Context: an optimization exercise on an open-source flow, tuned for small area and a short achievable clock period. The choices shown serve that exercise and are no tape-out recipe. RTL that was checked went through simulation tests only; none was proved equivalent to the original. Not every run is shown, and edits may drop behaviour that the tests do not exercise. The RTL of runs 6 to 13 was laid out without a check of its function.

## constraint.sdc

```tcl
create_clock -name core_clock -period 9.5 [get_ports {clk}]
set_input_delay 1.9000 -clock core_clock [delete_from_list [all_inputs] [get_ports {clk}]]
set_output_delay 1.9000 -clock core_clock [all_outputs]
set_load 0.01 [all_outputs]
```

## config.mk

```make
export PLATFORM = sky130hd
export DESIGN_NAME = SyncFP32Adder2
export DESIGN_NICKNAME = SyncFP32Adder2
export VERILOG_FILES = /design/flow/design.v
export SDC_FILE = /design/flow/constraint.sdc
export NUM_CORES = 8
export LEC_CHECK = 0
export CAP_MARGIN = 20
export CORE_MARGIN = 2
export CORE_UTILIZATION = 40
export SLEW_MARGIN = 20
```

## run.sh

```bash
#!/bin/bash
# synth_recipe.tcl (not shown) runs the flow's synth.tcl, then flattens the netlist and writes it again
# the make line also repeats each setting of config.mk as NAME=value (left out here)
make -C /OpenROAD-flow-scripts/flow DESIGN_CONFIG=/design/flow/config.mk WORK_HOME=/design/flow/orfs CLKGATE_MAP_FILE= SYNTH_SCRIPT=/design/flow/synth_recipe.tcl finish
```

## design.v

```verilog
module FP32Adder2(
    input wire [31:0] a,  
	input wire [31:0] b,  
    output wire [31:0]S,  
    output wire Overflow
);
    wire a_sign;
    wire b_sign;
    wire [7:0] a_exp;
    wire [7:0] b_exp;
    wire [22:0] a_mantissa;
    wire [22:0] b_mantissa;
    wire [22:0] zeros;
    assign zeros = 23'b00000000000000000000000;
    assign a_sign = a[31];
    assign b_sign = b[31];
    assign a_exp  = a[30:23];
    assign b_exp  = b[30:23];
    assign a_mantissa = a[22:0];
    assign b_mantissa = b[22:0];
    wire [23:0] l_mantissa;
    wire [23:0] s_mantissa;
    wire [7:0] c_exp;
    wire l_sign;
    wire s_sign;
    wire cmp;
    assign cmp = (a_exp > b_exp || (a_exp == b_exp && a_mantissa > b_mantissa));
    assign l_mantissa = cmp ? { a_exp != 8'b00000000 , a_mantissa} :
                              { b_exp != 8'b00000000 , b_mantissa};
    assign s_mantissa = cmp ? { b_exp != 8'b00000000 , b_mantissa} >> (a_exp - b_exp) : 
                              { a_exp != 8'b00000000 , a_mantissa} >> (b_exp - a_exp);
    assign c_exp  = cmp ? a_exp : b_exp;
    assign l_sign = cmp ? a_sign : b_sign;
    assign s_sign = cmp ? b_sign : a_sign;
    wire equs;
    assign equs = l_sign ^ s_sign;
    wire [24:0] sum_man; assign sum_man = l_mantissa + s_mantissa;
    wire [22:0] ss_m;
    wire [7:0] ss_exp;
    assign ss_m   = sum_man[24] ? sum_man[23:1] : sum_man[22:0];
    assign ss_exp = sum_man[24] ? c_exp + 1 : c_exp;
    wire [24:0] sum_dif; assign sum_dif = l_mantissa - s_mantissa;
    wire [22:0] ds_m;
    wire [7:0] ds_exp_offset;
    assign ds_m = sum_dif[23] ?  sum_dif[22:0] :
                  sum_dif[22] ? {sum_dif[21:0],zeros[0   ]} :
                  sum_dif[21] ? {sum_dif[20:0],zeros[1:0 ]} :
                  sum_dif[20] ? {sum_dif[19:0],zeros[2:0 ]} :
                  sum_dif[19] ? {sum_dif[18:0],zeros[3:0 ]} :
                  sum_dif[18] ? {sum_dif[17:0],zeros[4:0 ]} :
                  sum_dif[17] ? {sum_dif[16:0],zeros[5:0 ]} :
                  sum_dif[16] ? {sum_dif[15:0],zeros[6:0 ]} :
                  sum_dif[15] ? {sum_dif[14:0],zeros[7:0 ]} :
                  sum_dif[14] ? {sum_dif[13:0],zeros[8:0 ]} :
                  sum_dif[13] ? {sum_dif[12:0],zeros[9:0 ]} :
                  sum_dif[12] ? {sum_dif[11:0],zeros[10:0]} :
                  sum_dif[11] ? {sum_dif[10:0],zeros[11:0]} :
                  sum_dif[10] ? {sum_dif[9:0 ],zeros[11:0]} :
                  sum_dif[9]  ? {sum_dif[8:0 ],zeros[12:0]} :
                  sum_dif[8]  ? {sum_dif[7:0 ],zeros[13:0]} :
                  sum_dif[7]  ? {sum_dif[6:0 ],zeros[14:0]} :
                  sum_dif[6]  ? {sum_dif[5:0 ],zeros[15:0]} :
                  sum_dif[5]  ? {sum_dif[4:0 ],zeros[16:0]} :
                  sum_dif[4]  ? {sum_dif[3:0 ],zeros[17:0]} :
                  sum_dif[3]  ? {sum_dif[2:0 ],zeros[18:0]} :
                  sum_dif[2]  ? {sum_dif[1:0 ],zeros[19:0]} :
                  sum_dif[1]  ? {sum_dif[0   ],zeros[20:0]} :
                  sum_dif[0]  ? zeros[22:0] : zeros[22:0];
    assign ds_exp_offset = 
                  sum_dif[23] ? 8'b00000000 :  
                  sum_dif[22] ? 8'b11111111 :  
                  sum_dif[21] ? 8'b11111110 :  
                  sum_dif[20] ? 8'b11111101 :  
                  sum_dif[19] ? 8'b11111100 :  
                  sum_dif[18] ? 8'b11111011 :  
                  sum_dif[17] ? 8'b11111010 :  
                  sum_dif[16] ? 8'b11111001 :  
                  sum_dif[15] ? 8'b11111000 :  
                  sum_dif[14] ? 8'b11110111 :  
                  sum_dif[13] ? 8'b11110110 :  
                  sum_dif[12] ? 8'b11110101 :  
                  sum_dif[11] ? 8'b11110100 :  
                  sum_dif[10] ? 8'b11110011 :  
                  sum_dif[9]  ? 8'b11110010 :  
                  sum_dif[8]  ? 8'b11110001 :  
                  sum_dif[7]  ? 8'b11110000 :  
                  sum_dif[6]  ? 8'b11101111 :  
                  sum_dif[5]  ? 8'b11101110 :  
                  sum_dif[4]  ? 8'b11101101 :  
                  sum_dif[3]  ? 8'b11101100 :  
                  sum_dif[2]  ? 8'b11101011 :  
                  sum_dif[1]  ? 8'b11101010 :  
                  sum_dif[0]  ? 8'b11101001 :  
                        8'b01111111; 
    wire [7:0] ds_exp;
    assign ds_exp = ds_exp_offset[7] | (!ds_exp_offset[0]) ? c_exp + ds_exp_offset : 8'b00000000;
    assign S[31]    = l_sign;
    assign S[30:23] = equs ? ds_exp : ss_exp;
    assign S[22:0]  = equs ? ds_m   : ss_m  ;
    assign Overflow = c_exp == 8'b11111111 || S[30:23] == 8'b11111111;
endmodule
module SyncFP32Adder2(
    input wire [31:0] a,
    input wire [31:0] b,
    output wire [31:0] S,
    output wire Overflow,
    input wire clk,
    input wire rst
);
    reg [31:0] in_a;
    reg [31:0] in_b;
    reg [31:0] out_S;
    reg out_Overflow;
    assign S = out_S;
    assign Overflow = out_Overflow;
    wire [31:0] temp_S;
    wire temp_Overflow;
    FP32Adder2 add(
        .a(in_a),
        .b(in_b),
        .S(temp_S),
        .Overflow(temp_Overflow)
    );
    always @(posedge clk, posedge rst) begin
        if (rst) begin
            in_a <= 32'b0;
            in_b <= 32'b0;
            out_S <= 32'b0;
            out_Overflow <= 1'b0;
        end else begin
            in_a <= a;
            in_b <= b;
            out_S <= temp_S;
            out_Overflow <= temp_Overflow;
        end
    end
endmodule
```

==> Flow_metrics.wiki, run 1 <==
{| class="wikitable"
! Metric !! Value
|-
| Setup slack of the worst register-to-register path || 470 ps
|-
| Start point of the critical path || in_a[23]$_DFF_PP0_
|-
| Pin count of the biggest net entering global routing || 51
|-
| Vias per cell || ~6.4
|-
| Total congestion overflow after global routing || 0
|-
| Seq/total area || 0.164
|-
| Starting Density || 0.408
|-
| Full die area || 0.0337 mm²
|-
| Synth warn || 1
|-
| Status || timing/DRC/antenna clean
|-
| Count of flip-flops with a built-in enable after synthesis || 0
|-
| HPWL reported at the end of detailed placement || 40.4 mm
|-
| Adder and majority gate portion of the synthesized area || 0.0999
|-
| Total nets after synthesis || around 1900
|-
| Worst hold path type || reg -> reg
|-
| Hold violation total from the final report || 0
|-
| Setup-failing EPs final || 0
|-
| Highest layer used for signal routing || met4
|-
| Simple-gate area share of the yosys netlist || 0.201
|-
| Number of clock-tree buffers in the layout || 9
|-
| Async S/R FF share, synth || 1.00
|-
| Kind of critical path || reg -> reg
|-
| Inserted Clock Buffers || 9
|-
| Sequential cells || 97
|-
| Most frequently used cell type in the post-synthesis netlist || sky130_fd_sc_hd__nand2_1
|-
| Total length of routed met3 wires || 3.15 mm
|-
| Area taken by flip-flops and latches || 0.00243 mm²
|-
| Met1 Use GR || 0.384
|}
[run 1: stage by stage]
stage               std cells  setup slack [ps]  instance area (µm²)  hold slack [ps]
floorplan                1752              1130                12900              543
global placement         2184               399                14400              629
detailed placement       2184               192                14400              630
CTS                      2200               137                14700              647
global route             2201              20.1                14800              677
finish                   2201               475                14800              642
[run 1: flip-flops by register name, summed over array words and instances, names as in the netlist]
name / flops
in_b: 32
in_a: 32
out_Overflow: 1
out_S: 32
[run 1: worst max-delay path: cells and delay by family, from the launching register on]
family	cells	cell delay [ps]
AOI/OAI and AO/OA	21	4570
and+or+nand+nor	7	1840
adders and majority gates	4	1130
buffers and inverters	5	760
DFF	1	440
xor gates and xnor gates	1	150
[run 1: what timing repair did]
| action | CTS | global route |
|---|---|---|
| endpoints found under the setup margin | 0 | 2 |
| setup buffers | 0 | 0 |
| resized for setup | 0 | 10 |
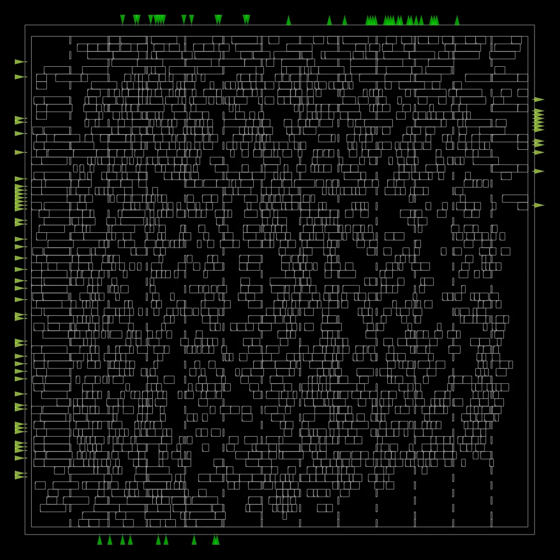
(run_1/placed.png)
Finished Core Util: 0.467
count of inserted tapcells: 402
# fillers: 3176
non-filler cells in the finished layout: 2201

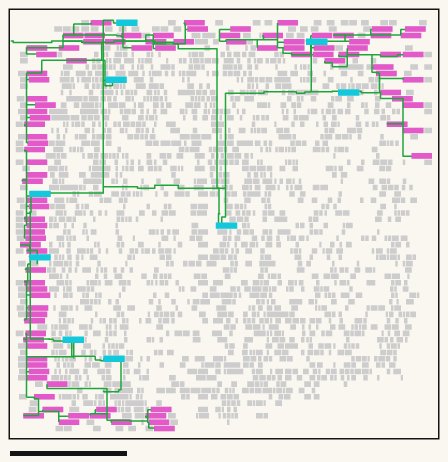
(run_1/clock_wires.png)
The bar under the picture is 50 µm long.
magenta -> flip-flops  # count 97
cyan -> clock-net drivers  # count 9
green -> clock wires  # length 1410 µm
flops lie = all over the die

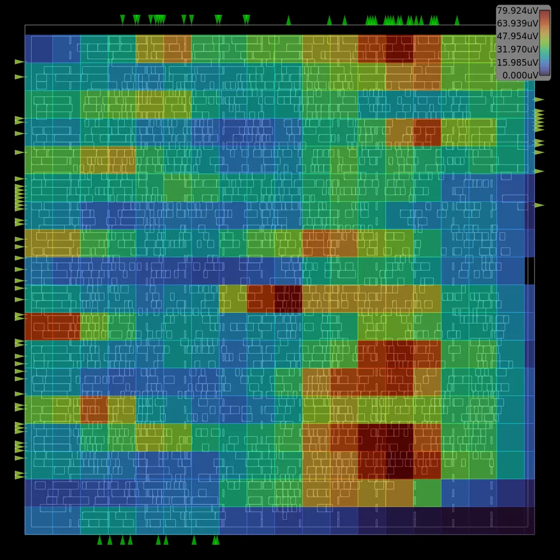
(run_1/ir_map.png)

==> run 2, diff against run 1 <==
==> design.v (replaced) <==
module FP32Adder2_align(
    input  wire [31:0] a,
    input  wire [31:0] b,
    output wire        l_sign,
    output wire [7:0]  l_exp,
    output wire [22:0] l_man,
    output wire        sub,
    output wire [23:0] t_man
);
    wire gt = a[30:0] > b[30:0];
    wire [31:0] L = gt ? a : b;
    wire [31:0] T = gt ? b : a;
    wire [8:0] dab = {1'b0, a[30:23]} - {1'b0, b[30:23]};
    wire [7:0] dba = b[30:23] - a[30:23];
    wire [7:0] d = dab[8] ? dba : dab[7:0];
    wire [23:0] tfull = {|T[30:23], T[22:0]};
    assign t_man  = (|d[7:5]) ? 24'd0 : (tfull >> d[4:0]);
    assign l_sign = L[31];
    assign l_exp  = L[30:23];
    assign l_man  = L[22:0];
    assign sub    = a[31] ^ b[31];
endmodule
module FP32Adder2(
    input  wire        l_sign,
    input  wire [7:0]  l_exp,
    input  wire [22:0] l_man,
    input  wire        sub,
    input  wire [23:0] t_man,
    output wire [31:0] S,
    output wire        l_exp_max
);
    wire [23:0] lm = {|l_exp, l_man};
    wire [24:0] r = sub ? {1'b0, lm} - {1'b0, t_man} : {1'b0, lm} + {1'b0, t_man};
    reg [4:0] lz;
    integer i;
    always @* begin
        lz = 5'd24;
        for (i = 0; i < 24; i = i + 1)
            if (r[i]) lz = 23 - i;
    end
    wire zero  = ~|r[23:0];
    wire quirk = lz >= 5'd13;
    wire [4:0] sh = quirk ? lz - 5'd1 : lz;
    wire [23:0] n = r[23:0] << sh;
    wire [22:0] mant_d = {n[22] & n[23], n[21:0]};
    wire [7:0]  exp_d  = zero ? 8'd0 : l_exp - {3'd0, lz};
    wire [22:0] mant_a = r[24] ? r[23:1] : r[22:0];
    wire [7:0]  exp_a  = l_exp + {7'd0, r[24]};
    assign S = {l_sign, sub ? exp_d : exp_a, sub ? mant_d : mant_a};
    assign l_exp_max = &l_exp;
endmodule
module SyncFP32Adder2(
    input wire [31:0] a,
    input wire [31:0] b,
    output wire [31:0] S,
    output wire Overflow,
    input wire clk,
    input wire rst
);
    wire        l_sign_d, sub_d;
    wire [7:0]  l_exp_d;
    wire [22:0] l_man_d;
    wire [23:0] t_man_d;
    FP32Adder2_align align(
        .a(a), .b(b),
        .l_sign(l_sign_d), .l_exp(l_exp_d), .l_man(l_man_d),
        .sub(sub_d), .t_man(t_man_d)
    );
    reg        l_sign_q, sub_q;
    reg [7:0]  l_exp_q;
    reg [22:0] l_man_q;
    reg [23:0] t_man_q;
    wire [31:0] sum_d;
    wire        l_exp_max_d;
    FP32Adder2 add(
        .l_sign(l_sign_q), .l_exp(l_exp_q), .l_man(l_man_q),
        .sub(sub_q), .t_man(t_man_q),
        .S(sum_d), .l_exp_max(l_exp_max_d)
    );
    reg [31:0] out_S;
    reg        l_exp_max_q;
    always @(posedge clk, posedge rst) begin
        if (rst) begin
            l_sign_q    <= 1'b0;
            sub_q       <= 1'b0;
            l_exp_q     <= 8'd0;
            l_man_q     <= 23'd0;
            t_man_q     <= 24'd0;
            out_S       <= 32'd0;
            l_exp_max_q <= 1'b0;
        end else begin
            l_sign_q    <= l_sign_d;
            sub_q       <= sub_d;
            l_exp_q     <= l_exp_d;
            l_man_q     <= l_man_d;
            t_man_q     <= t_man_d;
            out_S       <= sum_d;
            l_exp_max_q <= l_exp_max_d;
        end
    end
    assign S = out_S;
    assign Overflow = l_exp_max_q | (&out_S[30:23]);
endmodule
--- a/config.mk
+++ b/config.mk
@@ -9,3 +9,4 @@
 export CORE_MARGIN = 2
 export CORE_UTILIZATION = 40
+export SETUP_SLACK_MARGIN = 3
 export SLEW_MARGIN = 20
==> run 2 against run 1 <==
Net effect:
- worst hold slack got worse by 290 ps
- count of clock-buffer cells in the layout stayed put
- final area is 19% lower
- cell count shrank 24%
- first-iteration DRC count fell by 59%
- sequential cell count shrank 7
- register-to-register slack improved by 2800 ps
- utilization increased by 2.1 points
- via count down 33%
- critical path depth down 11
- global-route usage shrank 8.5 points
- still clean on timing, DRC and antenna
==> Flow_metrics.wiki, run 2 <==
{| class="wikitable"
! Metric !! Value
|-
| Status || timing/DRC/antenna clean (unchanged)
|-
| Total Nets Final || 1475 (was 1960)
|-
| Detailed-route wire length on metal 1 || 13.5 mm (was 21.2 mm)
|-
| Inserted Clock Buffers || 9 (unchanged)
|-
| Count of flip-flops with a built-in enable after synthesis || 0 (unchanged)
|-
| Hold violation total from the final report || 0 (unchanged)
|-
| Global Route Usage Sum || 0.219 (was 0.304)
|-
| Biggest registers after layout || out_S (32), t_man_q (24), l_man_q (23) (was in_a (32), in_b (32), out_S (32))
|-
| Synthesized netlist cell count || 1247 (was 1752)
|-
| Kind of critical path || reg -> reg (unchanged)
|-
| Number of flip-flops under the largest register name || 32
|-
| Fraction of synthesized area in multiplexers || 0.135 (was 0.0559)
|-
| Final estimated routing congestion in global placement || 0.907 (was 0.994)
|-
| Total length of routed met3 wires || 917 µm (was 3.15 mm)
|-
| Start point of the critical path || t_man_q[4]$_DFF_PP0_ (was in_a[23]$_DFF_PP0_)
|-
| Worst hold path type || reg -> reg (unchanged)
|-
| Length in cells of the worst reg-to-reg path || 27 (was 38)
|-
| Most frequently used cell type in the post-synthesis netlist || sky130_fd_sc_hd__nand2_1 (unchanged)
|-
| # fillers || 2366 (was 3176)
|-
| Total congestion overflow after global routing || 0 (unchanged)
|-
| HPWL reported at the end of detailed placement || 22.7 mm (was 40.4 mm)
|-
| Adder and majority gate portion of the synthesized area || 0.0979 (was 0.0999)
|-
| Worst Path Buf+Inv || 3 (was 5)
|-
| Full die area || 0.0263 mm² (was 0.0337 mm²)
|-
| Most Frequent Cell on Critical Path || sky130_fd_sc_hd__buf_4
|-
| Sink count of the clock tree || 90 (was 97)
|-
| Crit. path cell count || 27 (was 38)
|-
| Post-route cell area || 0.0120 mm² (was 0.0148 mm²)
|-
| Largest area contributor in the synthesized netlist || sky130_fd_sc_hd__dfrtp_1 (unchanged)
|-
| Highest layer used for signal routing || met4 (unchanged)
|-
| Register bank with the most flops || out_S
|-
| Async S/R FF share, synth || 1.00 (unchanged)
|-
| Area overhead of the layout relative to synthesis || 19.3% (was 14.6%)
|-
| Antenna violations before repair || 0 (unchanged)
|-
| Post-DP Area || 0.0113 mm² (was 0.0144 mm²)
|-
| Starting Density || 0.409 (was 0.408)
|-
| Synth warn || 2 (was 1)
|-
| Area taken by flip-flops and latches || 0.00225 mm² (was 0.00243 mm²)
|-
| Simple-gate area share of the yosys netlist || 0.188 (was 0.201)
|-
| Endpoint of the worst hold-timing path || out_S[31]$_DFF_PP0_ (unchanged)
|-
| Share of the yosys chip area belonging to registers || 0.225 (was 0.188)
|-
| Vias per cell || 5.73 (was 6.41)
|-
| Setup slack of the worst register-to-register path || 3270 ps (was 470 ps)
|-
| Startpoint of the worst register-to-register path || t_man_q[4]$_DFF_PP0_ (was in_a[23]$_DFF_PP0_)
|}
run 2: changes by cell type in the layout (fill, tap and decap cells not counted), sizes merged, moves of 29 or more:
cell / delta
buf: -36
nor2: -41
a21oi: -52
o21ai: -41
nand3: -29
nand2: -35
mux2i: +46
run 2: cell type report:
cell class	instances	area share
timing repair buffer	131	0.103
multi-input combinational	1028	0.624
clock buffer	9	0.0188
inverter	73	0.0230
tap	324	0.0339
sequential	90	0.189
clock inverter	7	0.00796
run 2: what timing repair did:
action	CTS	global route
pin swaps	2	11
endpoints found under the setup margin	23	35
gates cloned	0	1
setup buffers	5	16
gates resized for setup	16	33
run 2: stage by stage:
stage / hold WS, ps / cells / utilization / worst slack, ps
finish: 350 / 1662 / 0.489 / 3270
global route: 377 / 1662 / 0.489 / 2930
CTS: 350 / 1645 / 0.478 / 3010
detailed placement: 335 / 1624 / 0.461 / 2090
global placement: 332 / 1624 / 0.461 / 2340
floorplan: 331 / 1247 / - / 3450
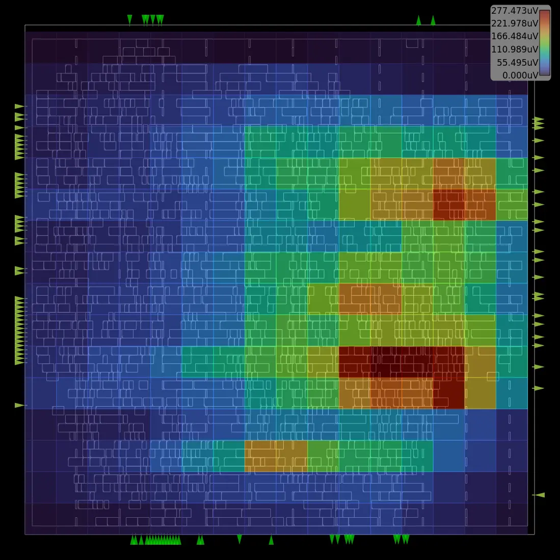
(run_2/ir_map.png)

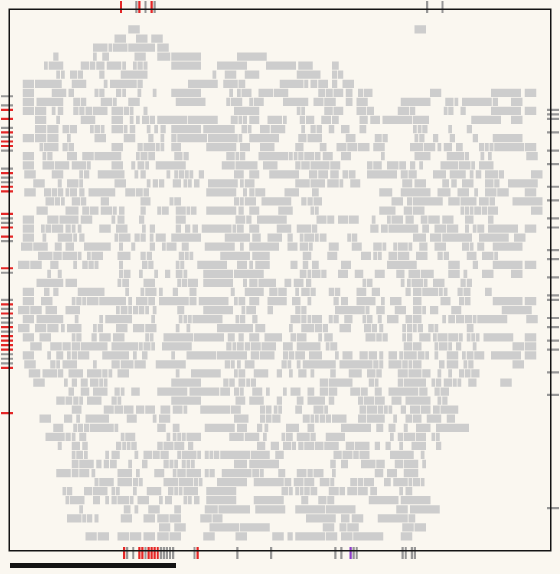
(run_2/pinout.png)
The bar under the picture is 50 µm long. Pins as bars across the die edge, other pins in grey.
red -> `b`  # pins 32, direction input, edge 21 left, 8 bottom, 3 top
purple -> `Overflow`  # pins 1, direction output, edge bottom
all pins by edge = 41 left, 28 bottom, 22 right, 8 top

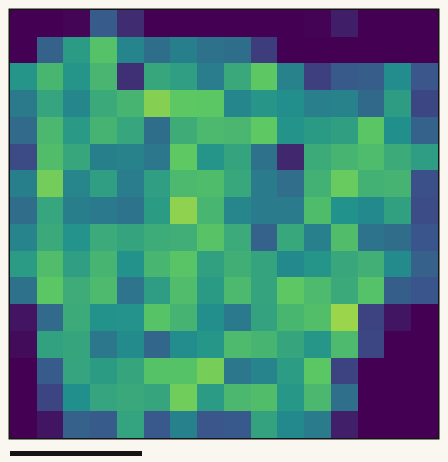
(run_2/util_map.png)
The bar under the picture is 50 µm long. 16 x 16 tiles, from dark purple (low) to yellow (high), 0 to 100% covered.
tiles over 75% full = 3.5%
fullest tile = 85%
mean over tiles = 44%
nearly empty tiles = 14%

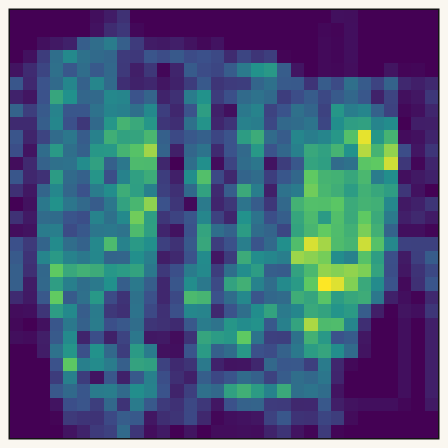
(run_2/route_heat.png)
32 x 32 tiles, from dark purple (low) to yellow (high), scaled to the fullest tile. Values are wire area over tile area, all layers added.
mean over tiles = 0.17
fullest tile = 0.63
densest ninth of the die = middle right
tiles over half the peak = 18%
nearly empty tiles = 16%

==> run 3, diff against run 2 <==
--- a/config.mk
+++ b/config.mk
@@ -6,4 +6,5 @@
 export NUM_CORES = 8
 export LEC_CHECK = 0
+export ABC_AREA = 1
 export CAP_MARGIN = 20
 export CORE_MARGIN = 2
==> run 3 against run 2 <==
Net effect:
- still clean
- clock skew fell by 3.0 ps
- register-to-register slack improved by 100 ps
- die area fell by 1.2%
- worst hold slack improved by 4.0 ps
- count of clock-buffer cells in the layout rose by 1
- worst setup slack improved by 100 ps
- final area fell by 2.4%
- maximum frequency rose by 1.6%
- global-route usage rose by 3.0 points
- largest cell class unchanged
- highest routed layer unchanged
==> Flow_metrics.wiki, run 3 <==
{| class="wikitable"
! Metric !! Value
|-
| Setup repair bufs after CTS || 9 (was 5)
|-
| Area overhead of the layout relative to synthesis || 17.9% (was 19.3%)
|-
| Async S/R FF share, synth || 1.00 (unchanged)
|-
| Global Route Usage Sum || 0.250 (was 0.219)
|-
| Total nets after synthesis || 1691 (was 1389)
|-
| Vias per cell || 5.30 (was 5.73)
|-
| Total congestion overflow after global routing || 0 (unchanged)
|-
| HPWL reported at the end of detailed placement || 25.9 mm (was 22.7 mm)
|-
| Pin count of the biggest net entering global routing || 56 (was 96)
|-
| Worst hold path type || reg -> reg (unchanged)
|-
| Most Frequent Cell on Critical Path || sky130_fd_sc_hd__nand2_1 (was sky130_fd_sc_hd__buf_4)
|-
| Number of clock-tree buffers in the layout || 10 (was 9)
|-
| Area taken by flip-flops and latches || 0.00225 mm² (about the same)
|-
| Final estimated routing congestion in global placement || 0.968 (was 0.907)
|-
| Status || timing/DRC/antenna clean (unchanged)
|-
| Final hold slack || 354 ps (was 350 ps)
|-
| Synthesized netlist cell count || 1549 (was 1247)
|-
| Hold violation total from the final report || 0 (unchanged)
|-
| Non-clk bufs || 121 (was 131)
|-
| Final-layout non-clock buffer area share || 0.0992 (was 0.103)
|-
| Proportion of cell area spent on the clock network || 0.0280 (was 0.0268)
|-
| Setup slack of the worst register-to-register path || 3370 ps (was 3270 ps)
|-
| Adder and majority gate portion of the synthesized area || 0.0991 (was 0.0979)
|-
| Total Nets Final || 1771 (was 1475)
|-
| Startpoint of the worst register-to-register path || t_man_q[1]$_DFF_PP0_ (was t_man_q[4]$_DFF_PP0_)
|-
| Share of the yosys chip area belonging to registers || 0.228 (was 0.225)
|-
| Kind of critical path || reg -> reg (unchanged)
|-
| Simple-gate area share of the yosys netlist || 0.354 (was 0.188)
|}
[run 3: layer usage]
layer | global-route usage | vias to the layer above | share of wire | wire [µm]
met1 | 0.344 | 4777 | 0.48 | 15300
met3 | 0.0429 | 42 | 0.047 | 1500
met4 | 0.0718 | 0 | 0.022 | 701
li1 | - | 5258 | - | -
met5 | 0 | - | 0 | 0
met2 | 0.402 | 310 | 0.46 | 14700
[run 3: worst max-delay path, delay by kind of cell (launching register included)]
| family | cells | cell delay, ps |
|---|---|---|
| AOI/OAI and AO/OA | 4 | 980 |
| xor gates and xnor gates | 2 | 400 |
| adders and majority gates | 3 | 740 |
| buffers and inverters | 7 | 790 |
| DFF | 1 | 390 |
| and+or+nand+nor | 21 | 2700 |
[run 3: stage by stage]
stage	area, µm²	setup WS [ps]	cells
after global placement	11100	2380	1925
after CTS	11500	3060	1952
after detailed placement	11100	2220	1925
after global routing	11700	2970	1958
after floorplan	9900	3900	1549
final	11700	3370	1958
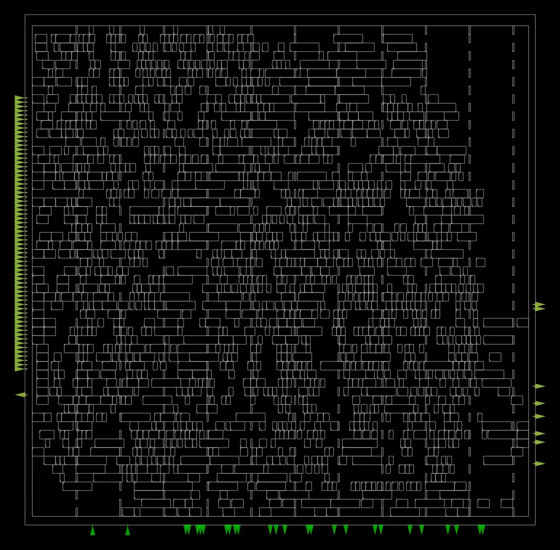
(run_3/placed.png)
Seq/total area: 0.193
Site Rows: 57
sequential cells: 90

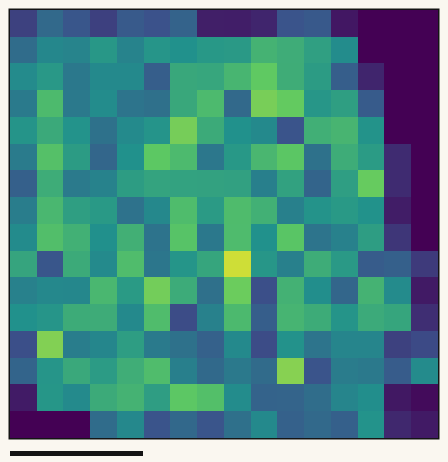
(run_3/util_map.png)
The bar under the picture is 50 µm long. 16 x 16 tiles, from dark purple (low) to yellow (high), 0 to 100% covered.
Finished Core Util: 0.480
Starting Density: 0.407

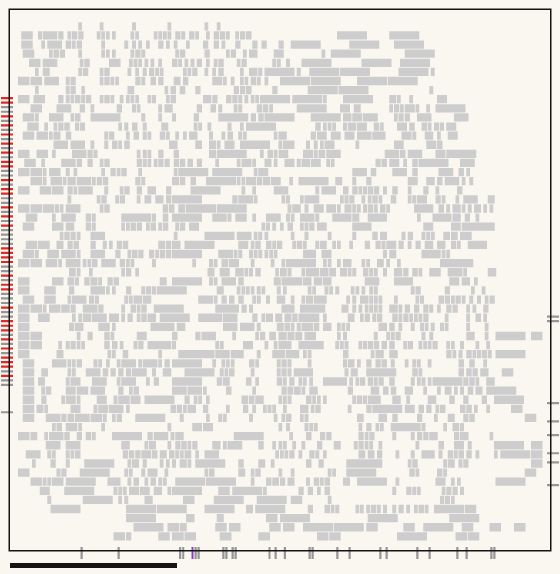
(run_3/pinout.png)
The bar under the picture is 50 µm long. Pins as bars across the die edge, other pins in grey.
purple -> `Overflow`  # pins 1, direction output, edge bottom
red -> `b`  # pins 32, direction input, edge left

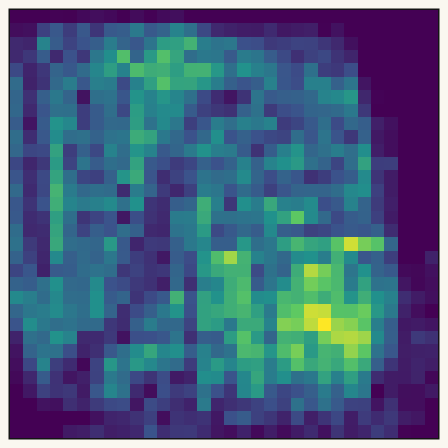
(run_3/route_heat.png)
32 x 32 tiles, from dark purple (low) to yellow (high), scaled to the fullest tile. Values are wire area over tile area, all layers added.
mean over tiles = 0.20
emptiest ninth of the die = upper right
tiles over half the peak = 15%

==> run 4, diff against run 3 <==
--- a/config.mk
+++ b/config.mk
@@ -6,8 +6,7 @@
 export NUM_CORES = 8
 export LEC_CHECK = 0
-export ABC_AREA = 1
 export CAP_MARGIN = 20
 export CORE_MARGIN = 2
 export CORE_UTILIZATION = 40
-export SETUP_SLACK_MARGIN = 3
+export SETUP_SLACK_MARGIN = 5
 export SLEW_MARGIN = 20
==> run 4 against run 3 <==
Net effect:
- still clean
- cell count fell by 9.8%
- final area grew 23%
- utilization is 11 points higher
- via count decreased by 0.77%
- critical path depth down 12
- worst setup slack gained 300 ps
- count of clock-buffer cells in the layout did not move
- clock skew increased by 3.0 ps
- synthesized cell count down 19%
- die area up 1.2%
- largest cell class unchanged
==> Flow_metrics.wiki, run 4 <==
{| class="wikitable"
! Metric !! Value
|-
| Status || timing/DRC/antenna clean (unchanged)
|-
| Length in cells of the worst reg-to-reg path || 25 (was 37)
|-
| Synth warn || 2 (unchanged)
|-
| Kind of critical path || reg -> reg (unchanged)
|-
| Site Rows || 57 (unchanged)
|-
| Fraction of synthesized area in multiplexers || 0.135 (was 0.00506)
|-
| Mapped Area || 0.0100 mm² (was 0.00990 mm²)
|-
| HPWL reported at the end of detailed placement || 23.2 mm (was 25.9 mm)
|-
| Final estimated routing congestion in global placement || 0.921 (was 0.968)
|-
| Number of clock-tree buffers in the layout || 10 (unchanged)
|-
| Most frequently used cell type in the post-synthesis netlist || sky130_fd_sc_hd__nand2_1 (unchanged)
|-
| Total Nets Final || 1579 (was 1771)
|-
| Multi-input logic portion of the cell area || 0.613 (was 0.581)
|-
| Async S/R FF share, synth || 1.00 (unchanged)
|-
| Met3 capacity usage during global routing || 0.0245 (was 0.0429)
|-
| Antenna violations before repair || 0 (was 1)
|-
| Final hold slack || 356 ps (was 354 ps)
|-
| Total nets after synthesis || 1389 (was 1691)
|-
| Sink count of the clock tree || 90 (unchanged)
|-
| Place WS || 2570 ps (was 2220 ps)
|-
| Detailed-route wire length on metal 1 || 14.2 mm (was 15.3 mm)
|-
| Routing usage on met2 || 0.422 (was 0.402)
|-
| Adder and majority gate portion of the synthesized area || 0.0979 (was 0.0991)
|-
| Vias per cell || 5.84 (was 5.30)
|-
| Total length of routed met3 wires || 1.54 mm (was 1.50 mm)
|-
| Crit. path cell count || 25 (was 37)
|-
| Share of the yosys chip area belonging to registers || 0.225 (was 0.228)
|-
| Inverters || 73 (was 197)
|-
| Endpoint of the worst hold-timing path || out_S[31]$_DFF_PP0_ (unchanged)
|-
| Post-route cell area || 0.0143 mm² (was 0.0117 mm²)
|-
| Worst Path Buf+Inv || 4 (was 7)
|-
| Setup slack of the critical path after layout || 3670 ps (was 3370 ps)
|-
| Port Buf Inserts || 98 (unchanged)
|-
| Most Frequent Cell on Critical Path || sky130_fd_sc_hd__buf_4 (was sky130_fd_sc_hd__nand2_1)
|-
| Setup slack of the worst register-to-register path || 3670 ps (was 3370 ps)
|-
| Full die area || 0.0263 mm² (was 0.0260 mm²)
|-
| Area overhead of the layout relative to synthesis || 43.2% (was 17.9%)
|-
| Global Route Usage Sum || 0.247 (was 0.250)
|-
| Simple-gate area share of the yosys netlist || 0.188 (was 0.354)
|-
| Sequential cells || 90 (unchanged)
|-
| Cell type taking the most area || multi-input combinational cells (unchanged)
|-
| Inserted Clock Buffers || 9 (unchanged)
|-
| Critical path's top delay family || simple AND/OR/NAND/NOR gates (unchanged)
|-
| Most used routing layer in global routing || met2 (unchanged)
|-
| Worst hold path type || reg -> reg (unchanged)
|-
| Setup-failing EPs final || 0 (unchanged)
|-
| Post-DP Area || 0.0116 mm² (was 0.0111 mm²)
|-
| Area taken by flip-flops and latches || 0.00226 mm² (was 0.00225 mm²)
|-
| Count of flip-flops with a built-in enable after synthesis || 0 (unchanged)
|-
| Sum of met2 wire segment lengths after detailed routing || 16.2 mm (was 14.7 mm)
|-
| Synthesized netlist cell count || 1247 (was 1549)
|-
| Share of the synthesized area in the top cell type || 0.225 (was 0.228)
|}
[run 4: cell types whose count changed in the layout (fill, tap and decap cells not counted), moves of 18 or more]
cell,delta
sky130_fd_sc_hd__nand3_1,-126
sky130_fd_sc_hd__a21o_1,+22
sky130_fd_sc_hd__o21ai_0,-74
sky130_fd_sc_hd__xnor2_1,+30
sky130_fd_sc_hd__ha_1,-27
sky130_fd_sc_hd__clkdlybuf4s50_1,-50
sky130_fd_sc_hd__o21ai_1,+18
sky130_fd_sc_hd__nand2_1,-320
sky130_fd_sc_hd__nor2_1,+18
sky130_fd_sc_hd__mux2i_1,+46
sky130_fd_sc_hd__buf_4,+83
sky130_fd_sc_hd__inv_1,-131
sky130_fd_sc_hd__mux2i_4,+19
[run 4: what timing repair did]
| action | CTS | global route |
|---|---|---|
| resized for setup | 313 | 126 |
| cloned | 7 | 3 |
| endpoints found under the setup margin | 87 | 69 |
| pin swaps | 91 | 68 |
| endpoints found under the hold margin | 0 | 0 |
| setup buffers | 80 | 36 |
[run 4: metrics by stage]
stage	utilization	cells
2_1_floorplan	-	1247
3_3_place_gp	0.474	1624
3_5_place_dp	0.474	1624
4_1_cts	0.557	1727
5_1_grt	0.586	1766
6_report	0.586	1766
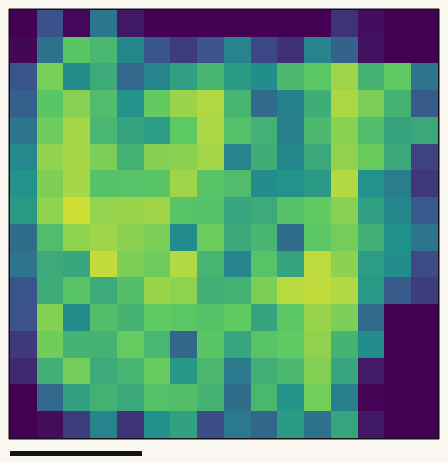
(run_4/util_map.png)
The bar under the picture is 50 µm long. 16 x 16 tiles, from dark purple (low) to yellow (high), 0 to 100% covered.
Starting Density: 0.409
CORE AREA: 0.0245 mm²
Finished Core Util: 0.586

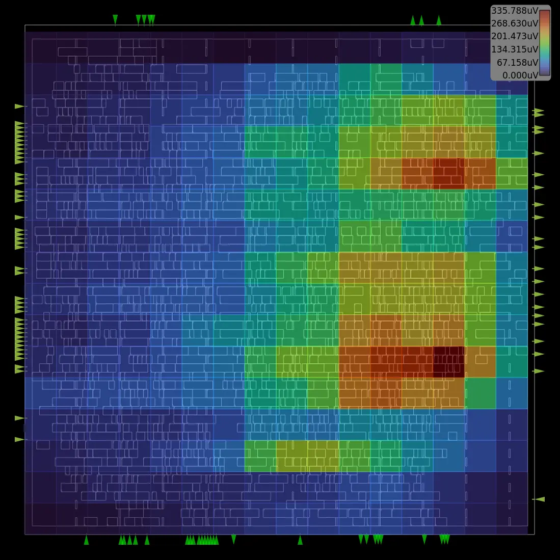
(run_4/ir_map.png)

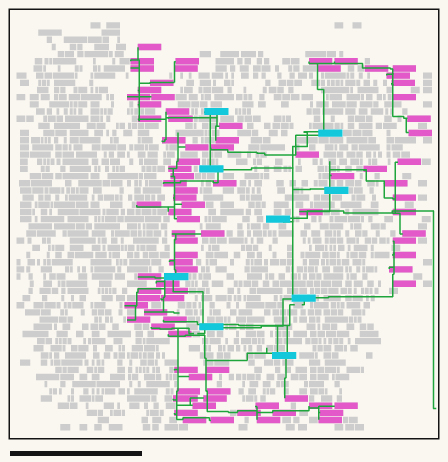
(run_4/clock_wires.png)
The bar under the picture is 50 µm long.
cyan -> clock-net drivers  # count 9
magenta -> flip-flops  # count 90
green -> clock wires  # length 1380 µm
routed clock nets = 10

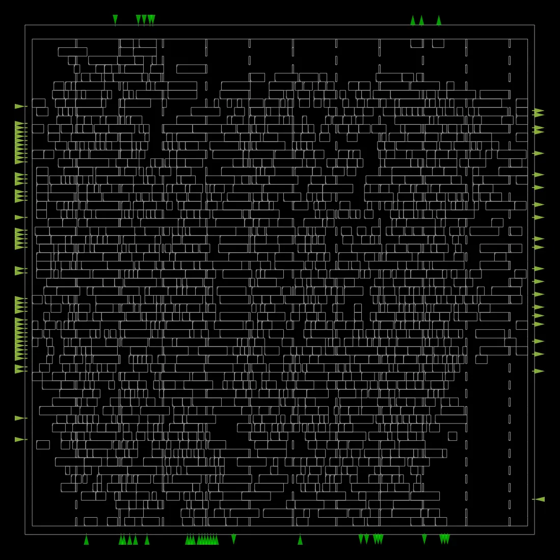
(run_4/placed.png)
count of inserted tapcells: 324
# fillers: 2115
Seq/total area: 0.157
non-filler cells in the finished layout: 1766

==> run 5, diff against run 4 <==
--- a/config.mk
+++ b/config.mk
@@ -9,4 +9,3 @@
 export CORE_MARGIN = 2
 export CORE_UTILIZATION = 40
-export SETUP_SLACK_MARGIN = 5
 export SLEW_MARGIN = 20
==> run 5 against run 4 <==
Net effect:
- cell count shrank 7.1%
- final area shrank 19%
- worst setup slack lost 1900 ps
- area after synthesis is the same
- first-iteration DRC count shrank 14%
- die area is the same
- critical path type unchanged
- critical endpoint is now out_S[22]$_DFF_PP0_
- largest cell class unchanged
==> Flow_metrics.wiki, run 5 <==
{| class="wikitable"
! Metric !! Value
|-
| Total nets after synthesis || 1389 (unchanged)
|-
| Pin count of the biggest net entering global routing || 96 (was 59)
|-
| Worst Path Buf+Inv || 0 (was 4)
|-
| Final estimated routing congestion in global placement || 0.907 (was 0.921)
|-
| Setup slack of the critical path after layout || 1780 ps (was 3670 ps)
|-
| Mapped Area || 0.0100 mm² (unchanged)
|-
| Placed instance count || 1624 (unchanged)
|-
| Fraction of synthesized area in multiplexers || 0.135 (unchanged)
|-
| Share of the yosys chip area belonging to registers || 0.225 (unchanged)
|-
| Number of flip-flops under the largest register name || 32 (unchanged)
|-
| Total Negative Setup Slacks || 0 ps (unchanged)
|-
| Place WS || 2090 ps (was 2570 ps)
|-
| CORE AREA || 0.0245 mm² (unchanged)
|-
| Register bank with the most flops || out_S (unchanged)
|-
| Most Frequent Cell on Critical Path || sky130_fd_sc_hd__a21oi_1 (was sky130_fd_sc_hd__buf_4)
|-
| Post-DP Area || 0.0113 mm² (was 0.0116 mm²)
|-
| Final hold slack || 350 ps (was 356 ps)
|-
| Biggest registers after layout || out_S (32), t_man_q (24), l_man_q (23) (unchanged)
|-
| Total Nets Final || 1453 (was 1579)
|-
| Setup-failing EPs final || 0 (unchanged)
|-
| Kind of critical path || reg -> reg (unchanged)
|-
| Vias per cell || 5.75 (was 5.84)
|-
| Port Buf Inserts || 98 (unchanged)
|-
| Status || timing/DRC/antenna clean (unchanged)
|-
| Critical path's top delay family || simple AND/OR/NAND/NOR gates (unchanged)
|-
| Synth warn || 2 (unchanged)
|-
| Number of cells upsized or downsized after cts || 0 (was 313)
|-
| Antenna violations before repair || 0 (unchanged)
|-
| Site Rows || 57 (unchanged)
|-
| Async S/R FF share, synth || 1.00 (unchanged)
|-
| Hold violation total from the final report || 0 (unchanged)
|-
| Starting Density || 0.409 (unchanged)
|-
| Largest area contributor in the synthesized netlist || sky130_fd_sc_hd__dfrtp_1 (unchanged)
|-
| Adder and majority gate portion of the synthesized area || 0.0979 (unchanged)
|-
| Sort of element at the end of the critical path || register (unchanged)
|-
| Most frequently used cell type in the post-synthesis netlist || sky130_fd_sc_hd__nand2_1 (unchanged)
|-
| Area overhead of the layout relative to synthesis || 15.8% (was 43.2%)
|-
| Sink count of the clock tree || 90 (unchanged)
|-
| Synthesized netlist cell count || 1247 (unchanged)
|-
| Share of the synthesized area in the top cell type || 0.225 (unchanged)
|-
| Inserted Clock Buffers || 9 (unchanged)
|-
| Post-route cell area || 0.0116 mm² (was 0.0143 mm²)
|-
| Setup repair bufs after CTS || 0 (was 80)
|-
| Simple-gate area share of the yosys netlist || 0.188 (unchanged)
|}
==> run 5: cell counts after synthesis <==
No cell type changed its count.
==> run 5: final cells by class <==
type,count,area (µm²)
tap,324,405
sequential,90,2250
clock buffer,9,225
fill,2389,12900
clock inverter,7,95.1
inverter,73,275
timing repair buffer,110,1070
multi-input combinational,1027,7270
==> run 5: path summary, 6_finish.rpt <==
| path | startpoint | endpoint | slack (ps) | depth (start not counted) |
|---|---|---|---|---|
| setup reg to reg | t_man_q[5]$_DFF_PP0_ | out_S[22]$_DFF_PP0_ | 1780 | 24 |
| hold reg to reg | l_sign_q$_DFF_PP0_ | out_S[31]$_DFF_PP0_ | 350 | 0 |
| max in group asynchronous | rst | out_S[8]$_DFF_PP0_ | 6490 | 3 |
| setup / recovery | t_man_q[5]$_DFF_PP0_ | out_S[22]$_DFF_PP0_ | 1780 | 24 |
| hold / removal | l_sign_q$_DFF_PP0_ | out_S[31]$_DFF_PP0_ | 350 | 0 |
| min in group asynchronous | rst | out_S[27]$_DFF_PP0_ | 1770 | 2 |
==> run 5: layer usage <==
metal / track usage / share of wire
met1: 0.294 / 0.47
met4: 0.0724 / 0.025
met5: 0 / 0
met2: 0.371 / 0.47
met3: 0.0163 / 0.028
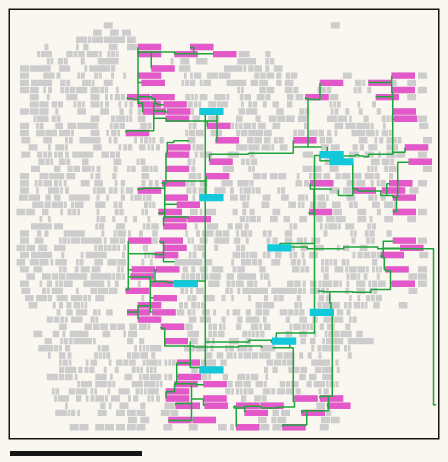
(run_5/clock_wires.png)
The bar under the picture is 50 µm long.
worst-skew pair later-pin latency: 360 ps

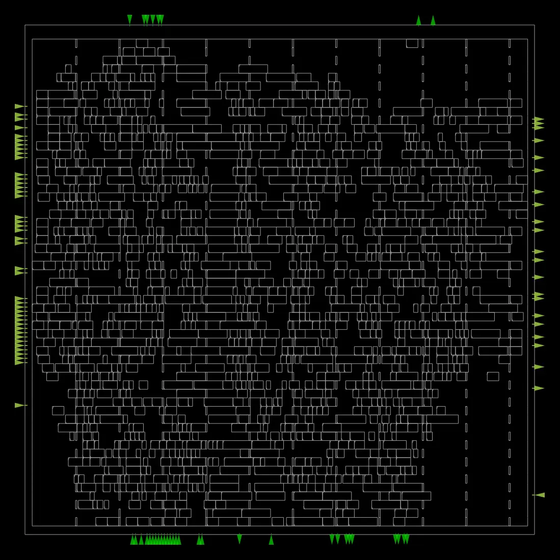
(run_5/placed.png)
Seq/total area: 0.194
non-filler cells in the finished layout: 1640
# fillers: 2389
Finished Core Util: 0.474

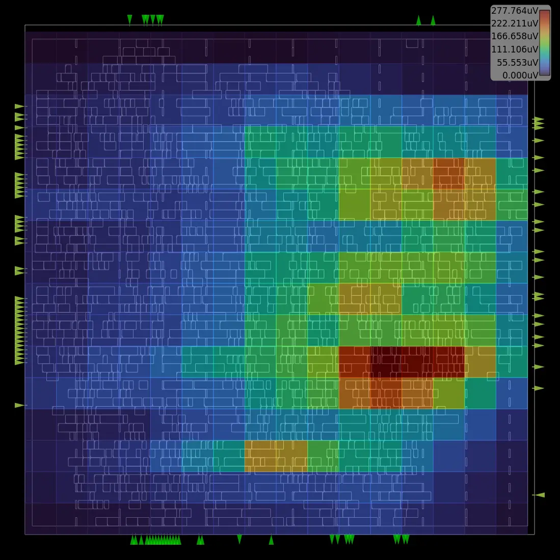
(run_5/ir_map.png)

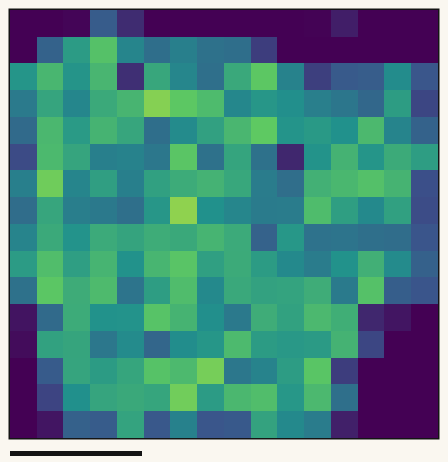
(run_5/util_map.png)
The bar under the picture is 50 µm long. 16 x 16 tiles, from dark purple (low) to yellow (high), 0 to 100% covered.

==> run 6, diff against run 5 <==
--- a/design.v
+++ b/design.v
@@ -8,12 +8,15 @@
     output wire [23:0] t_man
 );
-    wire gt = a[30:0] > b[30:0];
-    wire [31:0] L = gt ? a : b;
-    wire [31:0] T = gt ? b : a;
-    wire [8:0] dab = {1'b0, a[30:23]} - {1'b0, b[30:23]};
-    wire [7:0] dba = b[30:23] - a[30:23];
-    wire [7:0] d = dab[8] ? dba : dab[7:0];
-    wire [23:0] tfull = {|T[30:23], T[22:0]};
-    assign t_man  = (|d[7:5]) ? 24'd0 : (tfull >> d[4:0]);
+    wire [7:0] ea = a[30:23];
+    wire [7:0] eb = b[30:23];
+    wire [8:0] y  = {1'b0, ea} + {1'b0, ~eb};    
+    wire       c  = y[8];
+    wire [7:0] d  = c ? y[7:0] + 8'd1 : ~y[7:0];  
+    wire [31:0] L = c ? a : b;
+    wire [31:0] T = c ? b : a;
+    wire       th = c ? |eb : |ea;
+    wire [23:0] tfull = {th, T[22:0]};
+    wire       far = |d[7:5] | (d[4] & d[3]);
+    assign t_man  = far ? 24'd0 : (tfull >> d[4:0]);
     assign l_sign = L[31];
     assign l_exp  = L[30:23];
@@ -30,23 +33,61 @@
     output wire        l_exp_max
 );
-    wire [23:0] lm = {|l_exp, l_man};
-    wire [24:0] r = sub ? {1'b0, lm} - {1'b0, t_man} : {1'b0, lm} + {1'b0, t_man};
-    reg [4:0] lz;
+    wire [23:0] A = {|l_exp, l_man};
+    wire [23:0] B = t_man ^ {24{sub}};
+    wire [23:0] p0 = A ^ B;
+    wire [23:0] g0 = A & B;
+    wire [23:0] G, P;
+    prefix24 pt(.g(g0), .p(p0), .G(G), .P(P));
+    wire        c2  = G[23];
+    wire        cin = sub & c2;
+    wire        inv = sub & ~c2;
+    wire [23:0] k   = {G[22:0] | (P[22:0] & {23{cin}}), cin};
+    wire [24:0] r   = {c2 & ~sub, p0 ^ k ^ {24{inv}}};
+    wire        zero = ~|r[23:0];
+    wire [23:0] w = {r[23:12], r[11] | r[10], r[9:0], 1'b0};
+    reg [4:0] sh;
     integer i;
     always @* begin
-        lz = 5'd24;
+        sh = 5'd24;
         for (i = 0; i < 24; i = i + 1)
-            if (r[i]) lz = 23 - i;
+            if (w[i]) sh = 23 - i;
     end
-    wire zero  = ~|r[23:0];
-    wire quirk = lz >= 5'd13;
-    wire [4:0] sh = quirk ? lz - 5'd1 : lz;
+    wire q = ~|r[23:11];
     wire [23:0] n = r[23:0] << sh;
     wire [22:0] mant_d = {n[22] & n[23], n[21:0]};
-    wire [7:0]  exp_d  = zero ? 8'd0 : l_exp - {3'd0, lz};
+    wire [7:0]  exp_d  = zero ? 8'd0 : l_exp - {3'd0, sh} - {7'd0, q};
     wire [22:0] mant_a = r[24] ? r[23:1] : r[22:0];
     wire [7:0]  exp_a  = l_exp + {7'd0, r[24]};
-    assign S = {l_sign, sub ? exp_d : exp_a, sub ? mant_d : mant_a};
+    wire        sign   = l_sign ^ (sub & ~c2 & ~zero);
+    assign S = {sign, sub ? exp_d : exp_a, sub ? mant_d : mant_a};
     assign l_exp_max = &l_exp;
+endmodule
+module prefix24(
+    input  wire [23:0] g,
+    input  wire [23:0] p,
+    output wire [23:0] G,
+    output wire [23:0] P
+);
+    wire [23:0] gl [0:5];
+    wire [23:0] pl [0:5];
+    assign gl[0] = g;
+    assign pl[0] = p;
+    genvar l, i;
+    generate
+        for (l = 0; l < 5; l = l + 1) begin : lv
+            for (i = 0; i < 24; i = i + 1) begin : bt
+                if ((i >> l) & 1) begin : m
+                    localparam integer J = ((i >> l) << l) - 1;
+                    assign gl[l+1][i] = gl[l][i] | (pl[l][i] & gl[l][J]);
+                    assign pl[l+1][i] = pl[l][i] & pl[l][J];
+                end else begin : t
+                    assign gl[l+1][i] = gl[l][i];
+                    assign pl[l+1][i] = pl[l][i];
+                end
+            end
+        end
+    endgenerate
+    assign G = gl[5];
+    assign P = pl[5];
 endmodule
 module SyncFP32Adder2(
--- a/config.mk
+++ b/config.mk
@@ -9,3 +9,4 @@
 export CORE_MARGIN = 2
 export CORE_UTILIZATION = 40
+export SETUP_SLACK_MARGIN = 3
 export SLEW_MARGIN = 20
==> run 6 against run 5 <==
Net effect:
- non-clock buffer count is 31 higher
- utilization is 3.5 points higher
- first-iteration DRC count is 22% lower
- worst hold slack better by 89 ps
- final area is 6.8% higher
- routed wire length is 10% higher
- critical path type unchanged
- clock skew is 2.8 ps lower
==> Flow_metrics.wiki, run 6 <==
{| class="wikitable"
! Metric !! Value
|-
| Total congestion overflow after global routing || 0 (unchanged)
|-
| Post-DP Area || 0.0111 mm² (was 0.0113 mm²)
|-
| Total length of routed met3 wires || 1.50 mm (was 799 µm)
|-
| Highest layer used for signal routing || met4 (unchanged)
|-
| Register bank with the most flops || out_S (unchanged)
|-
| Starting Density || 0.406 (was 0.409)
|-
| Endpoint of the worst hold-timing path || out_S[31]$_DFF_PP0_ (unchanged)
|-
| Post-route cell area || 0.0124 mm² (was 0.0116 mm²)
|-
| Sum of met2 wire segment lengths after detailed routing || 15.5 mm (was 13.5 mm)
|-
| Share of the yosys chip area belonging to registers || 0.228 (was 0.225)
|-
| Setup repair bufs after CTS || 13 (was 0)
|-
| Site Rows || 57 (unchanged)
|-
| Inserted Clock Buffers || 9 (unchanged)
|-
| Placed instance count || 1555 (was 1624)
|-
| Full die area || 0.0260 mm² (was 0.0263 mm²)
|-
| Setup slack of the critical path after layout || 3240 ps (was 1780 ps)
|-
| Total nets after synthesis || 1305 (was 1389)
|-
| Worst r2r dst || out_S[29]$_DFF_PP0_ (was out_S[22]$_DFF_PP0_)
|-
| Number of library cell types mapped by synthesis || 104 (was 85)
|-
| Port Buf Inserts || 98 (unchanged)
|-
| End point of the critical path || out_S[29]$_DFF_PP0_ (was out_S[22]$_DFF_PP0_)
|-
| Place WS || 2120 ps (was 2090 ps)
|-
| Startpoint of the worst register-to-register path || sub_q$_DFF_PP0_ (was t_man_q[5]$_DFF_PP0_)
|-
| Synth warn || 3 (was 2)
|-
| Hold violation total from the final report || 0 (unchanged)
|-
| Biggest registers after layout || out_S (32), t_man_q (24), l_man_q (23) (unchanged)
|-
| Worst-skew pair later-pin latency || 350 ps (was 360 ps)
|-
| Worst hold path type || reg -> reg (unchanged)
|-
| Share of the synthesized area in the top cell type || 0.228 (was 0.225)
|-
| Area overhead of the layout relative to synthesis || 25.3% (was 15.8%)
|-
| Sink count of the clock tree || 90 (unchanged)
|-
| Area contributors post-synth || sky130_fd_sc_hd__dfrtp_1 (23%), sky130_fd_sc_hd__mux2i_1 (9.9%), sky130_fd_sc_hd__ha_1 (5.7%) (was sky130_fd_sc_hd__dfrtp_1 (22%), sky130_fd_sc_hd__ha_1 (9.0%), sky130_fd_sc_hd__mux2i_1 (8.1%))
|-
| Synthesized netlist cell count || 1192 (was 1247)
|-
| Length in cells of the worst reg-to-reg path || 27 (was 24)
|-
| Most frequently used cell type in the post-synthesis netlist || sky130_fd_sc_hd__nor2_1 (was sky130_fd_sc_hd__nand2_1)
|-
| Hold path cells || 1 (was 0)
|-
| Vias per cell || 5.85 (was 5.75)
|-
| Count of flip-flops with a built-in enable after synthesis || 0 (unchanged)
|-
| Met3 capacity usage during global routing || 0.0303 (was 0.0163)
|-
| Number of flip-flops under the largest register name || 32 (unchanged)
|-
| Status || timing/DRC/antenna clean (unchanged)
|-
| Final estimated routing congestion in global placement || 0.931 (was 0.907)
|-
| Number of cells upsized or downsized after cts || 73 (was 0)
|-
| Met1 Use GR || 0.295 (was 0.294)
|-
| Mapped Area || 0.00988 mm² (was 0.0100 mm²)
|-
| Routing usage on met2 || 0.409 (was 0.371)
|-
| HPWL reported at the end of detailed placement || 23.7 mm (was 22.7 mm)
|-
| Antenna violations before repair || 0 (unchanged)
|-
| Total Nets Final || 1391 (was 1453)
|}
==> run 6: worst max-delay path, delay by kind of cell, from the launching register on <==
family / cells / cell delay (ps)
AOI/OAI and AO/OA: 9 / 1910
DFF: 1 / 510
adders and majority gates: 4 / 1130
and+or+nand+nor: 9 / 1930
xor gates and xnor gates: 3 / 460
buffers and inverters: 2 / 230
==> run 6: logic make-up after synthesis <==
group / Yosys count / synth area share
muxes: 145 / 0.155
xor gates and xnor gates: 86 / 0.0777
AOI/OAI and AO/OA: 326 / 0.236
and+or+nand+nor: 381 / 0.191
adders and majority gates: 47 / 0.0610
DFF: 90 / 0.228
buffers and inverters: 117 / 0.0510
==> run 6: area by class of cell <==
cell class | instances | area, µm² | area share
sequential | 90 | 2260 | 0.182
clock buffer | 11 | 233 | 0.0188
inverter | 48 | 181 | 0.0147
clock inverter | 5 | 40.0 | 0.00323
timing repair buffer | 141 | 1340 | 0.108
tap | 324 | 405 | 0.0327
multi-input combinational | 988 | 7930 | 0.640
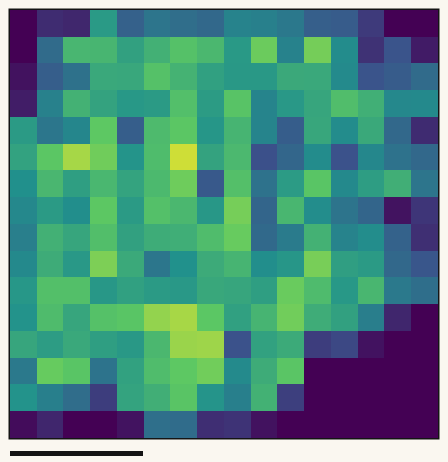
(run_6/util_map.png)
The bar under the picture is 50 µm long. 16 x 16 tiles, from dark purple (low) to yellow (high), 0 to 100% covered.
nearly empty tiles = 9.8%
fullest tile = 93%
tiles over 75% full = 7.0%
mean over tiles = 46%
emptiest ninth of the die = lower right

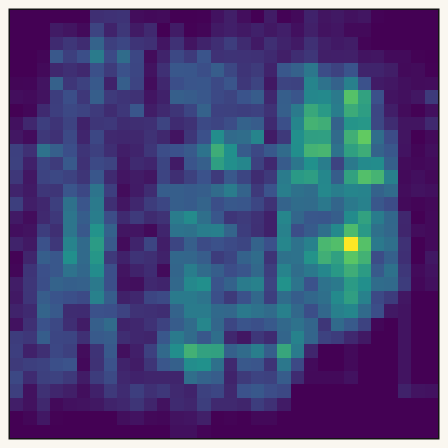
(run_6/route_heat.png)
32 x 32 tiles, from dark purple (low) to yellow (high), scaled to the fullest tile. Values are wire area over tile area, all layers added.
Global Route Usage Sum: 0.233
total via count in the routed design: 9404

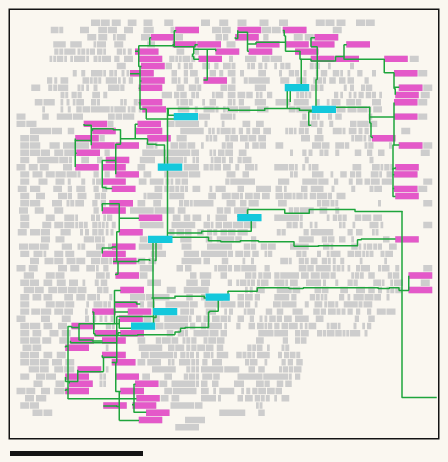
(run_6/clock_wires.png)
The bar under the picture is 50 µm long.
cyan -> clock-net drivers  # count 9
green -> clock wires  # length 1480 µm
magenta -> flip-flops  # count 90
routed clock nets = 10
flops lie = all over the die

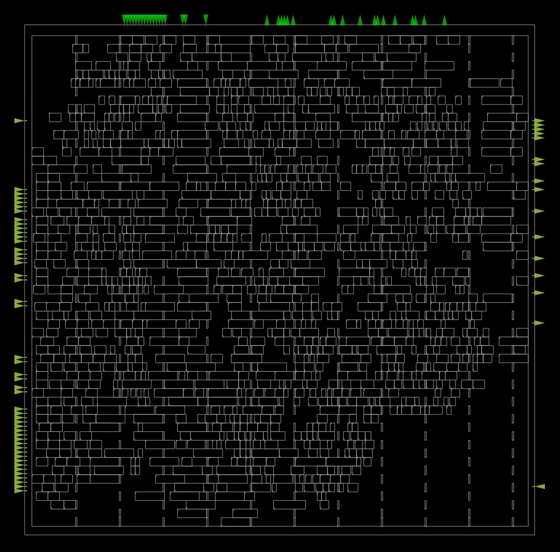
(run_6/placed.png)
CORE AREA: 0.0243 mm²
Finished Core Util: 0.509
non-filler cells in the finished layout: 1607
# fillers: 2289
Seq/total area: 0.182

==> run 7, diff against run 6 <==
--- a/config.mk
+++ b/config.mk
@@ -9,4 +9,3 @@
 export CORE_MARGIN = 2
 export CORE_UTILIZATION = 40
-export SETUP_SLACK_MARGIN = 3
 export SLEW_MARGIN = 20
==> run 7 against run 6 <==
Net effect:
- sequential cell count unchanged
- still clean on timing, DRC and antenna
- highest routed layer unchanged
- utilization decreased by 4.3 points
- clock skew up 6.6 ps
==> Flow_metrics.wiki, run 7 <==
{| class="wikitable"
! Metric !! Value
|-
| Status || timing/DRC/antenna clean (unchanged)
|-
| Largest area contributor in the synthesized netlist || sky130_fd_sc_hd__dfrtp_1 (unchanged)
|-
| Synthesized netlist cell count || 1192 (unchanged)
|-
| Sink count of the clock tree || 90 (unchanged)
|-
| Placed instance count || 1556 (was 1555)
|-
| Kind of critical path || reg -> reg (unchanged)
|-
| Register bank with the most flops || out_S (unchanged)
|-
| Synth warn || 3 (unchanged)
|-
| Post-route cell area || 0.0113 mm² (was 0.0124 mm²)
|-
| Number of cells upsized or downsized after cts || 0 (was 73)
|-
| Post-DP Area || 0.0111 mm² (about the same)
|-
| Sum of met2 wire segment lengths after detailed routing || 14.0 mm (was 15.5 mm)
|-
| Total Nets Final || 1356 (was 1391)
|-
| Share of the synthesized area in compound gates (AO/OA/AOI/OAI) || 0.236 (unchanged)
|-
| Area overhead of the layout relative to synthesis || 14.7% (was 25.3%)
|-
| Setup repair bufs after CTS || 0 (was 13)
|-
| Met1 Use GR || 0.293 (was 0.295)
|-
| Sort of element at the end of the critical path || register (unchanged)
|-
| Biggest registers after layout || out_S (32), t_man_q (24), l_man_q (23) (unchanged)
|-
| Starting Density || 0.406 (unchanged)
|-
| Inserted Clock Buffers || 9 (unchanged)
|-
| Routing usage on met2 || 0.385 (was 0.409)
|-
| Worst hold path type || reg -> reg (unchanged)
|-
| Most frequently used cell type in the post-synthesis netlist || sky130_fd_sc_hd__nor2_1 (unchanged)
|-
| CORE AREA || 0.0243 mm² (unchanged)
|-
| Adder and majority gate portion of the synthesized area || 0.0610 (unchanged)
|-
| Total nets after synthesis || 1305 (unchanged)
|-
| Total congestion overflow after global routing || 0 (unchanged)
|-
| Mapped Area || 0.00988 mm² (unchanged)
|-
| Port Buf Inserts || 98 (unchanged)
|-
| Setup slack of the critical path after layout || 2070 ps (was 3240 ps)
|-
| Pin count of the biggest net entering global routing || 72 (unchanged)
|-
| Area share of xor/xnor cells in the synthesized design || 0.0777 (unchanged)
|-
| Worst Path Buf+Inv || 1 (was 2)
|-
| Fraction of synthesized area in multiplexers || 0.155 (unchanged)
|-
| Final estimated routing congestion in global placement || 0.967 (was 0.931)
|-
| Critical path's top delay family || compound AO/OA/AOI/OAI gates (was simple AND/OR/NAND/NOR gates)
|-
| Simple-gate area share of the yosys netlist || 0.191 (unchanged)
|-
| Total Negative Setup Slacks || 0 ps (unchanged)
|-
| Total length of routed met3 wires || 1.43 mm (was 1.50 mm)
|-
| Async S/R FF share, synth || 1.00 (unchanged)
|-
| Hold path cells || 1 (unchanged)
|-
| Count of flip-flops with a built-in enable after synthesis || 0 (unchanged)
|-
| Site Rows || 57 (unchanged)
|-
| Start point of the critical path || sub_q$_DFF_PP0_ (unchanged)
|-
| Place WS || 2070 ps (was 2120 ps)
|-
| HPWL reported at the end of detailed placement || 23.4 mm (was 23.7 mm)
|-
| Highest layer used for signal routing || met4 (unchanged)
|-
| Crit. path cell count || 26 (was 27)
|-
| Multi-input combinational cell area || 0.00715 mm² (was 0.00793 mm²)
|}
## run 7: cell counts after synthesis
Identical to the previous run, type by type.
## run 7: path summary, 6_finish.rpt
| check | end | slack, ps |
|---|---|---|
| worst max register to register | out_S[29]$_DFF_PP0_ | 2070 |
| worst max-delay path | out_S[29]$_DFF_PP0_ | 2070 |
| worst min register to register | out_S[31]$_DFF_PP0_ | 440 |
| min in group asynchronous | out_S[26]$_DFF_PP0_ | 1900 |
| worst min-delay path | out_S[31]$_DFF_PP0_ | 440 |
| max in group asynchronous | sub_q$_DFF_PP0_ | 6530 |
## run 7: per-stage QoR
| stage | hold WS, ps | util |
|---|---|---|
| after CTS | 448 | 0.466 |
| after floorplan | 425 | - |
| after global placement | 433 | 0.455 |
| after detailed placement | 439 | 0.455 |
| final | 441 | 0.466 |
| after global routing | 461 | 0.466 |
## run 7: final cells by class
class,instances,share of cell area
timing repair buffer,109,0.0938
inverter,48,0.0160
sequential,90,0.199
multi-input combinational,985,0.631
clock buffer,12,0.0217
tap,324,0.0357
clock inverter,4,0.00309
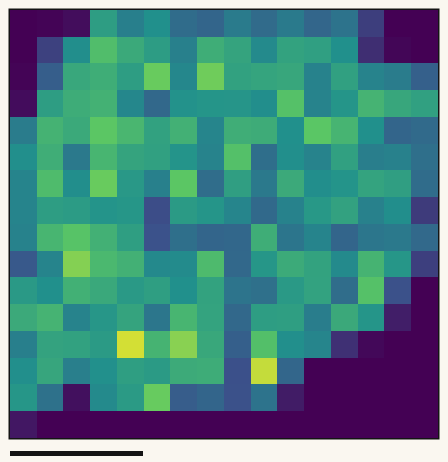
(run_7/util_map.png)
The bar under the picture is 50 µm long. 16 x 16 tiles, from dark purple (low) to yellow (high), 0 to 100% covered.
mean over tiles = 42%
fullest tile = 93%
nearly empty tiles = 14%

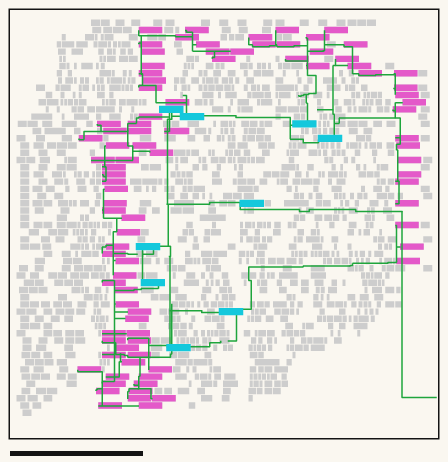
(run_7/clock_wires.png)
The bar under the picture is 50 µm long.
cyan -> clock-net drivers  # count 9
green -> clock wires  # length 1360 µm
magenta -> flip-flops  # count 90
flops lie = all over the die

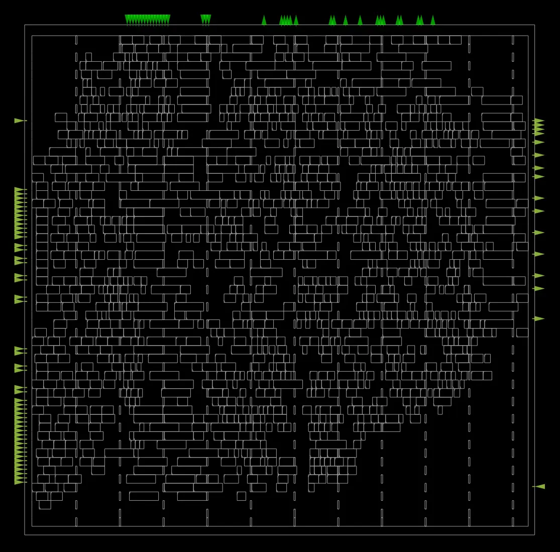
(run_7/placed.png)
# fillers: 2430
non-filler cells in the finished layout: 1572
Seq/total area: 0.199
Finished Core Util: 0.466

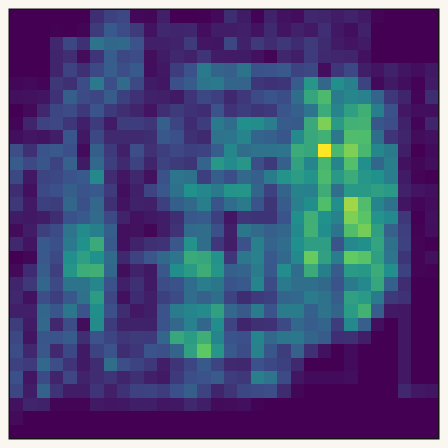
(run_7/route_heat.png)
32 x 32 tiles, from dark purple (low) to yellow (high), scaled to the fullest tile. Values are wire area over tile area, all layers added.
Global Route Usage Sum: 0.227
total via count in the routed design: 9050
Detailed Route WL: 29.6 mm
routed wirelength normalized by instance count: 18.8 µm

==> run 8, diff against run 7 <==
--- a/config.mk
+++ b/config.mk
@@ -6,6 +6,8 @@
 export NUM_CORES = 8
 export LEC_CHECK = 0
+export ABC_AREA = 1
 export CAP_MARGIN = 20
 export CORE_MARGIN = 2
 export CORE_UTILIZATION = 40
+export SETUP_SLACK_MARGIN = 3
 export SLEW_MARGIN = 20
==> run 8 against run 7 <==
Net effect:
- area after synthesis is 13% lower
- count of clock-buffer cells in the layout is 1 lower
- maximum frequency is 18% higher
- register-to-register slack better by 1100 ps
- clock skew is 6.4 ps lower
- via count is 0.40% higher
- largest cell class unchanged
==> Flow_metrics.wiki, run 8 <==
{| class="wikitable"
! Metric !! Value
|-
| Starting Density || 0.409 (was 0.406)
|-
| Number of library cell types mapped by synthesis || 57 (was 104)
|-
| Final estimated routing congestion in global placement || 0.947 (was 0.967)
|-
| Area overhead of the layout relative to synthesis || 30.5% (was 14.7%)
|-
| Detailed Route WL || 26.8 mm (was 29.6 mm)
|-
| Finished Core Util || 0.534 (was 0.466)
|-
| Start point of the critical path || sub_q$_DFF_PP0_ (unchanged)
|-
| Synth warn || 3 (unchanged)
|-
| Dominant combinational cell family by area after synthesis || simple AND/OR/NAND/NOR gates (was compound AO/OA/AOI/OAI gates)
|-
| Status || timing/DRC/antenna clean (unchanged)
|-
| Total Nets Final || 1579 (was 1356)
|-
| Post-DP Area || 0.00978 mm² (was 0.0111 mm²)
|-
| Setup slack of the worst register-to-register path || 3210 ps (was 2070 ps)
|-
| Setup repair bufs after CTS || 1 (was 0)
|-
| # fillers || 1997 (was 2430)
|-
| Async S/R FF share, synth || 1.00 (unchanged)
|-
| Antenna violations before repair || 1 (was 0)
|-
| Total nets after synthesis || 1435 (was 1305)
|-
| Origin of the worst min-delay path || l_sign_q$_DFF_PP0_ (unchanged)
|-
| Critical path's top delay family || simple AND/OR/NAND/NOR gates (was compound AO/OA/AOI/OAI gates)
|-
| Sink count of the clock tree || 90 (unchanged)
|-
| Area share of xor/xnor cells in the synthesized design || 0.0786 (was 0.0777)
|-
| Vias per cell || 5.20 (was 5.76)
|-
| Mapped Area || 0.00865 mm² (was 0.00988 mm²)
|-
| Adder and majority gate portion of the synthesized area || 0.0697 (was 0.0610)
|}
## run 8: cell count changes after synthesis, moves of 15 or more
cell / change
sky130_fd_sc_hd__nand2_1: +303
sky130_fd_sc_hd__mux2i_1: -95
sky130_fd_sc_hd__o21ai_0: +44
sky130_fd_sc_hd__xnor2_1: -27
sky130_fd_sc_hd__nand3_1: +66
sky130_fd_sc_hd__mux2_2: -44
sky130_fd_sc_hd__nand2b_1: -19
sky130_fd_sc_hd__xor2_1: +15
sky130_fd_sc_hd__nor2_1: -27
sky130_fd_sc_hd__inv_2: +15
sky130_fd_sc_hd__a21oi_1: -39
sky130_fd_sc_hd__inv_1: +104
## run 8: layer usage
layer / routed length, µm / global-route usage / part of all wire
met1: 12100 / 0.311 / 0.45
met4: 902 / 0.0836 / 0.034
met2: 12400 / 0.363 / 0.46
met3: 1360 / 0.0247 / 0.051
met5: 0 / 0 / 0
## run 8: cell type report
type | instances | area [µm²] | share of cell area
inverter | 174 | 672 | 0.0595
tap | 275 | 344 | 0.0305
multi-input combinational | 1008 | 6000 | 0.531
clock buffer | 11 | 243 | 0.0215
timing repair buffer | 183 | 1710 | 0.152
clock inverter | 5 | 60.1 | 0.00532
sequential | 90 | 2260 | 0.200
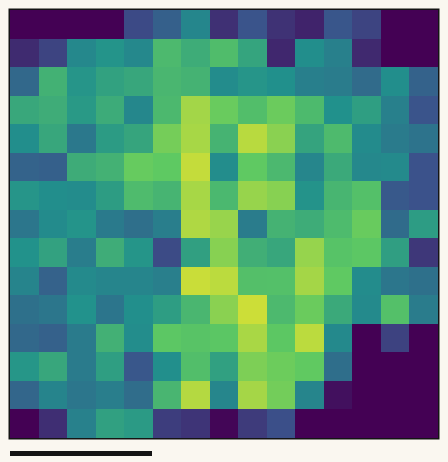
(run_8/util_map.png)
The bar under the picture is 50 µm long. 15 x 15 tiles, from dark purple (low) to yellow (high), 0 to 100% covered.
tiles over 75% full = 15%
mean over tiles = 48%
fullest tile = 92%

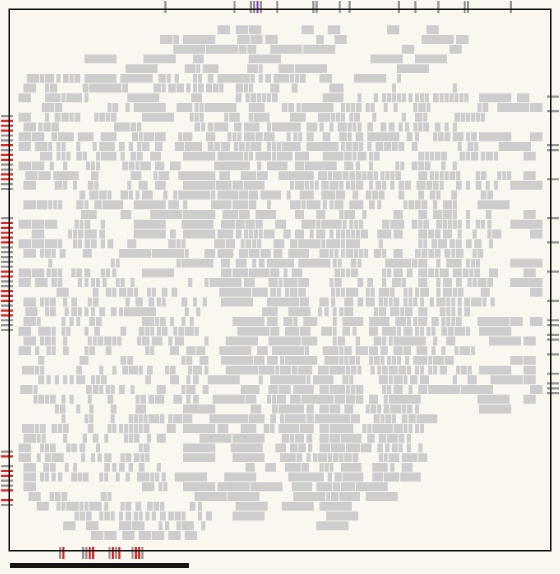
(run_8/pinout.png)
The bar under the picture is 50 µm long. Pins as bars across the die edge, other pins in grey.
horizontal die dimension: 151 µm
Port Buf Inserts: 98
Die Span Y: 151 µm

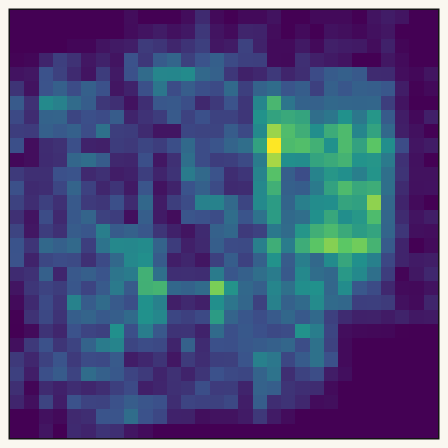
(run_8/route_heat.png)
30 x 30 tiles, from dark purple (low) to yellow (high), scaled to the fullest tile. Values are wire area over tile area, all layers added.
tiles over half the peak = 7.4%
densest ninth of the die = middle right
mean over tiles = 0.19
fullest tile = 0.88

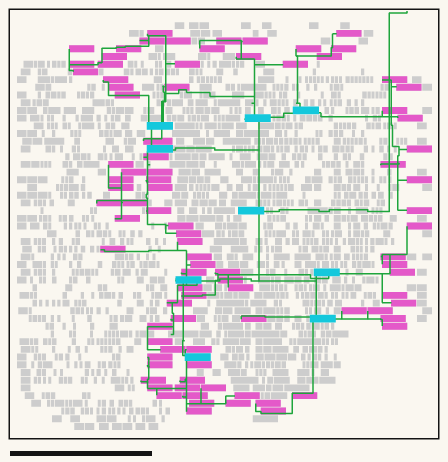
(run_8/clock_wires.png)
The bar under the picture is 50 µm long.
worst-skew pair later-pin latency: 350 ps
clock skew: 8.44 ps

## Run 9: files that changed since run 8, shown whole
==> design.v <==
module FP32Adder2_align(
    input  wire [31:0] a,
    input  wire [31:0] b,
    output wire        l_sign,
    output wire [7:0]  l_exp,
    output wire [22:0] l_man,
    output wire        sub,
    output wire [23:0] t_man
);
    assign sub    = a[31] ^ b[31];
    wire [7:0] ea = a[30:23];
    wire [7:0] eb = b[30:23];
    wire [8:0] dab = {1'b0, ea} - {1'b0, eb};
    wire [7:0] dba = eb - ea;
    wire       c  = ~dab[8] & |dab[7:0];    
    wire [7:0] d  = c ? dab[7:0] : dba;     
    wire [31:0] L = c ? a : b;
    wire [31:0] T = c ? b : a;
    wire       th = c ? |eb : |ea;
    wire [23:0] tfull = {th, T[22:0]};
    wire       far = |d[7:5] | (d[4] & d[3]);
    assign t_man  = (far ? 24'd0 : (tfull >> d[4:0])) ^ {24{sub}};
    assign l_sign = L[31];
    assign l_exp  = L[30:23];
    assign l_man  = L[22:0];
endmodule
module FP32Adder2(
    input  wire        l_sign,
    input  wire [7:0]  l_exp,
    input  wire [22:0] l_man,
    input  wire        sub,
    input  wire [23:0] t_man,     
    output wire [23:0] v,         
    output wire [4:0]  sh,        
    output wire [7:0]  exp,
    output wire        sign,
    output wire        l_exp_max
);
    wire [23:0] A = {|l_exp, l_man};
    wire [23:0] B = t_man;
    wire [23:0] p0 = A ^ B;
    wire [23:0] g0 = A & B;
    wire [23:0] G, P;
    prefix24 pt(.g(g0), .p(p0), .G(G), .P(P));
    wire        c2  = G[23];
    wire        cin = sub & c2;
    wire        inv = sub & ~c2;
    wire [23:0] k   = {G[22:0] | (P[22:0] & {23{cin}}), cin};
    wire [23:0] r   = p0 ^ k ^ {24{inv}};
    wire        ovf = c2 & ~sub;         
    wire [23:0] w = {r[23:12], r[11] | r[10], r[9:0], 1'b0};
    wire [4:0]  lz;
    wire        zero;
    lzc32 lzc(.x({w, 8'hff}), .n(lz), .z());
    assign zero = ~|r;
    wire q = ~|r[23:11];
    assign sh   = sub ? lz : 5'd0;
    assign v    = ovf ? {1'b1, r[23:1]} : r;
    wire [8:0] exp_s = {l_exp, 1'b1} + {3'b111, ~lz, ~q};
    assign exp  = sub ? (zero ? 8'd0 : exp_s[8:1]) : l_exp + {7'd0, ovf};
    assign sign = l_sign ^ (inv & ~zero);
    assign l_exp_max = &l_exp;
endmodule
module FP32Adder2_norm(
    input  wire [23:0] v,
    input  wire [4:0]  sh,
    input  wire        sub,
    output wire [22:0] mant
);
    wire [23:0] n = v << sh;
    assign mant = {n[22] & (n[23] | ~sub), n[21:0]};
endmodule
module prefix24(
    input  wire [23:0] g,
    input  wire [23:0] p,
    output wire [23:0] G,
    output wire [23:0] P
);
    wire [23:0] gl [0:5];
    wire [23:0] pl [0:5];
    assign gl[0] = g;
    assign pl[0] = p;
    genvar l, i;
    generate
        for (l = 0; l < 5; l = l + 1) begin : lv
            for (i = 0; i < 24; i = i + 1) begin : bt
                if ((i >> l) & 1) begin : m
                    localparam integer J = ((i >> l) << l) - 1;
                    assign gl[l+1][i] = gl[l][i] | (pl[l][i] & gl[l][J]);
                    assign pl[l+1][i] = pl[l][i] & pl[l][J];
                end else begin : t
                    assign gl[l+1][i] = gl[l][i];
                    assign pl[l+1][i] = pl[l][i];
                end
            end
        end
    endgenerate
    assign G = gl[5];
    assign P = pl[5];
endmodule
module lzc32(
    input  wire [31:0] x,
    output wire [4:0]  n,
    output wire        z
);
    wire [15:0] a1;  wire [15:0] c1;
    wire [7:0]  a2;  wire [15:0] c2;
    wire [3:0]  a3;  wire [11:0] c3;
    wire [1:0]  a4;  wire [7:0]  c4;
    genvar i;
    generate
        for (i = 0; i < 16; i = i + 1) begin : l1
            assign a1[i] = x[2*i+1] | x[2*i];
            assign c1[i] = ~x[2*i+1];
        end
        for (i = 0; i < 8; i = i + 1) begin : l2
            assign a2[i] = a1[2*i+1] | a1[2*i];
            assign c2[2*i+1:2*i] = a1[2*i+1] ? {1'b0, c1[2*i+1]} : {1'b1, c1[2*i]};
        end
        for (i = 0; i < 4; i = i + 1) begin : l3
            assign a3[i] = a2[2*i+1] | a2[2*i];
            assign c3[3*i+2:3*i] = a2[2*i+1] ? {1'b0, c2[4*i+3:4*i+2]} : {1'b1, c2[4*i+1:4*i]};
        end
        for (i = 0; i < 2; i = i + 1) begin : l4
            assign a4[i] = a3[2*i+1] | a3[2*i];
            assign c4[4*i+3:4*i] = a3[2*i+1] ? {1'b0, c3[6*i+5:6*i+3]} : {1'b1, c3[6*i+2:6*i]};
        end
    endgenerate
    assign z = ~(a4[1] | a4[0]);
    assign n = a4[1] ? {1'b0, c4[7:4]} : {1'b1, c4[3:0]};
endmodule
module SyncFP32Adder2(
    input wire [31:0] a,
    input wire [31:0] b,
    output wire [31:0] S,
    output wire Overflow,
    input wire clk,
    input wire rst
);
    wire        l_sign_d, sub_d;
    wire [7:0]  l_exp_d;
    wire [22:0] l_man_d;
    wire [23:0] t_man_d;
    FP32Adder2_align align(
        .a(a), .b(b),
        .l_sign(l_sign_d), .l_exp(l_exp_d), .l_man(l_man_d),
        .sub(sub_d), .t_man(t_man_d)
    );
    reg        l_sign_q, sub_q;
    reg [7:0]  l_exp_q;
    reg [22:0] l_man_q;
    reg [23:0] t_man_q;
    wire [23:0] v_d;
    wire [4:0]  sh_d;
    wire [7:0]  exp_d;
    wire        sign_d, l_exp_max_d;
    FP32Adder2 add(
        .l_sign(l_sign_q), .l_exp(l_exp_q), .l_man(l_man_q),
        .sub(sub_q), .t_man(t_man_q),
        .v(v_d), .sh(sh_d), .exp(exp_d), .sign(sign_d), .l_exp_max(l_exp_max_d)
    );
    reg [23:0] v_q;
    reg [4:0]  sh_q;
    reg [7:0]  exp_q;
    reg        sign_q, l_exp_max_q, sub2_q;
    always @(posedge clk, posedge rst) begin
        if (rst) begin
            l_sign_q    <= 1'b0;
            sub_q       <= 1'b0;
            l_exp_q     <= 8'd0;
            l_man_q     <= 23'd0;
            t_man_q     <= 24'd0;
            v_q         <= 24'd0;
            sh_q        <= 5'd0;
            exp_q       <= 8'd0;
            sign_q      <= 1'b0;
            l_exp_max_q <= 1'b0;
            sub2_q      <= 1'b0;
        end else begin
            l_sign_q    <= l_sign_d;
            sub_q       <= sub_d;
            l_exp_q     <= l_exp_d;
            l_man_q     <= l_man_d;
            t_man_q     <= t_man_d;
            v_q         <= v_d;
            sh_q        <= sh_d;
            exp_q       <= exp_d;
            sign_q      <= sign_d;
            l_exp_max_q <= l_exp_max_d;
            sub2_q      <= sub_q;
        end
    end
    wire [22:0] mant;
    FP32Adder2_norm norm(.v(v_q), .sh(sh_q), .sub(sub2_q), .mant(mant));
    assign S = {sign_q, exp_q, mant};
    assign Overflow = l_exp_max_q | (&exp_q);
endmodule
==> config.mk <==
export PLATFORM = sky130hd
export DESIGN_NAME = SyncFP32Adder2
export DESIGN_NICKNAME = SyncFP32Adder2
export VERILOG_FILES = /design/flow/design.v
export SDC_FILE = /design/flow/constraint.sdc
export NUM_CORES = 8
export LEC_CHECK = 0
export CAP_MARGIN = 20
export CORE_MARGIN = 2
export CORE_UTILIZATION = 40
export SETUP_SLACK_MARGIN = 3
export SLEW_MARGIN = 20
==> run 9 against run 8 <==
Net effect:
- still clean
- die area up 20%
- sequential cell count up 7
- sequential share of layout area up 0.19 points
- synthesized cell count down 6.0%
- area after synthesis up 21%
- worst setup slack better by 19 ps
- critical path type unchanged
- critical endpoint is now exp_q[6]$_DFF_PP0_
- largest cell class unchanged
==> Flow_metrics.wiki, run 9 <==
{| class="wikitable"
! Metric !! Value
|-
| Worst r2r dst || exp_q[6]$_DFF_PP0_ (was out_S[29]$_DFF_PP0_)
|-
| Origin of the worst min-delay path || l_sign_q$_DFF_PP0_ (unchanged)
|-
| Startpoint of the worst register-to-register path || l_exp_q[0]$_DFF_PP0_ (was sub_q$_DFF_PP0_)
|-
| Full die area || 0.0274 mm² (was 0.0228 mm²)
|-
| Inserted Clock Buffers || 9 (unchanged)
|-
| Pin count of the biggest net entering global routing || 85 (was 71)
|-
| Setup slack of the worst register-to-register path || 3230 ps (was 3210 ps)
|-
| Total congestion overflow after global routing || 0 (unchanged)
|-
| Routed wirelength normalized by instance count || 18.9 µm (was 15.3 µm)
|-
| End point of the critical path || exp_q[6]$_DFF_PP0_ (was out_S[29]$_DFF_PP0_)
|-
| Detailed Route WL || 30.8 mm (was 26.8 mm)
|-
| Horizontal die dimension || 165 µm (was 151 µm)
|-
| Vias per cell || 5.99 (was 5.20)
|-
| Share of the synthesized area in compound gates (AO/OA/AOI/OAI) || 0.221 (was 0.159)
|-
| Dominant combinational cell family by area after synthesis || compound AO/OA/AOI/OAI gates (was simple AND/OR/NAND/NOR gates)
|-
| Antenna violations before repair || 0 (was 1)
|-
| Largest area contributor in the synthesized netlist || sky130_fd_sc_hd__dfrtp_1 (unchanged)
|-
| Worst-skew pair later-pin latency || 350 ps (about the same)
|-
| Total nets after synthesis || 1358 (was 1435)
|-
| Async S/R FF share, synth || 1.00 (unchanged)
|-
| Number of library cell types mapped by synthesis || 92 (was 57)
|-
| Fraction of synthesized area in multiplexers || 0.161 (was 0.00347)
|-
| Worst Path Buf+Inv || 0 (was 8)
|-
| Mapped Area || 0.0104 mm² (was 0.00865 mm²)
|-
| Share of the synthesized area in the top cell type || 0.233 (was 0.260)
|-
| Area contributors post-synth || sky130_fd_sc_hd__dfrtp_1 (23%), sky130_fd_sc_hd__mux2i_1 (7.1%), sky130_fd_sc_hd__xnor2_1 (5.5%) (was sky130_fd_sc_hd__dfrtp_1 (26%), sky130_fd_sc_hd__nand2_1 (17%), sky130_fd_sc_hd__ha_1 (6.5%))
|-
| Length in cells of the worst reg-to-reg path || 21 (was 47)
|-
| Share of the yosys chip area belonging to registers || 0.233 (was 0.260)
|-
| Most frequently used cell type in the post-synthesis netlist || sky130_fd_sc_hd__nand2_1 (unchanged)
|-
| Hold path cells || 1 (unchanged)
|-
| Worst hold path type || reg -> reg (unchanged)
|-
| Simple-gate area share of the yosys netlist || 0.207 (was 0.325)
|-
| Status || timing/DRC/antenna clean (unchanged)
|-
| Port Buf Inserts || 98 (unchanged)
|-
| Hold violation total from the final report || 0 (unchanged)
|-
| Area overhead of the layout relative to synthesis || 15.4% (was 30.5%)
|-
| Synth warn || 2 (was 3)
|-
| Area share of xor/xnor cells in the synthesized design || 0.0690 (was 0.0786)
|-
| Total via count in the routed design || 9757 (was 9086)
|-
| Clock skew || 10.1 ps (was 8.44 ps)
|-
| Total Nets Final || 1404 (was 1579)
|-
| Final estimated routing congestion in global placement || 0.928 (was 0.947)
|-
| Critical path's top delay family || compound AO/OA/AOI/OAI gates (was simple AND/OR/NAND/NOR gates)
|-
| Biggest registers after layout || t_man_q (24), v_q (24), l_man_q (23) (was out_S (32), t_man_q (24), l_man_q (23))
|-
| Crit. path cell count || 21 (was 47)
|-
| Adder and majority gate portion of the synthesized area || 0.0610 (was 0.0697)
|-
| Global Route Usage Sum || 0.227 (was 0.225)
|-
| Count of flip-flops with a built-in enable after synthesis || 0 (unchanged)
|}
run 9: layer usage:
layer / vias to the layer above / global-route usage / wire, µm
met2: 247 / 0.384 / 14800
met1: 4769 / 0.316 / 14500
li1: 4709 / - / -
met4: 0 / 0.0505 / 453
met5: - / 0 / 0
met3: 32 / 0.0187 / 991
run 9: area by class of cell:
type	count	area (µm²)
Fill cell	2553	13800
Multi-Input combinational cell	1029	7650
Sequential cell	97	2430
Timing Repair Buffer	118	1130
Tap cell	335	419
Clock buffer	10	229
Inverter	34	130
Clock inverter	5	40.0
run 9: per-stage QoR:
stage               setup WS (ps)  instances  hold slack [ps]  cell area [µm²]
finish                       3230       1628              445            12000
global route                 2880       1628              486            12000
CTS                          3050       1617              449            11900
detailed placement           2410       1601              439            11500
global placement             2500       1601              441            11500
floorplan                    4000       1243              384            10400
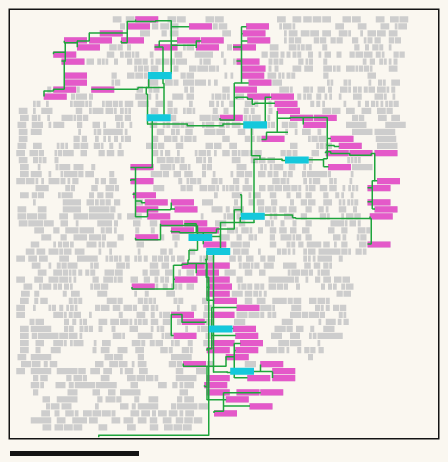
(run_9/clock_wires.png)
The bar under the picture is 50 µm long.
cyan -> clock-net drivers  # count 9
green -> clock wires  # length 1260 µm
magenta -> flip-flops  # count 97
routed clock nets = 10

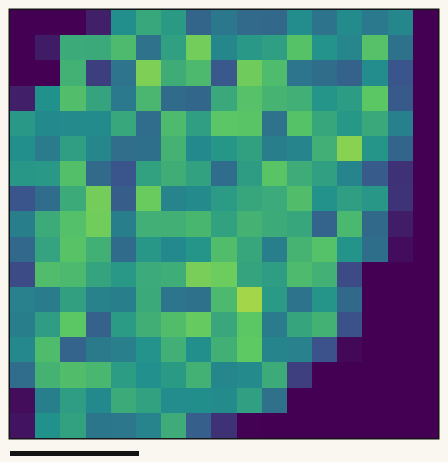
(run_9/util_map.png)
The bar under the picture is 50 µm long. 17 x 17 tiles, from dark purple (low) to yellow (high), 0 to 100% covered.
Starting Density: 0.404
CORE AREA: 0.0258 mm²
Finished Core Util: 0.466

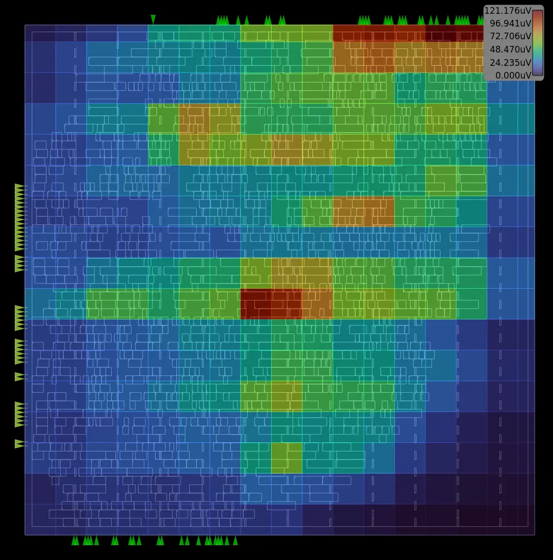
(run_9/ir_map.png)

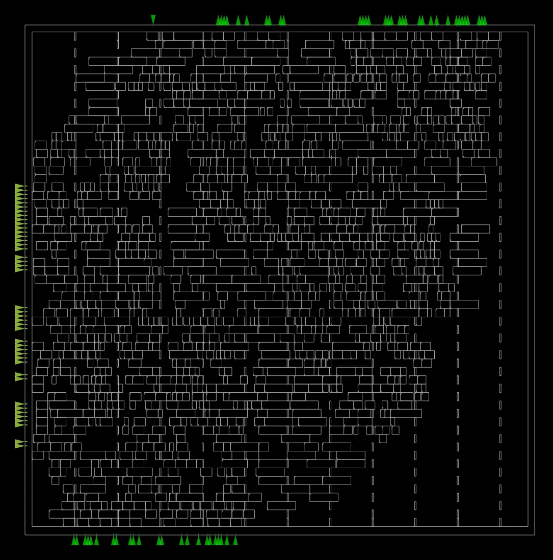
(run_9/placed.png)
Seq/total area: 0.202
sequential cells: 97
# fillers: 2553
Site Rows: 59
count of inserted tapcells: 335

==> run 10, diff against run 9 <==
--- a/config.mk
+++ b/config.mk
@@ -6,4 +6,5 @@
 export NUM_CORES = 8
 export LEC_CHECK = 0
+export ABC_AREA = 1
 export CAP_MARGIN = 20
 export CORE_MARGIN = 2
==> run 10 against run 9 <==
Net effect:
- still clean
- global-route usage fell by 0.69 points
- sequential cell count did not move
- critical path type is now in -> reg
==> Flow_metrics.wiki, run 10 <==
{| class="wikitable"
! Metric !! Value
|-
| Status || timing/DRC/antenna clean (unchanged)
|-
| Total number of multi-input combinational cells || 1157 (was 1029)
|-
| Fraction of synthesized area in multiplexers || 0.00219 (was 0.161)
|-
| Starting Density || 0.406 (was 0.404)
|-
| Number of library cell types mapped by synthesis || 49 (was 92)
|-
| Vias per cell || 5.14 (was 5.99)
|-
| Synthesized netlist cell count || 1449 (was 1243)
|-
| Mapped Area || 0.00913 mm² (was 0.0104 mm²)
|-
| # fillers || 2364 (was 2553)
|-
| Area overhead of the layout relative to synthesis || 15.8% (was 15.4%)
|-
| Seq/total area || 0.230 (was 0.202)
|-
| Total length of routed met3 wires || 805 µm (was 991 µm)
|-
| Sort of element at the end of the critical path || register (unchanged)
|-
| Most used routing layer in global routing || met2 (unchanged)
|-
| CORE AREA || 0.0225 mm² (was 0.0258 mm²)
|-
| Kind of critical path || in -> reg (was reg -> reg)
|-
| Post-DP Area || 0.0102 mm² (was 0.0115 mm²)
|-
| HPWL reported at the end of detailed placement || 21.0 mm (was 23.9 mm)
|-
| Horizontal die dimension || 155 µm (was 165 µm)
|-
| Critical path's top delay family || simple AND/OR/NAND/NOR gates (was compound AO/OA/AOI/OAI gates)
|-
| Area contributors post-synth || sky130_fd_sc_hd__dfrtp_1 (27%), sky130_fd_sc_hd__nand2_1 (22%), sky130_fd_sc_hd__nand3_1 (10%) (was sky130_fd_sc_hd__dfrtp_1 (23%), sky130_fd_sc_hd__mux2i_1 (7.1%), sky130_fd_sc_hd__xnor2_1 (5.5%))
|-
| Placed instance count || 1782 (was 1601)
|-
| Cell type taking the most area || multi-input combinational cells (unchanged)
|-
| Global Route Usage Sum || 0.220 (was 0.227)
|-
| Total nets after synthesis || 1564 (was 1358)
|-
| Worst Path Buf+Inv || 3 (was 0)
|-
| Inserted Clock Buffers || 9 (unchanged)
|-
| Share of the yosys chip area belonging to registers || 0.266 (was 0.233)
|-
| Total congestion overflow after global routing || 0 (unchanged)
|-
| Setup slack of the critical path after layout || 3400 ps (was 3230 ps)
|-
| Non-clk bufs || 109 (was 118)
|-
| Die Span Y || 155 µm (was 165 µm)
|-
| Place WS || 2770 ps (was 2410 ps)
|-
| Share of the synthesized area in compound gates (AO/OA/AOI/OAI) || 0.120 (was 0.221)
|-
| Setup-failing EPs final || 0 (unchanged)
|-
| Synth warn || 2 (unchanged)
|-
| Finished Core Util || 0.470 (was 0.466)
|-
| Simple-gate area share of the yosys netlist || 0.405 (was 0.207)
|-
| Biggest registers after layout || t_man_q (24), v_q (24), l_man_q (23) (unchanged)
|-
| Pin count of the biggest net entering global routing || 88 (was 85)
|-
| Multi-input logic portion of the cell area || 0.558 (was 0.636)
|-
| Final hold slack || 461 ps (was 445 ps)
|-
| Antenna violations before repair || 0 (unchanged)
|-
| Share of the synthesized area in the top cell type || 0.266 (was 0.233)
|-
| Total Nets Final || 1623 (was 1404)
|-
| Highest layer used for signal routing || met4 (unchanged)
|-
| Routed wirelength normalized by instance count || 14.2 µm (was 18.9 µm)
|-
| Inverters || 134 (was 34)
|-
| Count of inserted tapcells || 285 (was 335)
|-
| Area share of xor/xnor cells in the synthesized design || 0.0498 (was 0.0690)
|-
| Count of flip-flops with a built-in enable after synthesis || 0 (unchanged)
|-
| Sink count of the clock tree || 97 (unchanged)
|-
| Full die area || 0.0240 mm² (was 0.0274 mm²)
|-
| Non-filler cells in the finished layout || 1798 (was 1628)
|-
| Final-layout non-clock buffer area share || 0.101 (was 0.0943)
|-
| Final estimated routing congestion in global placement || 0.922 (was 0.928)
|}
-- run 10: cell count changes after synthesis, moves of 36 or more --
cell                      previous run  this run
sky130_fd_sc_hd__mux2i_1            74         2
sky130_fd_sc_hd__mux2_2             36         0
sky130_fd_sc_hd__xnor2_1            66        15
sky130_fd_sc_hd__nand3_1            43       189
sky130_fd_sc_hd__nand2_1           121       525
sky130_fd_sc_hd__inv_1              30       119
-- run 10: timing repair --
action / CTS / global route
endpoints found under the setup margin: 0 / 23
resized for setup: 0 / 3
buffers inserted: 0 / 0
-- run 10: path summary, 6_finish.rpt --
kind,cells after the start,from,endpoint,slack [ps]
max in group asynchronous,3,rst,v_q[17]$_DFF_PP0_,6760
setup / recovery,18,a[23],t_man_q[19]$_DFF_PP0_,3400
hold reg to reg,1,l_sign_q$_DFF_PP0_,sign_q$_DFF_PP0_,460
hold / removal,1,l_sign_q$_DFF_PP0_,sign_q$_DFF_PP0_,460
min in group asynchronous,2,rst,l_exp_q[4]$_DFF_PP0_,1780
setup reg to reg,26,l_exp_q[0]$_DFF_PP0_,exp_q[7]$_DFF_PP0_,3850
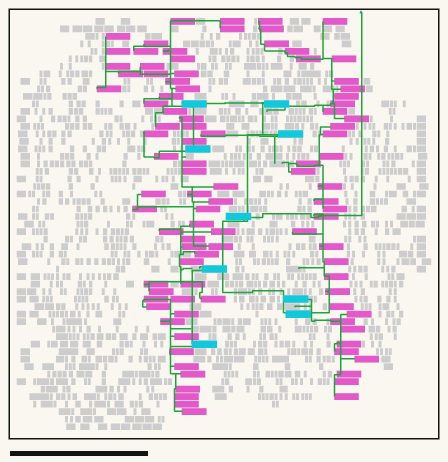
(run_10/clock_wires.png)
The bar under the picture is 50 µm long.
magenta -> flip-flops  # count 97
cyan -> clock-net drivers  # count 9
green -> clock wires  # length 1190 µm
routed clock nets = 10

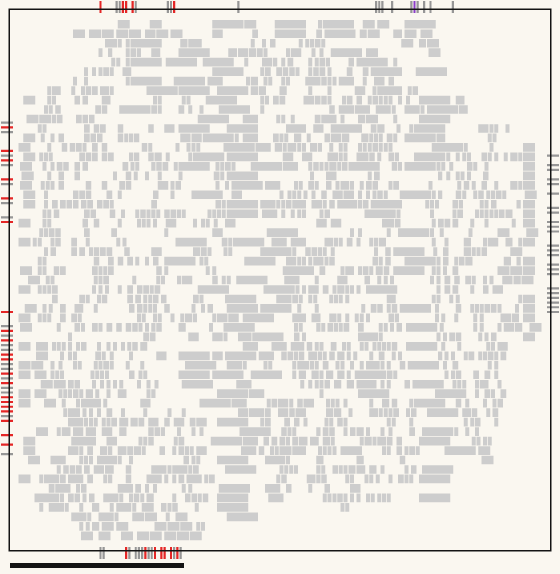
(run_10/pinout.png)
The bar under the picture is 50 µm long. Pins as bars across the die edge, other pins in grey.
red -> `b`  # pins 32, direction input, edge 20 left, 7 bottom, 5 top
purple -> `Overflow`  # pins 1, direction output, edge top
all pins by edge = 38 left, 23 right, 21 top, 17 bottom

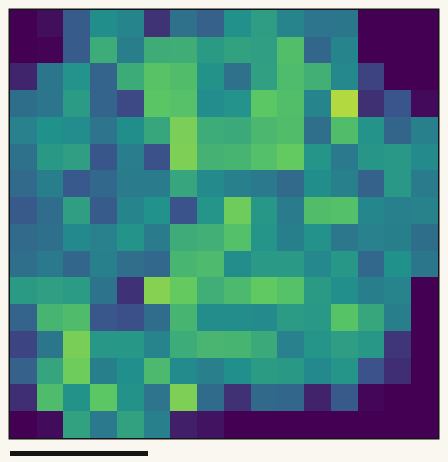
(run_10/util_map.png)
The bar under the picture is 50 µm long. 16 x 16 tiles, from dark purple (low) to yellow (high), 0 to 100% covered.
mean over tiles = 43%
emptiest ninth of the die = lower right
nearly empty tiles = 11%

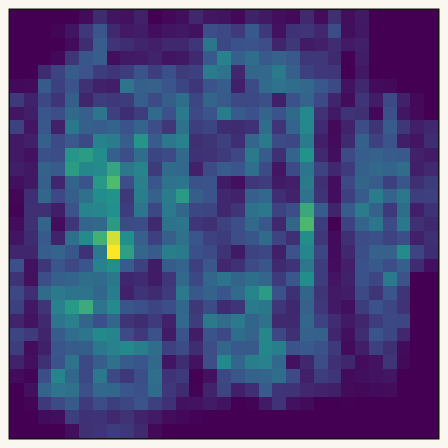
(run_10/route_heat.png)
31 x 31 tiles, from dark purple (low) to yellow (high), scaled to the fullest tile. Values are wire area over tile area, all layers added.
densest ninth of the die = middle left
emptiest ninth of the die = lower right
mean over tiles = 0.17
fullest tile = 0.87

==> run 11, diff against run 10 <==
--- a/design.v
+++ b/design.v
@@ -6,22 +6,20 @@
     output wire [22:0] l_man,
     output wire        sub,
-    output wire [23:0] t_man
+    output wire [23:0] t_man      
 );
-    assign sub    = a[31] ^ b[31];
+    assign sub = a[31] ^ b[31];
     wire [7:0] ea = a[30:23];
     wire [7:0] eb = b[30:23];
-    wire [8:0] dab = {1'b0, ea} - {1'b0, eb};
-    wire [7:0] dba = eb - ea;
-    wire       c  = ~dab[8] & |dab[7:0];    
-    wire [7:0] d  = c ? dab[7:0] : dba;     
-    wire [31:0] L = c ? a : b;
-    wire [31:0] T = c ? b : a;
-    wire       th = c ? |eb : |ea;
-    wire [23:0] tfull = {th, T[22:0]};
-    wire       far = |d[7:5] | (d[4] & d[3]);
-    assign t_man  = (far ? 24'd0 : (tfull >> d[4:0])) ^ {24{sub}};
-    assign l_sign = L[31];
-    assign l_exp  = L[30:23];
-    assign l_man  = L[22:0];
+    wire [8:0] y  = {1'b0, ea} + {1'b0, ~eb};
+    wire       c  = y[8];
+    wire [7:0] s  = y[7:0] ^ {8{~c}};
+    wire [23:0] ta = {|ea, a[22:0]};
+    wire [23:0] tb = {|eb, b[22:0]};
+    wire [23:0] t  = c ? {1'b0, tb[23:1]} : ta;
+    wire [4:0]  sa = s[4:0] | {5{|s[7:5]}};       
+    assign t_man  = (t >> sa) ^ {24{sub}};
+    assign l_sign = c ? a[31] : b[31];
+    assign l_exp  = c ? ea : eb;
+    assign l_man  = c ? a[22:0] : b[22:0];
 endmodule
 module FP32Adder2(
@@ -30,6 +28,6 @@
     input  wire [22:0] l_man,
     input  wire        sub,
-    input  wire [23:0] t_man,     
-    output wire [23:0] v,         
+    input  wire [23:0] t_man,
+    output wire [24:0] v,         
     output wire [4:0]  sh,        
     output wire [7:0]  exp,
@@ -49,25 +47,25 @@
     wire [23:0] r   = p0 ^ k ^ {24{inv}};
     wire        ovf = c2 & ~sub;         
-    wire [23:0] w = {r[23:12], r[11] | r[10], r[9:0], 1'b0};
     wire [4:0]  lz;
-    wire        zero;
-    lzc32 lzc(.x({w, 8'hff}), .n(lz), .z());
-    assign zero = ~|r;
-    wire q = ~|r[23:11];
-    assign sh   = sub ? lz : 5'd0;
-    assign v    = ovf ? {1'b1, r[23:1]} : r;
-    wire [8:0] exp_s = {l_exp, 1'b1} + {3'b111, ~lz, ~q};
-    assign exp  = sub ? (zero ? 8'd0 : exp_s[8:1]) : l_exp + {7'd0, ovf};
+    lzc32 lzc(.x({1'b0, r[23:12], r[11] | r[10], r[9:0], 1'b0, 7'h7f}), .n(lz), .z());
+    wire zero = ~|r;
+    wire q    = ~|r[23:11];
+    assign v    = {ovf, r};
+    assign sh   = sub ? lz : {4'd0, ~ovf};
+    wire [7:0] l_exp1 = l_exp + 8'd1;
+    wire [8:0] e_s   = {l_exp1, 1'b1} + {3'b111, ~(lz & {5{sub}}), sub ? ~q : ovf};
+    wire [7:0] e_r   = e_s[8:1];
+    assign exp  = (sub & zero) ? 8'd0 : e_r;
     assign sign = l_sign ^ (inv & ~zero);
     assign l_exp_max = &l_exp;
 endmodule
 module FP32Adder2_norm(
-    input  wire [23:0] v,
+    input  wire [24:0] v,
     input  wire [4:0]  sh,
     input  wire        sub,
     output wire [22:0] mant
 );
-    wire [23:0] n = v << sh;
-    assign mant = {n[22] & (n[23] | ~sub), n[21:0]};
+    wire [24:0] n = v << sh;
+    assign mant = {n[23] & (n[24] | ~sub), n[22:1]};
 endmodule
 module prefix24(
@@ -151,5 +149,5 @@
     reg [22:0] l_man_q;
     reg [23:0] t_man_q;
-    wire [23:0] v_d;
+    wire [24:0] v_d;
     wire [4:0]  sh_d;
     wire [7:0]  exp_d;
@@ -160,5 +158,5 @@
         .v(v_d), .sh(sh_d), .exp(exp_d), .sign(sign_d), .l_exp_max(l_exp_max_d)
     );
-    reg [23:0] v_q;
+    reg [24:0] v_q;
     reg [4:0]  sh_q;
     reg [7:0]  exp_q;
@@ -171,5 +169,5 @@
             l_man_q     <= 23'd0;
             t_man_q     <= 24'd0;
-            v_q         <= 24'd0;
+            v_q         <= 25'd0;
             sh_q        <= 5'd0;
             exp_q       <= 8'd0;
--- a/config.mk
+++ b/config.mk
@@ -10,4 +10,4 @@
 export CORE_MARGIN = 2
 export CORE_UTILIZATION = 40
-export SETUP_SLACK_MARGIN = 3
+export SETUP_SLACK_MARGIN = 4
 export SLEW_MARGIN = 20
==> run 11 against run 10 <==
Net effect:
- still clean on timing, DRC and antenna
- die area is 3.5% lower
- global-route usage hardly changed
- worst setup slack better by 770 ps
- critical path depth is 3 higher
- area after synthesis is 3.6% lower
- register-to-register slack better by 500 ps
- maximum frequency is 14% higher
- sequential cell count is 1 higher
- sequential share of layout area is 0.21 points higher
- non-clock buffer count is 17 higher
- via count is 3.5% lower
- critical endpoint is now t_man_q[13]$_DFF_PP0_
- largest cell class unchanged
==> Flow_metrics.wiki, run 11 <==
{| class="wikitable"
! Metric !! Value
|-
| Clock skew || 7.31 ps (was 11.9 ps)
|-
| Hold violation total from the final report || 0 (unchanged)
|-
| Setup slack of the worst register-to-register path || 4350 ps (was 3850 ps)
|-
| Hold path cells || 2 (was 1)
|-
| Crit. path cell count || 21 (was 18)
|-
| Total congestion overflow after global routing || 0 (unchanged)
|-
| Inserted Clock Buffers || 9 (unchanged)
|-
| Place WS || 3050 ps (was 2770 ps)
|-
| Area contributors post-synth || sky130_fd_sc_hd__dfrtp_1 (28%), sky130_fd_sc_hd__nand2_1 (18%), sky130_fd_sc_hd__nand3_1 (12%) (was sky130_fd_sc_hd__dfrtp_1 (27%), sky130_fd_sc_hd__nand2_1 (22%), sky130_fd_sc_hd__nand3_1 (10%))
|-
| Full die area || 0.0232 mm² (was 0.0240 mm²)
|-
| Post-route cell area || 0.0106 mm² (about the same)
|-
| Worst Path Buf+Inv || 9 (was 3)
|-
| Final estimated routing congestion in global placement || 0.958 (was 0.922)
|-
| Starting Density || 0.406 (about the same)
|-
| Non-filler cells in the finished layout || 1732 (was 1798)
|-
| Sequential cells || 98 (was 97)
|-
| Sort of element at the end of the critical path || register (unchanged)
|-
| Setup slack of the critical path after layout || 4170 ps (was 3400 ps)
|-
| Most frequently used cell type in the post-synthesis netlist || sky130_fd_sc_hd__nand2_1 (unchanged)
|-
| Count of inserted tapcells || 280 (was 285)
|-
| Finished Core Util || 0.489 (was 0.470)
|-
| Inverters || 170 (was 134)
|-
| Status || timing/DRC/antenna clean (unchanged)
|-
| Synth warn || 2 (unchanged)
|}
[run 11: cell count changes after synthesis, sizes merged, moves of 4 or more]
| cell | previous run | this run |
|---|---|---|
| or2 | 3 | 7 |
| nand3 | 193 | 208 |
| xnor2 | 16 | 12 |
| nor2 | 86 | 77 |
| clkbuf | 31 | 40 |
| nor4 | 4 | 8 |
| ha | 46 | 39 |
| o211ai | 7 | 2 |
| inv | 131 | 167 |
| buf | 30 | 20 |
| nand2 | 536 | 429 |
| a21oi | 51 | 43 |
| o21ai | 104 | 95 |
| o21bai | 7 | 3 |
[run 11: kinds of logic (layout without fill, tap and decap cells)]
logic type | after synthesis | count (layout) | synth area share
adder cells (fa/ha/maj) | 41 | 41 | 0.0600
flip-flops | 98 | 98 | 0.279
XOR/XNOR | 49 | 49 | 0.0513
buffers and inverters | 228 | 312 | 0.103
AND/OR/NAND/NOR | 766 | 769 | 0.386
AO/OA/AOI/OAI | 178 | 178 | 0.116
multiplexers | 5 | 5 | 0.00569
[run 11: layer usage]
layer	share of wire	global-route usage	vias to the layer above
met5	0	0	-
met3	0.041	0.0236	42
met2	0.50	0.391	235
met4	0.025	0.0685	0
li1	-	-	4617
met1	0.43	0.280	4017
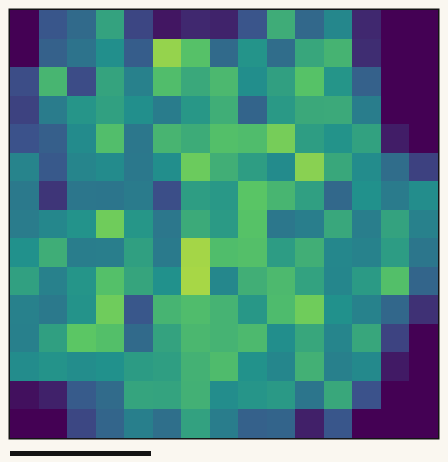
(run_11/util_map.png)
The bar under the picture is 50 µm long. 15 x 15 tiles, from dark purple (low) to yellow (high), 0 to 100% covered.
nearly empty tiles = 8.9%
mean over tiles = 44%
tiles over 75% full = 4.0%
fullest tile = 86%

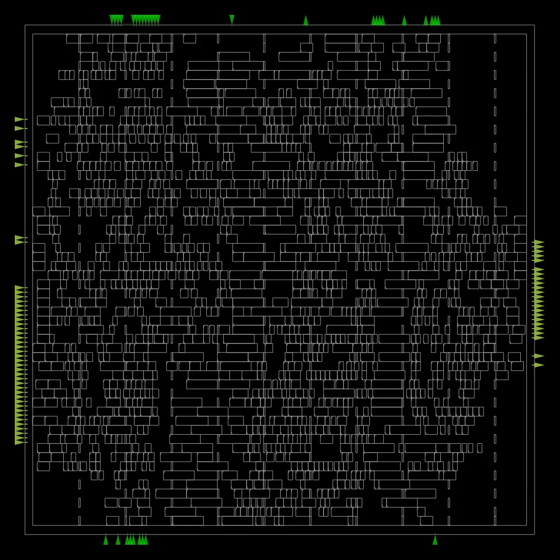
(run_11/placed.png)
Seq/total area: 0.232
CORE AREA: 0.0217 mm²

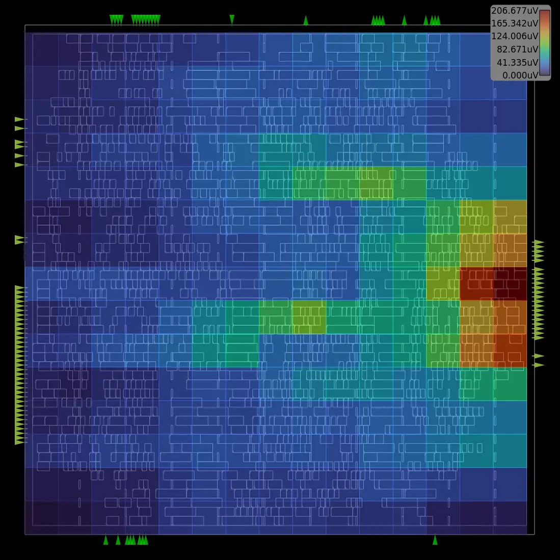
(run_11/ir_map.png)

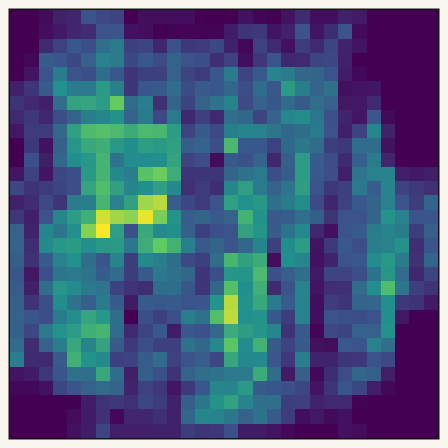
(run_11/route_heat.png)
30 x 30 tiles, from dark purple (low) to yellow (high), scaled to the fullest tile. Values are wire area over tile area, all layers added.
emptiest ninth of the die = upper right
fullest tile = 0.66
tiles over half the peak = 12%
nearly empty tiles = 13%

==> run 12, diff against run 11 <==
--- a/config.mk
+++ b/config.mk
@@ -10,4 +10,4 @@
 export CORE_MARGIN = 2
 export CORE_UTILIZATION = 40
-export SETUP_SLACK_MARGIN = 4
+export SETUP_SLACK_MARGIN = 5
 export SLEW_MARGIN = 20
==> run 12 against run 11 <==
Net effect:
- largest cell class unchanged
- synthesized cell count is the same
- highest routed layer unchanged
- global-route usage rose by 2.8 points
==> Flow_metrics.wiki, run 12 <==
{| class="wikitable"
! Metric !! Value
|-
| Post-route cell area || 0.0125 mm² (was 0.0106 mm²)
|-
| Worst-skew pair later-pin latency || 340 ps (about the same)
|-
| Vias per cell || 5.40 (was 5.14)
|-
| Final estimated routing congestion in global placement || 0.958 (about the same)
|-
| Share of the synthesized area in the top cell type || 0.279 (unchanged)
|-
| Final hold slack || 469 ps (about the same)
|-
| Synth warn || 2 (unchanged)
|-
| Count of flip-flops with a built-in enable after synthesis || 0 (unchanged)
|-
| Placed instance count || 1690 (was 1694)
|-
| Kind of critical path || reg -> reg (was in -> reg)
|-
| Place WS || 3220 ps (was 3050 ps)
|-
| End point of the critical path || exp_q[7]$_DFF_PP0_ (was t_man_q[13]$_DFF_PP0_)
|-
| Synthesized netlist cell count || 1365 (unchanged)
|-
| Antenna violations before repair || 1 (unchanged)
|-
| Site Rows || 54 (unchanged)
|-
| Mapped Area || 0.00880 mm² (unchanged)
|-
| Area taken by flip-flops and latches || 0.00246 mm² (was 0.00245 mm²)
|-
| Share of the synthesized area in compound gates (AO/OA/AOI/OAI) || 0.116 (unchanged)
|-
| Length in cells of the worst reg-to-reg path || 30 (was 28)
|-
| Setup slack of the worst register-to-register path || 4720 ps (was 4350 ps)
|-
| Register bank with the most flops || v_q (unchanged)
|-
| Total Negative Setup Slacks || 0 ps (unchanged)
|-
| Status || timing/DRC/antenna clean (unchanged)
|-
| CORE AREA || 0.0217 mm² (unchanged)
|-
| Clock skew || 4.56 ps (was 7.31 ps)
|-
| Share of the yosys chip area belonging to registers || 0.279 (unchanged)
|-
| Setup-failing EPs final || 0 (unchanged)
|-
| Async S/R FF share, synth || 1.00 (unchanged)
|-
| Fraction of synthesized area in multiplexers || 0.00569 (unchanged)
|-
| Area share of xor/xnor cells in the synthesized design || 0.0513 (unchanged)
|-
| Most frequently used cell type in the post-synthesis netlist || sky130_fd_sc_hd__nand2_1 (unchanged)
|-
| Hold path cells || 2 (unchanged)
|-
| Simple-gate area share of the yosys netlist || 0.386 (unchanged)
|-
| Dominant combinational cell family by area after synthesis || simple AND/OR/NAND/NOR gates (unchanged)
|}
==> run 12: cell counts after synthesis <==
Identical to the previous run, type by type.
==> run 12: routing by layer <==
layer | up-vias | GRT usage | part of all wire
li1 | 4818 | - | -
met1 | 4521 | 0.296 | 0.39
met2 | 386 | 0.445 | 0.50
met3 | 123 | 0.0228 | 0.047
met4 | 0 | 0.128 | 0.060
met5 | - | 0 | 0
==> run 12: what timing repair did <==
action	in CTS	in global routing
gates resized for setup	194	155
cloned	17	3
pin swaps	61	76
setup endpoints to repair	55	43
buffers inserted	74	26
==> run 12: worst register-to-register path, delay by kind of cell, from the launching register on <==
kind                     cells  cell delay (ps)
AND/OR/NAND/NOR             13             1440
buffers and inverters        6              670
adder cells (fa/ha/maj)      3              870
flip-flops                   1              450
AO/OA/AOI/OAI                7             1070
XOR/XNOR                     1              160
==> run 12: cell type report <==
class / count / area share
inverters: 168 / 0.0555
repair buffers: 211 / 0.168
clock inverters: 6 / 0.00722
repair inverters: 9 / 0.00522
well taps: 280 / 0.0281
clock buffers: 9 / 0.0181
flip-flops and latches: 98 / 0.198
multi-input cells: 1044 / 0.520
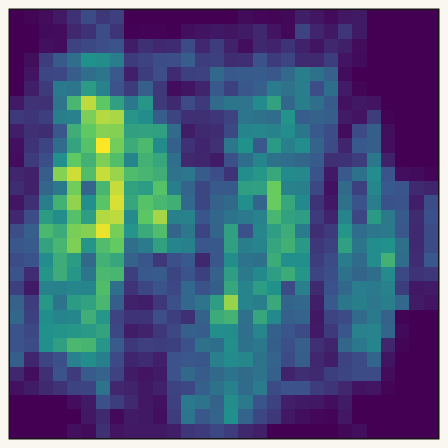
(run_12/route_heat.png)
30 x 30 tiles, from dark purple (low) to yellow (high), scaled to the fullest tile. Values are wire area over tile area, all layers added.
total via count in the routed design: 9848
Global Route Usage Sum: 0.248

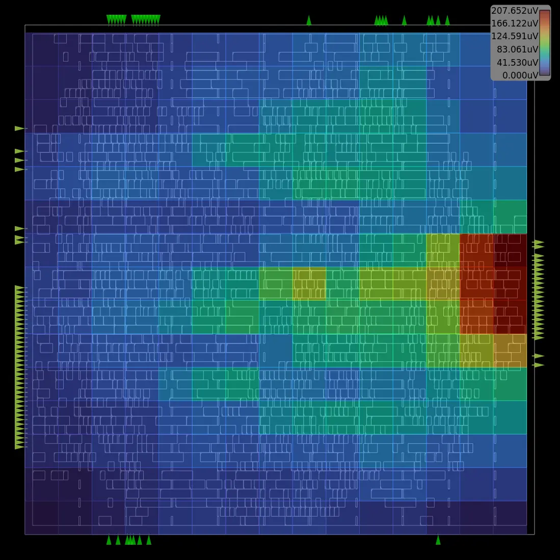
(run_12/ir_map.png)

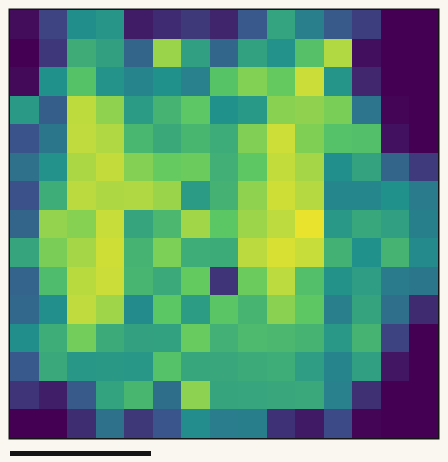
(run_12/util_map.png)
The bar under the picture is 50 µm long. 15 x 15 tiles, from dark purple (low) to yellow (high), 0 to 100% covered.
Finished Core Util: 0.575
Starting Density: 0.406

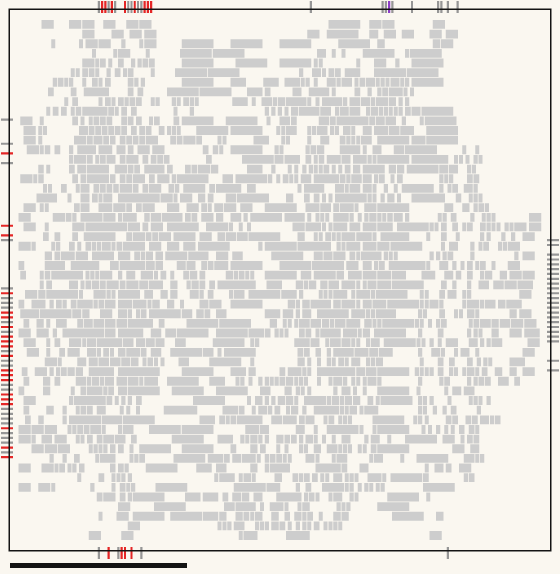
(run_12/pinout.png)
The bar under the picture is 50 µm long. Pins as bars across the die edge, other pins in grey.
Die Span Y: 152 µm
horizontal die dimension: 152 µm

==> run 13, diff against run 12 <==
--- a/config.mk
+++ b/config.mk
@@ -9,5 +9,5 @@
 export CAP_MARGIN = 20
 export CORE_MARGIN = 2
-export CORE_UTILIZATION = 40
-export SETUP_SLACK_MARGIN = 5
+export CORE_UTILIZATION = 60
+export SETUP_SLACK_MARGIN = 4
 export SLEW_MARGIN = 20
==> run 13 against run 12 <==
Net effect:
- maximum frequency decreased by 11%
- worst setup slack got worse by 580 ps
- cell count decreased by 11%
- final area decreased by 16%
- synthesized cell count unchanged
- largest cell class unchanged
==> Flow_metrics.wiki, run 13 <==
{| class="wikitable"
! Metric !! Value
|-
| Proportion of cell area spent on the clock network || 0.0300 (was 0.0253)
|-
| Most used routing layer in global routing || met2 (unchanged)
|-
| Starting Density || 0.610 (was 0.406)
|-
| Async S/R FF share, synth || 1.00 (unchanged)
|-
| Pin count of the biggest net entering global routing || 73 (was 76)
|-
| CORE AREA || 0.0144 mm² (was 0.0217 mm²)
|-
| Status || timing/DRC/antenna clean (unchanged)
|-
| Non-filler cells in the finished layout || 1626 (was 1825)
|-
| Worst-skew pair later-pin latency || 350 ps (was 340 ps)
|-
| Sink count of the clock tree || 98 (unchanged)
|-
| Setup-failing EPs final || 0 (unchanged)
|-
| Clock skew || 6.20 ps (was 4.56 ps)
|-
| Synth warn || 2 (unchanged)
|-
| Total via count in the routed design || 9235 (was 9848)
|-
| Non-clk bufs || 117 (was 211)
|-
| Total length of routed met3 wires || 1.59 mm (was 1.44 mm)
|-
| Full die area || 0.0156 mm² (was 0.0232 mm²)
|-
| Post-DP Area || 0.00982 mm² (was 0.00992 mm²)
|-
| Place WS || 2610 ps (was 3220 ps)
|-
| Multi-input combinational cell area || 0.00556 mm² (was 0.00649 mm²)
|-
| Sort of element at the end of the critical path || register (unchanged)
|-
| Area overhead of the layout relative to synthesis || 18.5% (was 41.8%)
|-
| Number of library cell types mapped by synthesis || 55 (unchanged)
|-
| Post-route cell area || 0.0104 mm² (was 0.0125 mm²)
|-
| Biggest registers after layout || v_q (25), t_man_q (24), l_man_q (23) (unchanged)
|-
| Horizontal die dimension || 125 µm (was 152 µm)
|}
run 13: path summary, 6_finish.rpt:
check | from | end | slack (ps) | cells past startpoint
hold reg to reg | l_sign_q$_DFF_PP0_ | sign_q$_DFF_PP0_ | 540 | 2
max in group asynchronous | rst | l_man_q[4]$_DFF_PP0_ | 6460 | 3
setup / recovery | b[27] | t_man_q[5]$_DFF_PP0_ | 4130 | 19
setup reg to reg | l_exp_q[7]$_DFF_PP0_ | exp_q[5]$_DFF_PP0_ | 4200 | 31
hold / removal | l_sign_q$_DFF_PP0_ | sign_q$_DFF_PP0_ | 540 | 2
min in group asynchronous | rst | t_man_q[22]$_DFF_PP0_ | 1970 | 2
run 13: what timing repair did:
action,CTS,global route
hold endpoints to repair,0,0
buffers inserted,3,5
gates cloned,4,3
pin swaps,1,3
hold buffers,0,0
gates resized for setup,21,20
setup endpoints to repair,26,28
run 13: cells by family after synthesis:
logic type,Yosys count,synth area share
mux,5,0.00569
buf+inv,228,0.103
fa+ha+maj,41,0.0600
xor+xnor,49,0.0513
flops,98,0.279
simple gates,766,0.386
compound gates,178,0.116
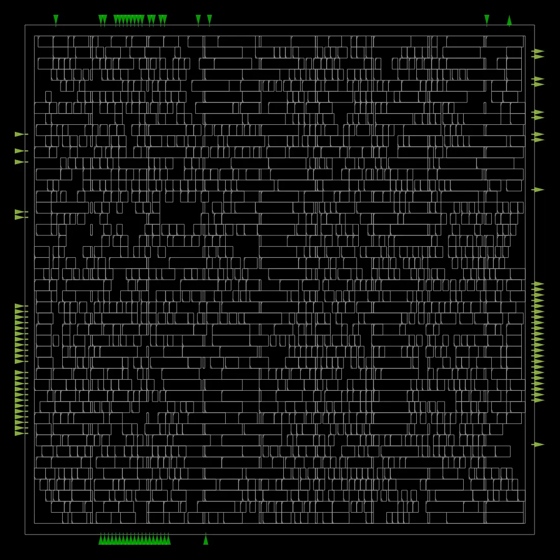
(run_13/placed.png)
Finished Core Util: 0.723
Site Rows: 44
sequential cells: 98
Seq/total area: 0.235
count of inserted tapcells: 184

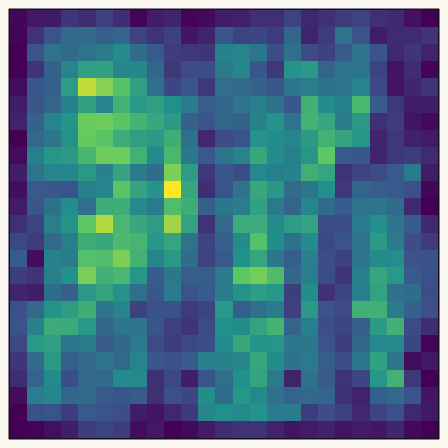
(run_13/route_heat.png)
25 x 25 tiles, from dark purple (low) to yellow (high), scaled to the fullest tile. Values are wire area over tile area, all layers added.
tiles over half the peak = 22%
nearly empty tiles = 2.9%
mean over tiles = 0.27

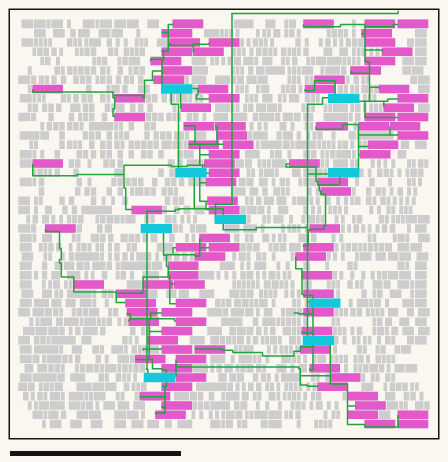
(run_13/clock_wires.png)
The bar under the picture is 50 µm long.
magenta -> flip-flops  # count 98
cyan -> clock-net drivers  # count 9
green -> clock wires  # length 1240 µm
routed clock nets = 10

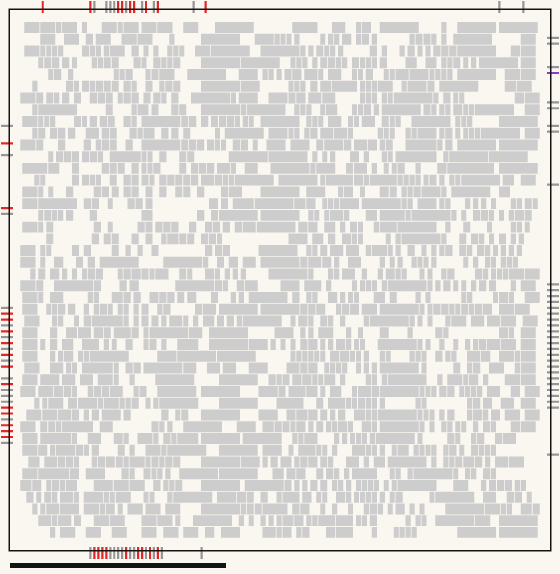
(run_13/pinout.png)
The bar under the picture is 50 µm long. Pins as bars across the die edge, other pins in grey.
red -> `b`  # pins 32, direction input, edge 14 left, 9 top, 9 bottom
purple -> `Overflow`  # pins 1, direction output, edge right
all pins by edge = 32 right, 28 left, 20 bottom, 19 top

[afterwards: timing with drivers on the ports]
No port has a modelled driver above. Below, the same layouts with a new extraction and two added sets of constraints. Step 1 assumes that a clkbuf_16 drives the clock port and a buf_2 every other input. Step 2 adds t to the input delays and takes it off the output delays; t is the mean of the earliest and latest rising clock arrival at the registers after step 1. Input paths then give back, and output paths get back, about the clock's delay inside the block. a / b / c = ideal / step 1 / step 2; a / b = the first two.
run	t (ns)	slack for setup (ns)	hold WS [ns]
run 1	0.428	0.475 / 0.475 / 0.475	0.642 / 0.642 / 0.642
run 2	0.406	3.268 / 3.268 / 2.964	0.350 / 0.350 / 0.350
run 3	0.406	3.368 / 3.368 / 3.242	0.354 / 0.354 / 0.354
run 4	0.402	3.669 / 3.669 / 3.669	0.356 / 0.356 / 0.356
run 5	0.402	1.783 / 1.783 / 1.783	0.350 / 0.350 / 0.350
run 6	0.398	3.242 / 3.242 / 3.083	0.439 / 0.439 / 0.439
run 7	0.399	2.072 / 2.072 / 2.072	0.441 / 0.441 / 0.441
run 8	0.396	3.211 / 3.211 / 3.154	0.466 / 0.466 / 0.466
run 9	0.383	3.230 / 3.230 / 2.979	0.445 / 0.445 / 0.445
run 10	0.392	3.399 / 3.421 / 3.030	0.461 / 0.461 / 0.461
run 11	0.375	4.170 / 4.186 / 3.811	0.469 / 0.469 / 0.469
run 12	0.385	4.715 / 4.715 / 4.467	0.469 / 0.469 / 0.469
run 13	0.392	4.133 / 4.146 / 3.754	0.537 / 0.537 / 0.537
After both steps every run listed still meets setup and hold. The setup slack of run 13, which loses most, moves by +0.013 ns with the drivers and by -0.379 ns with both steps.
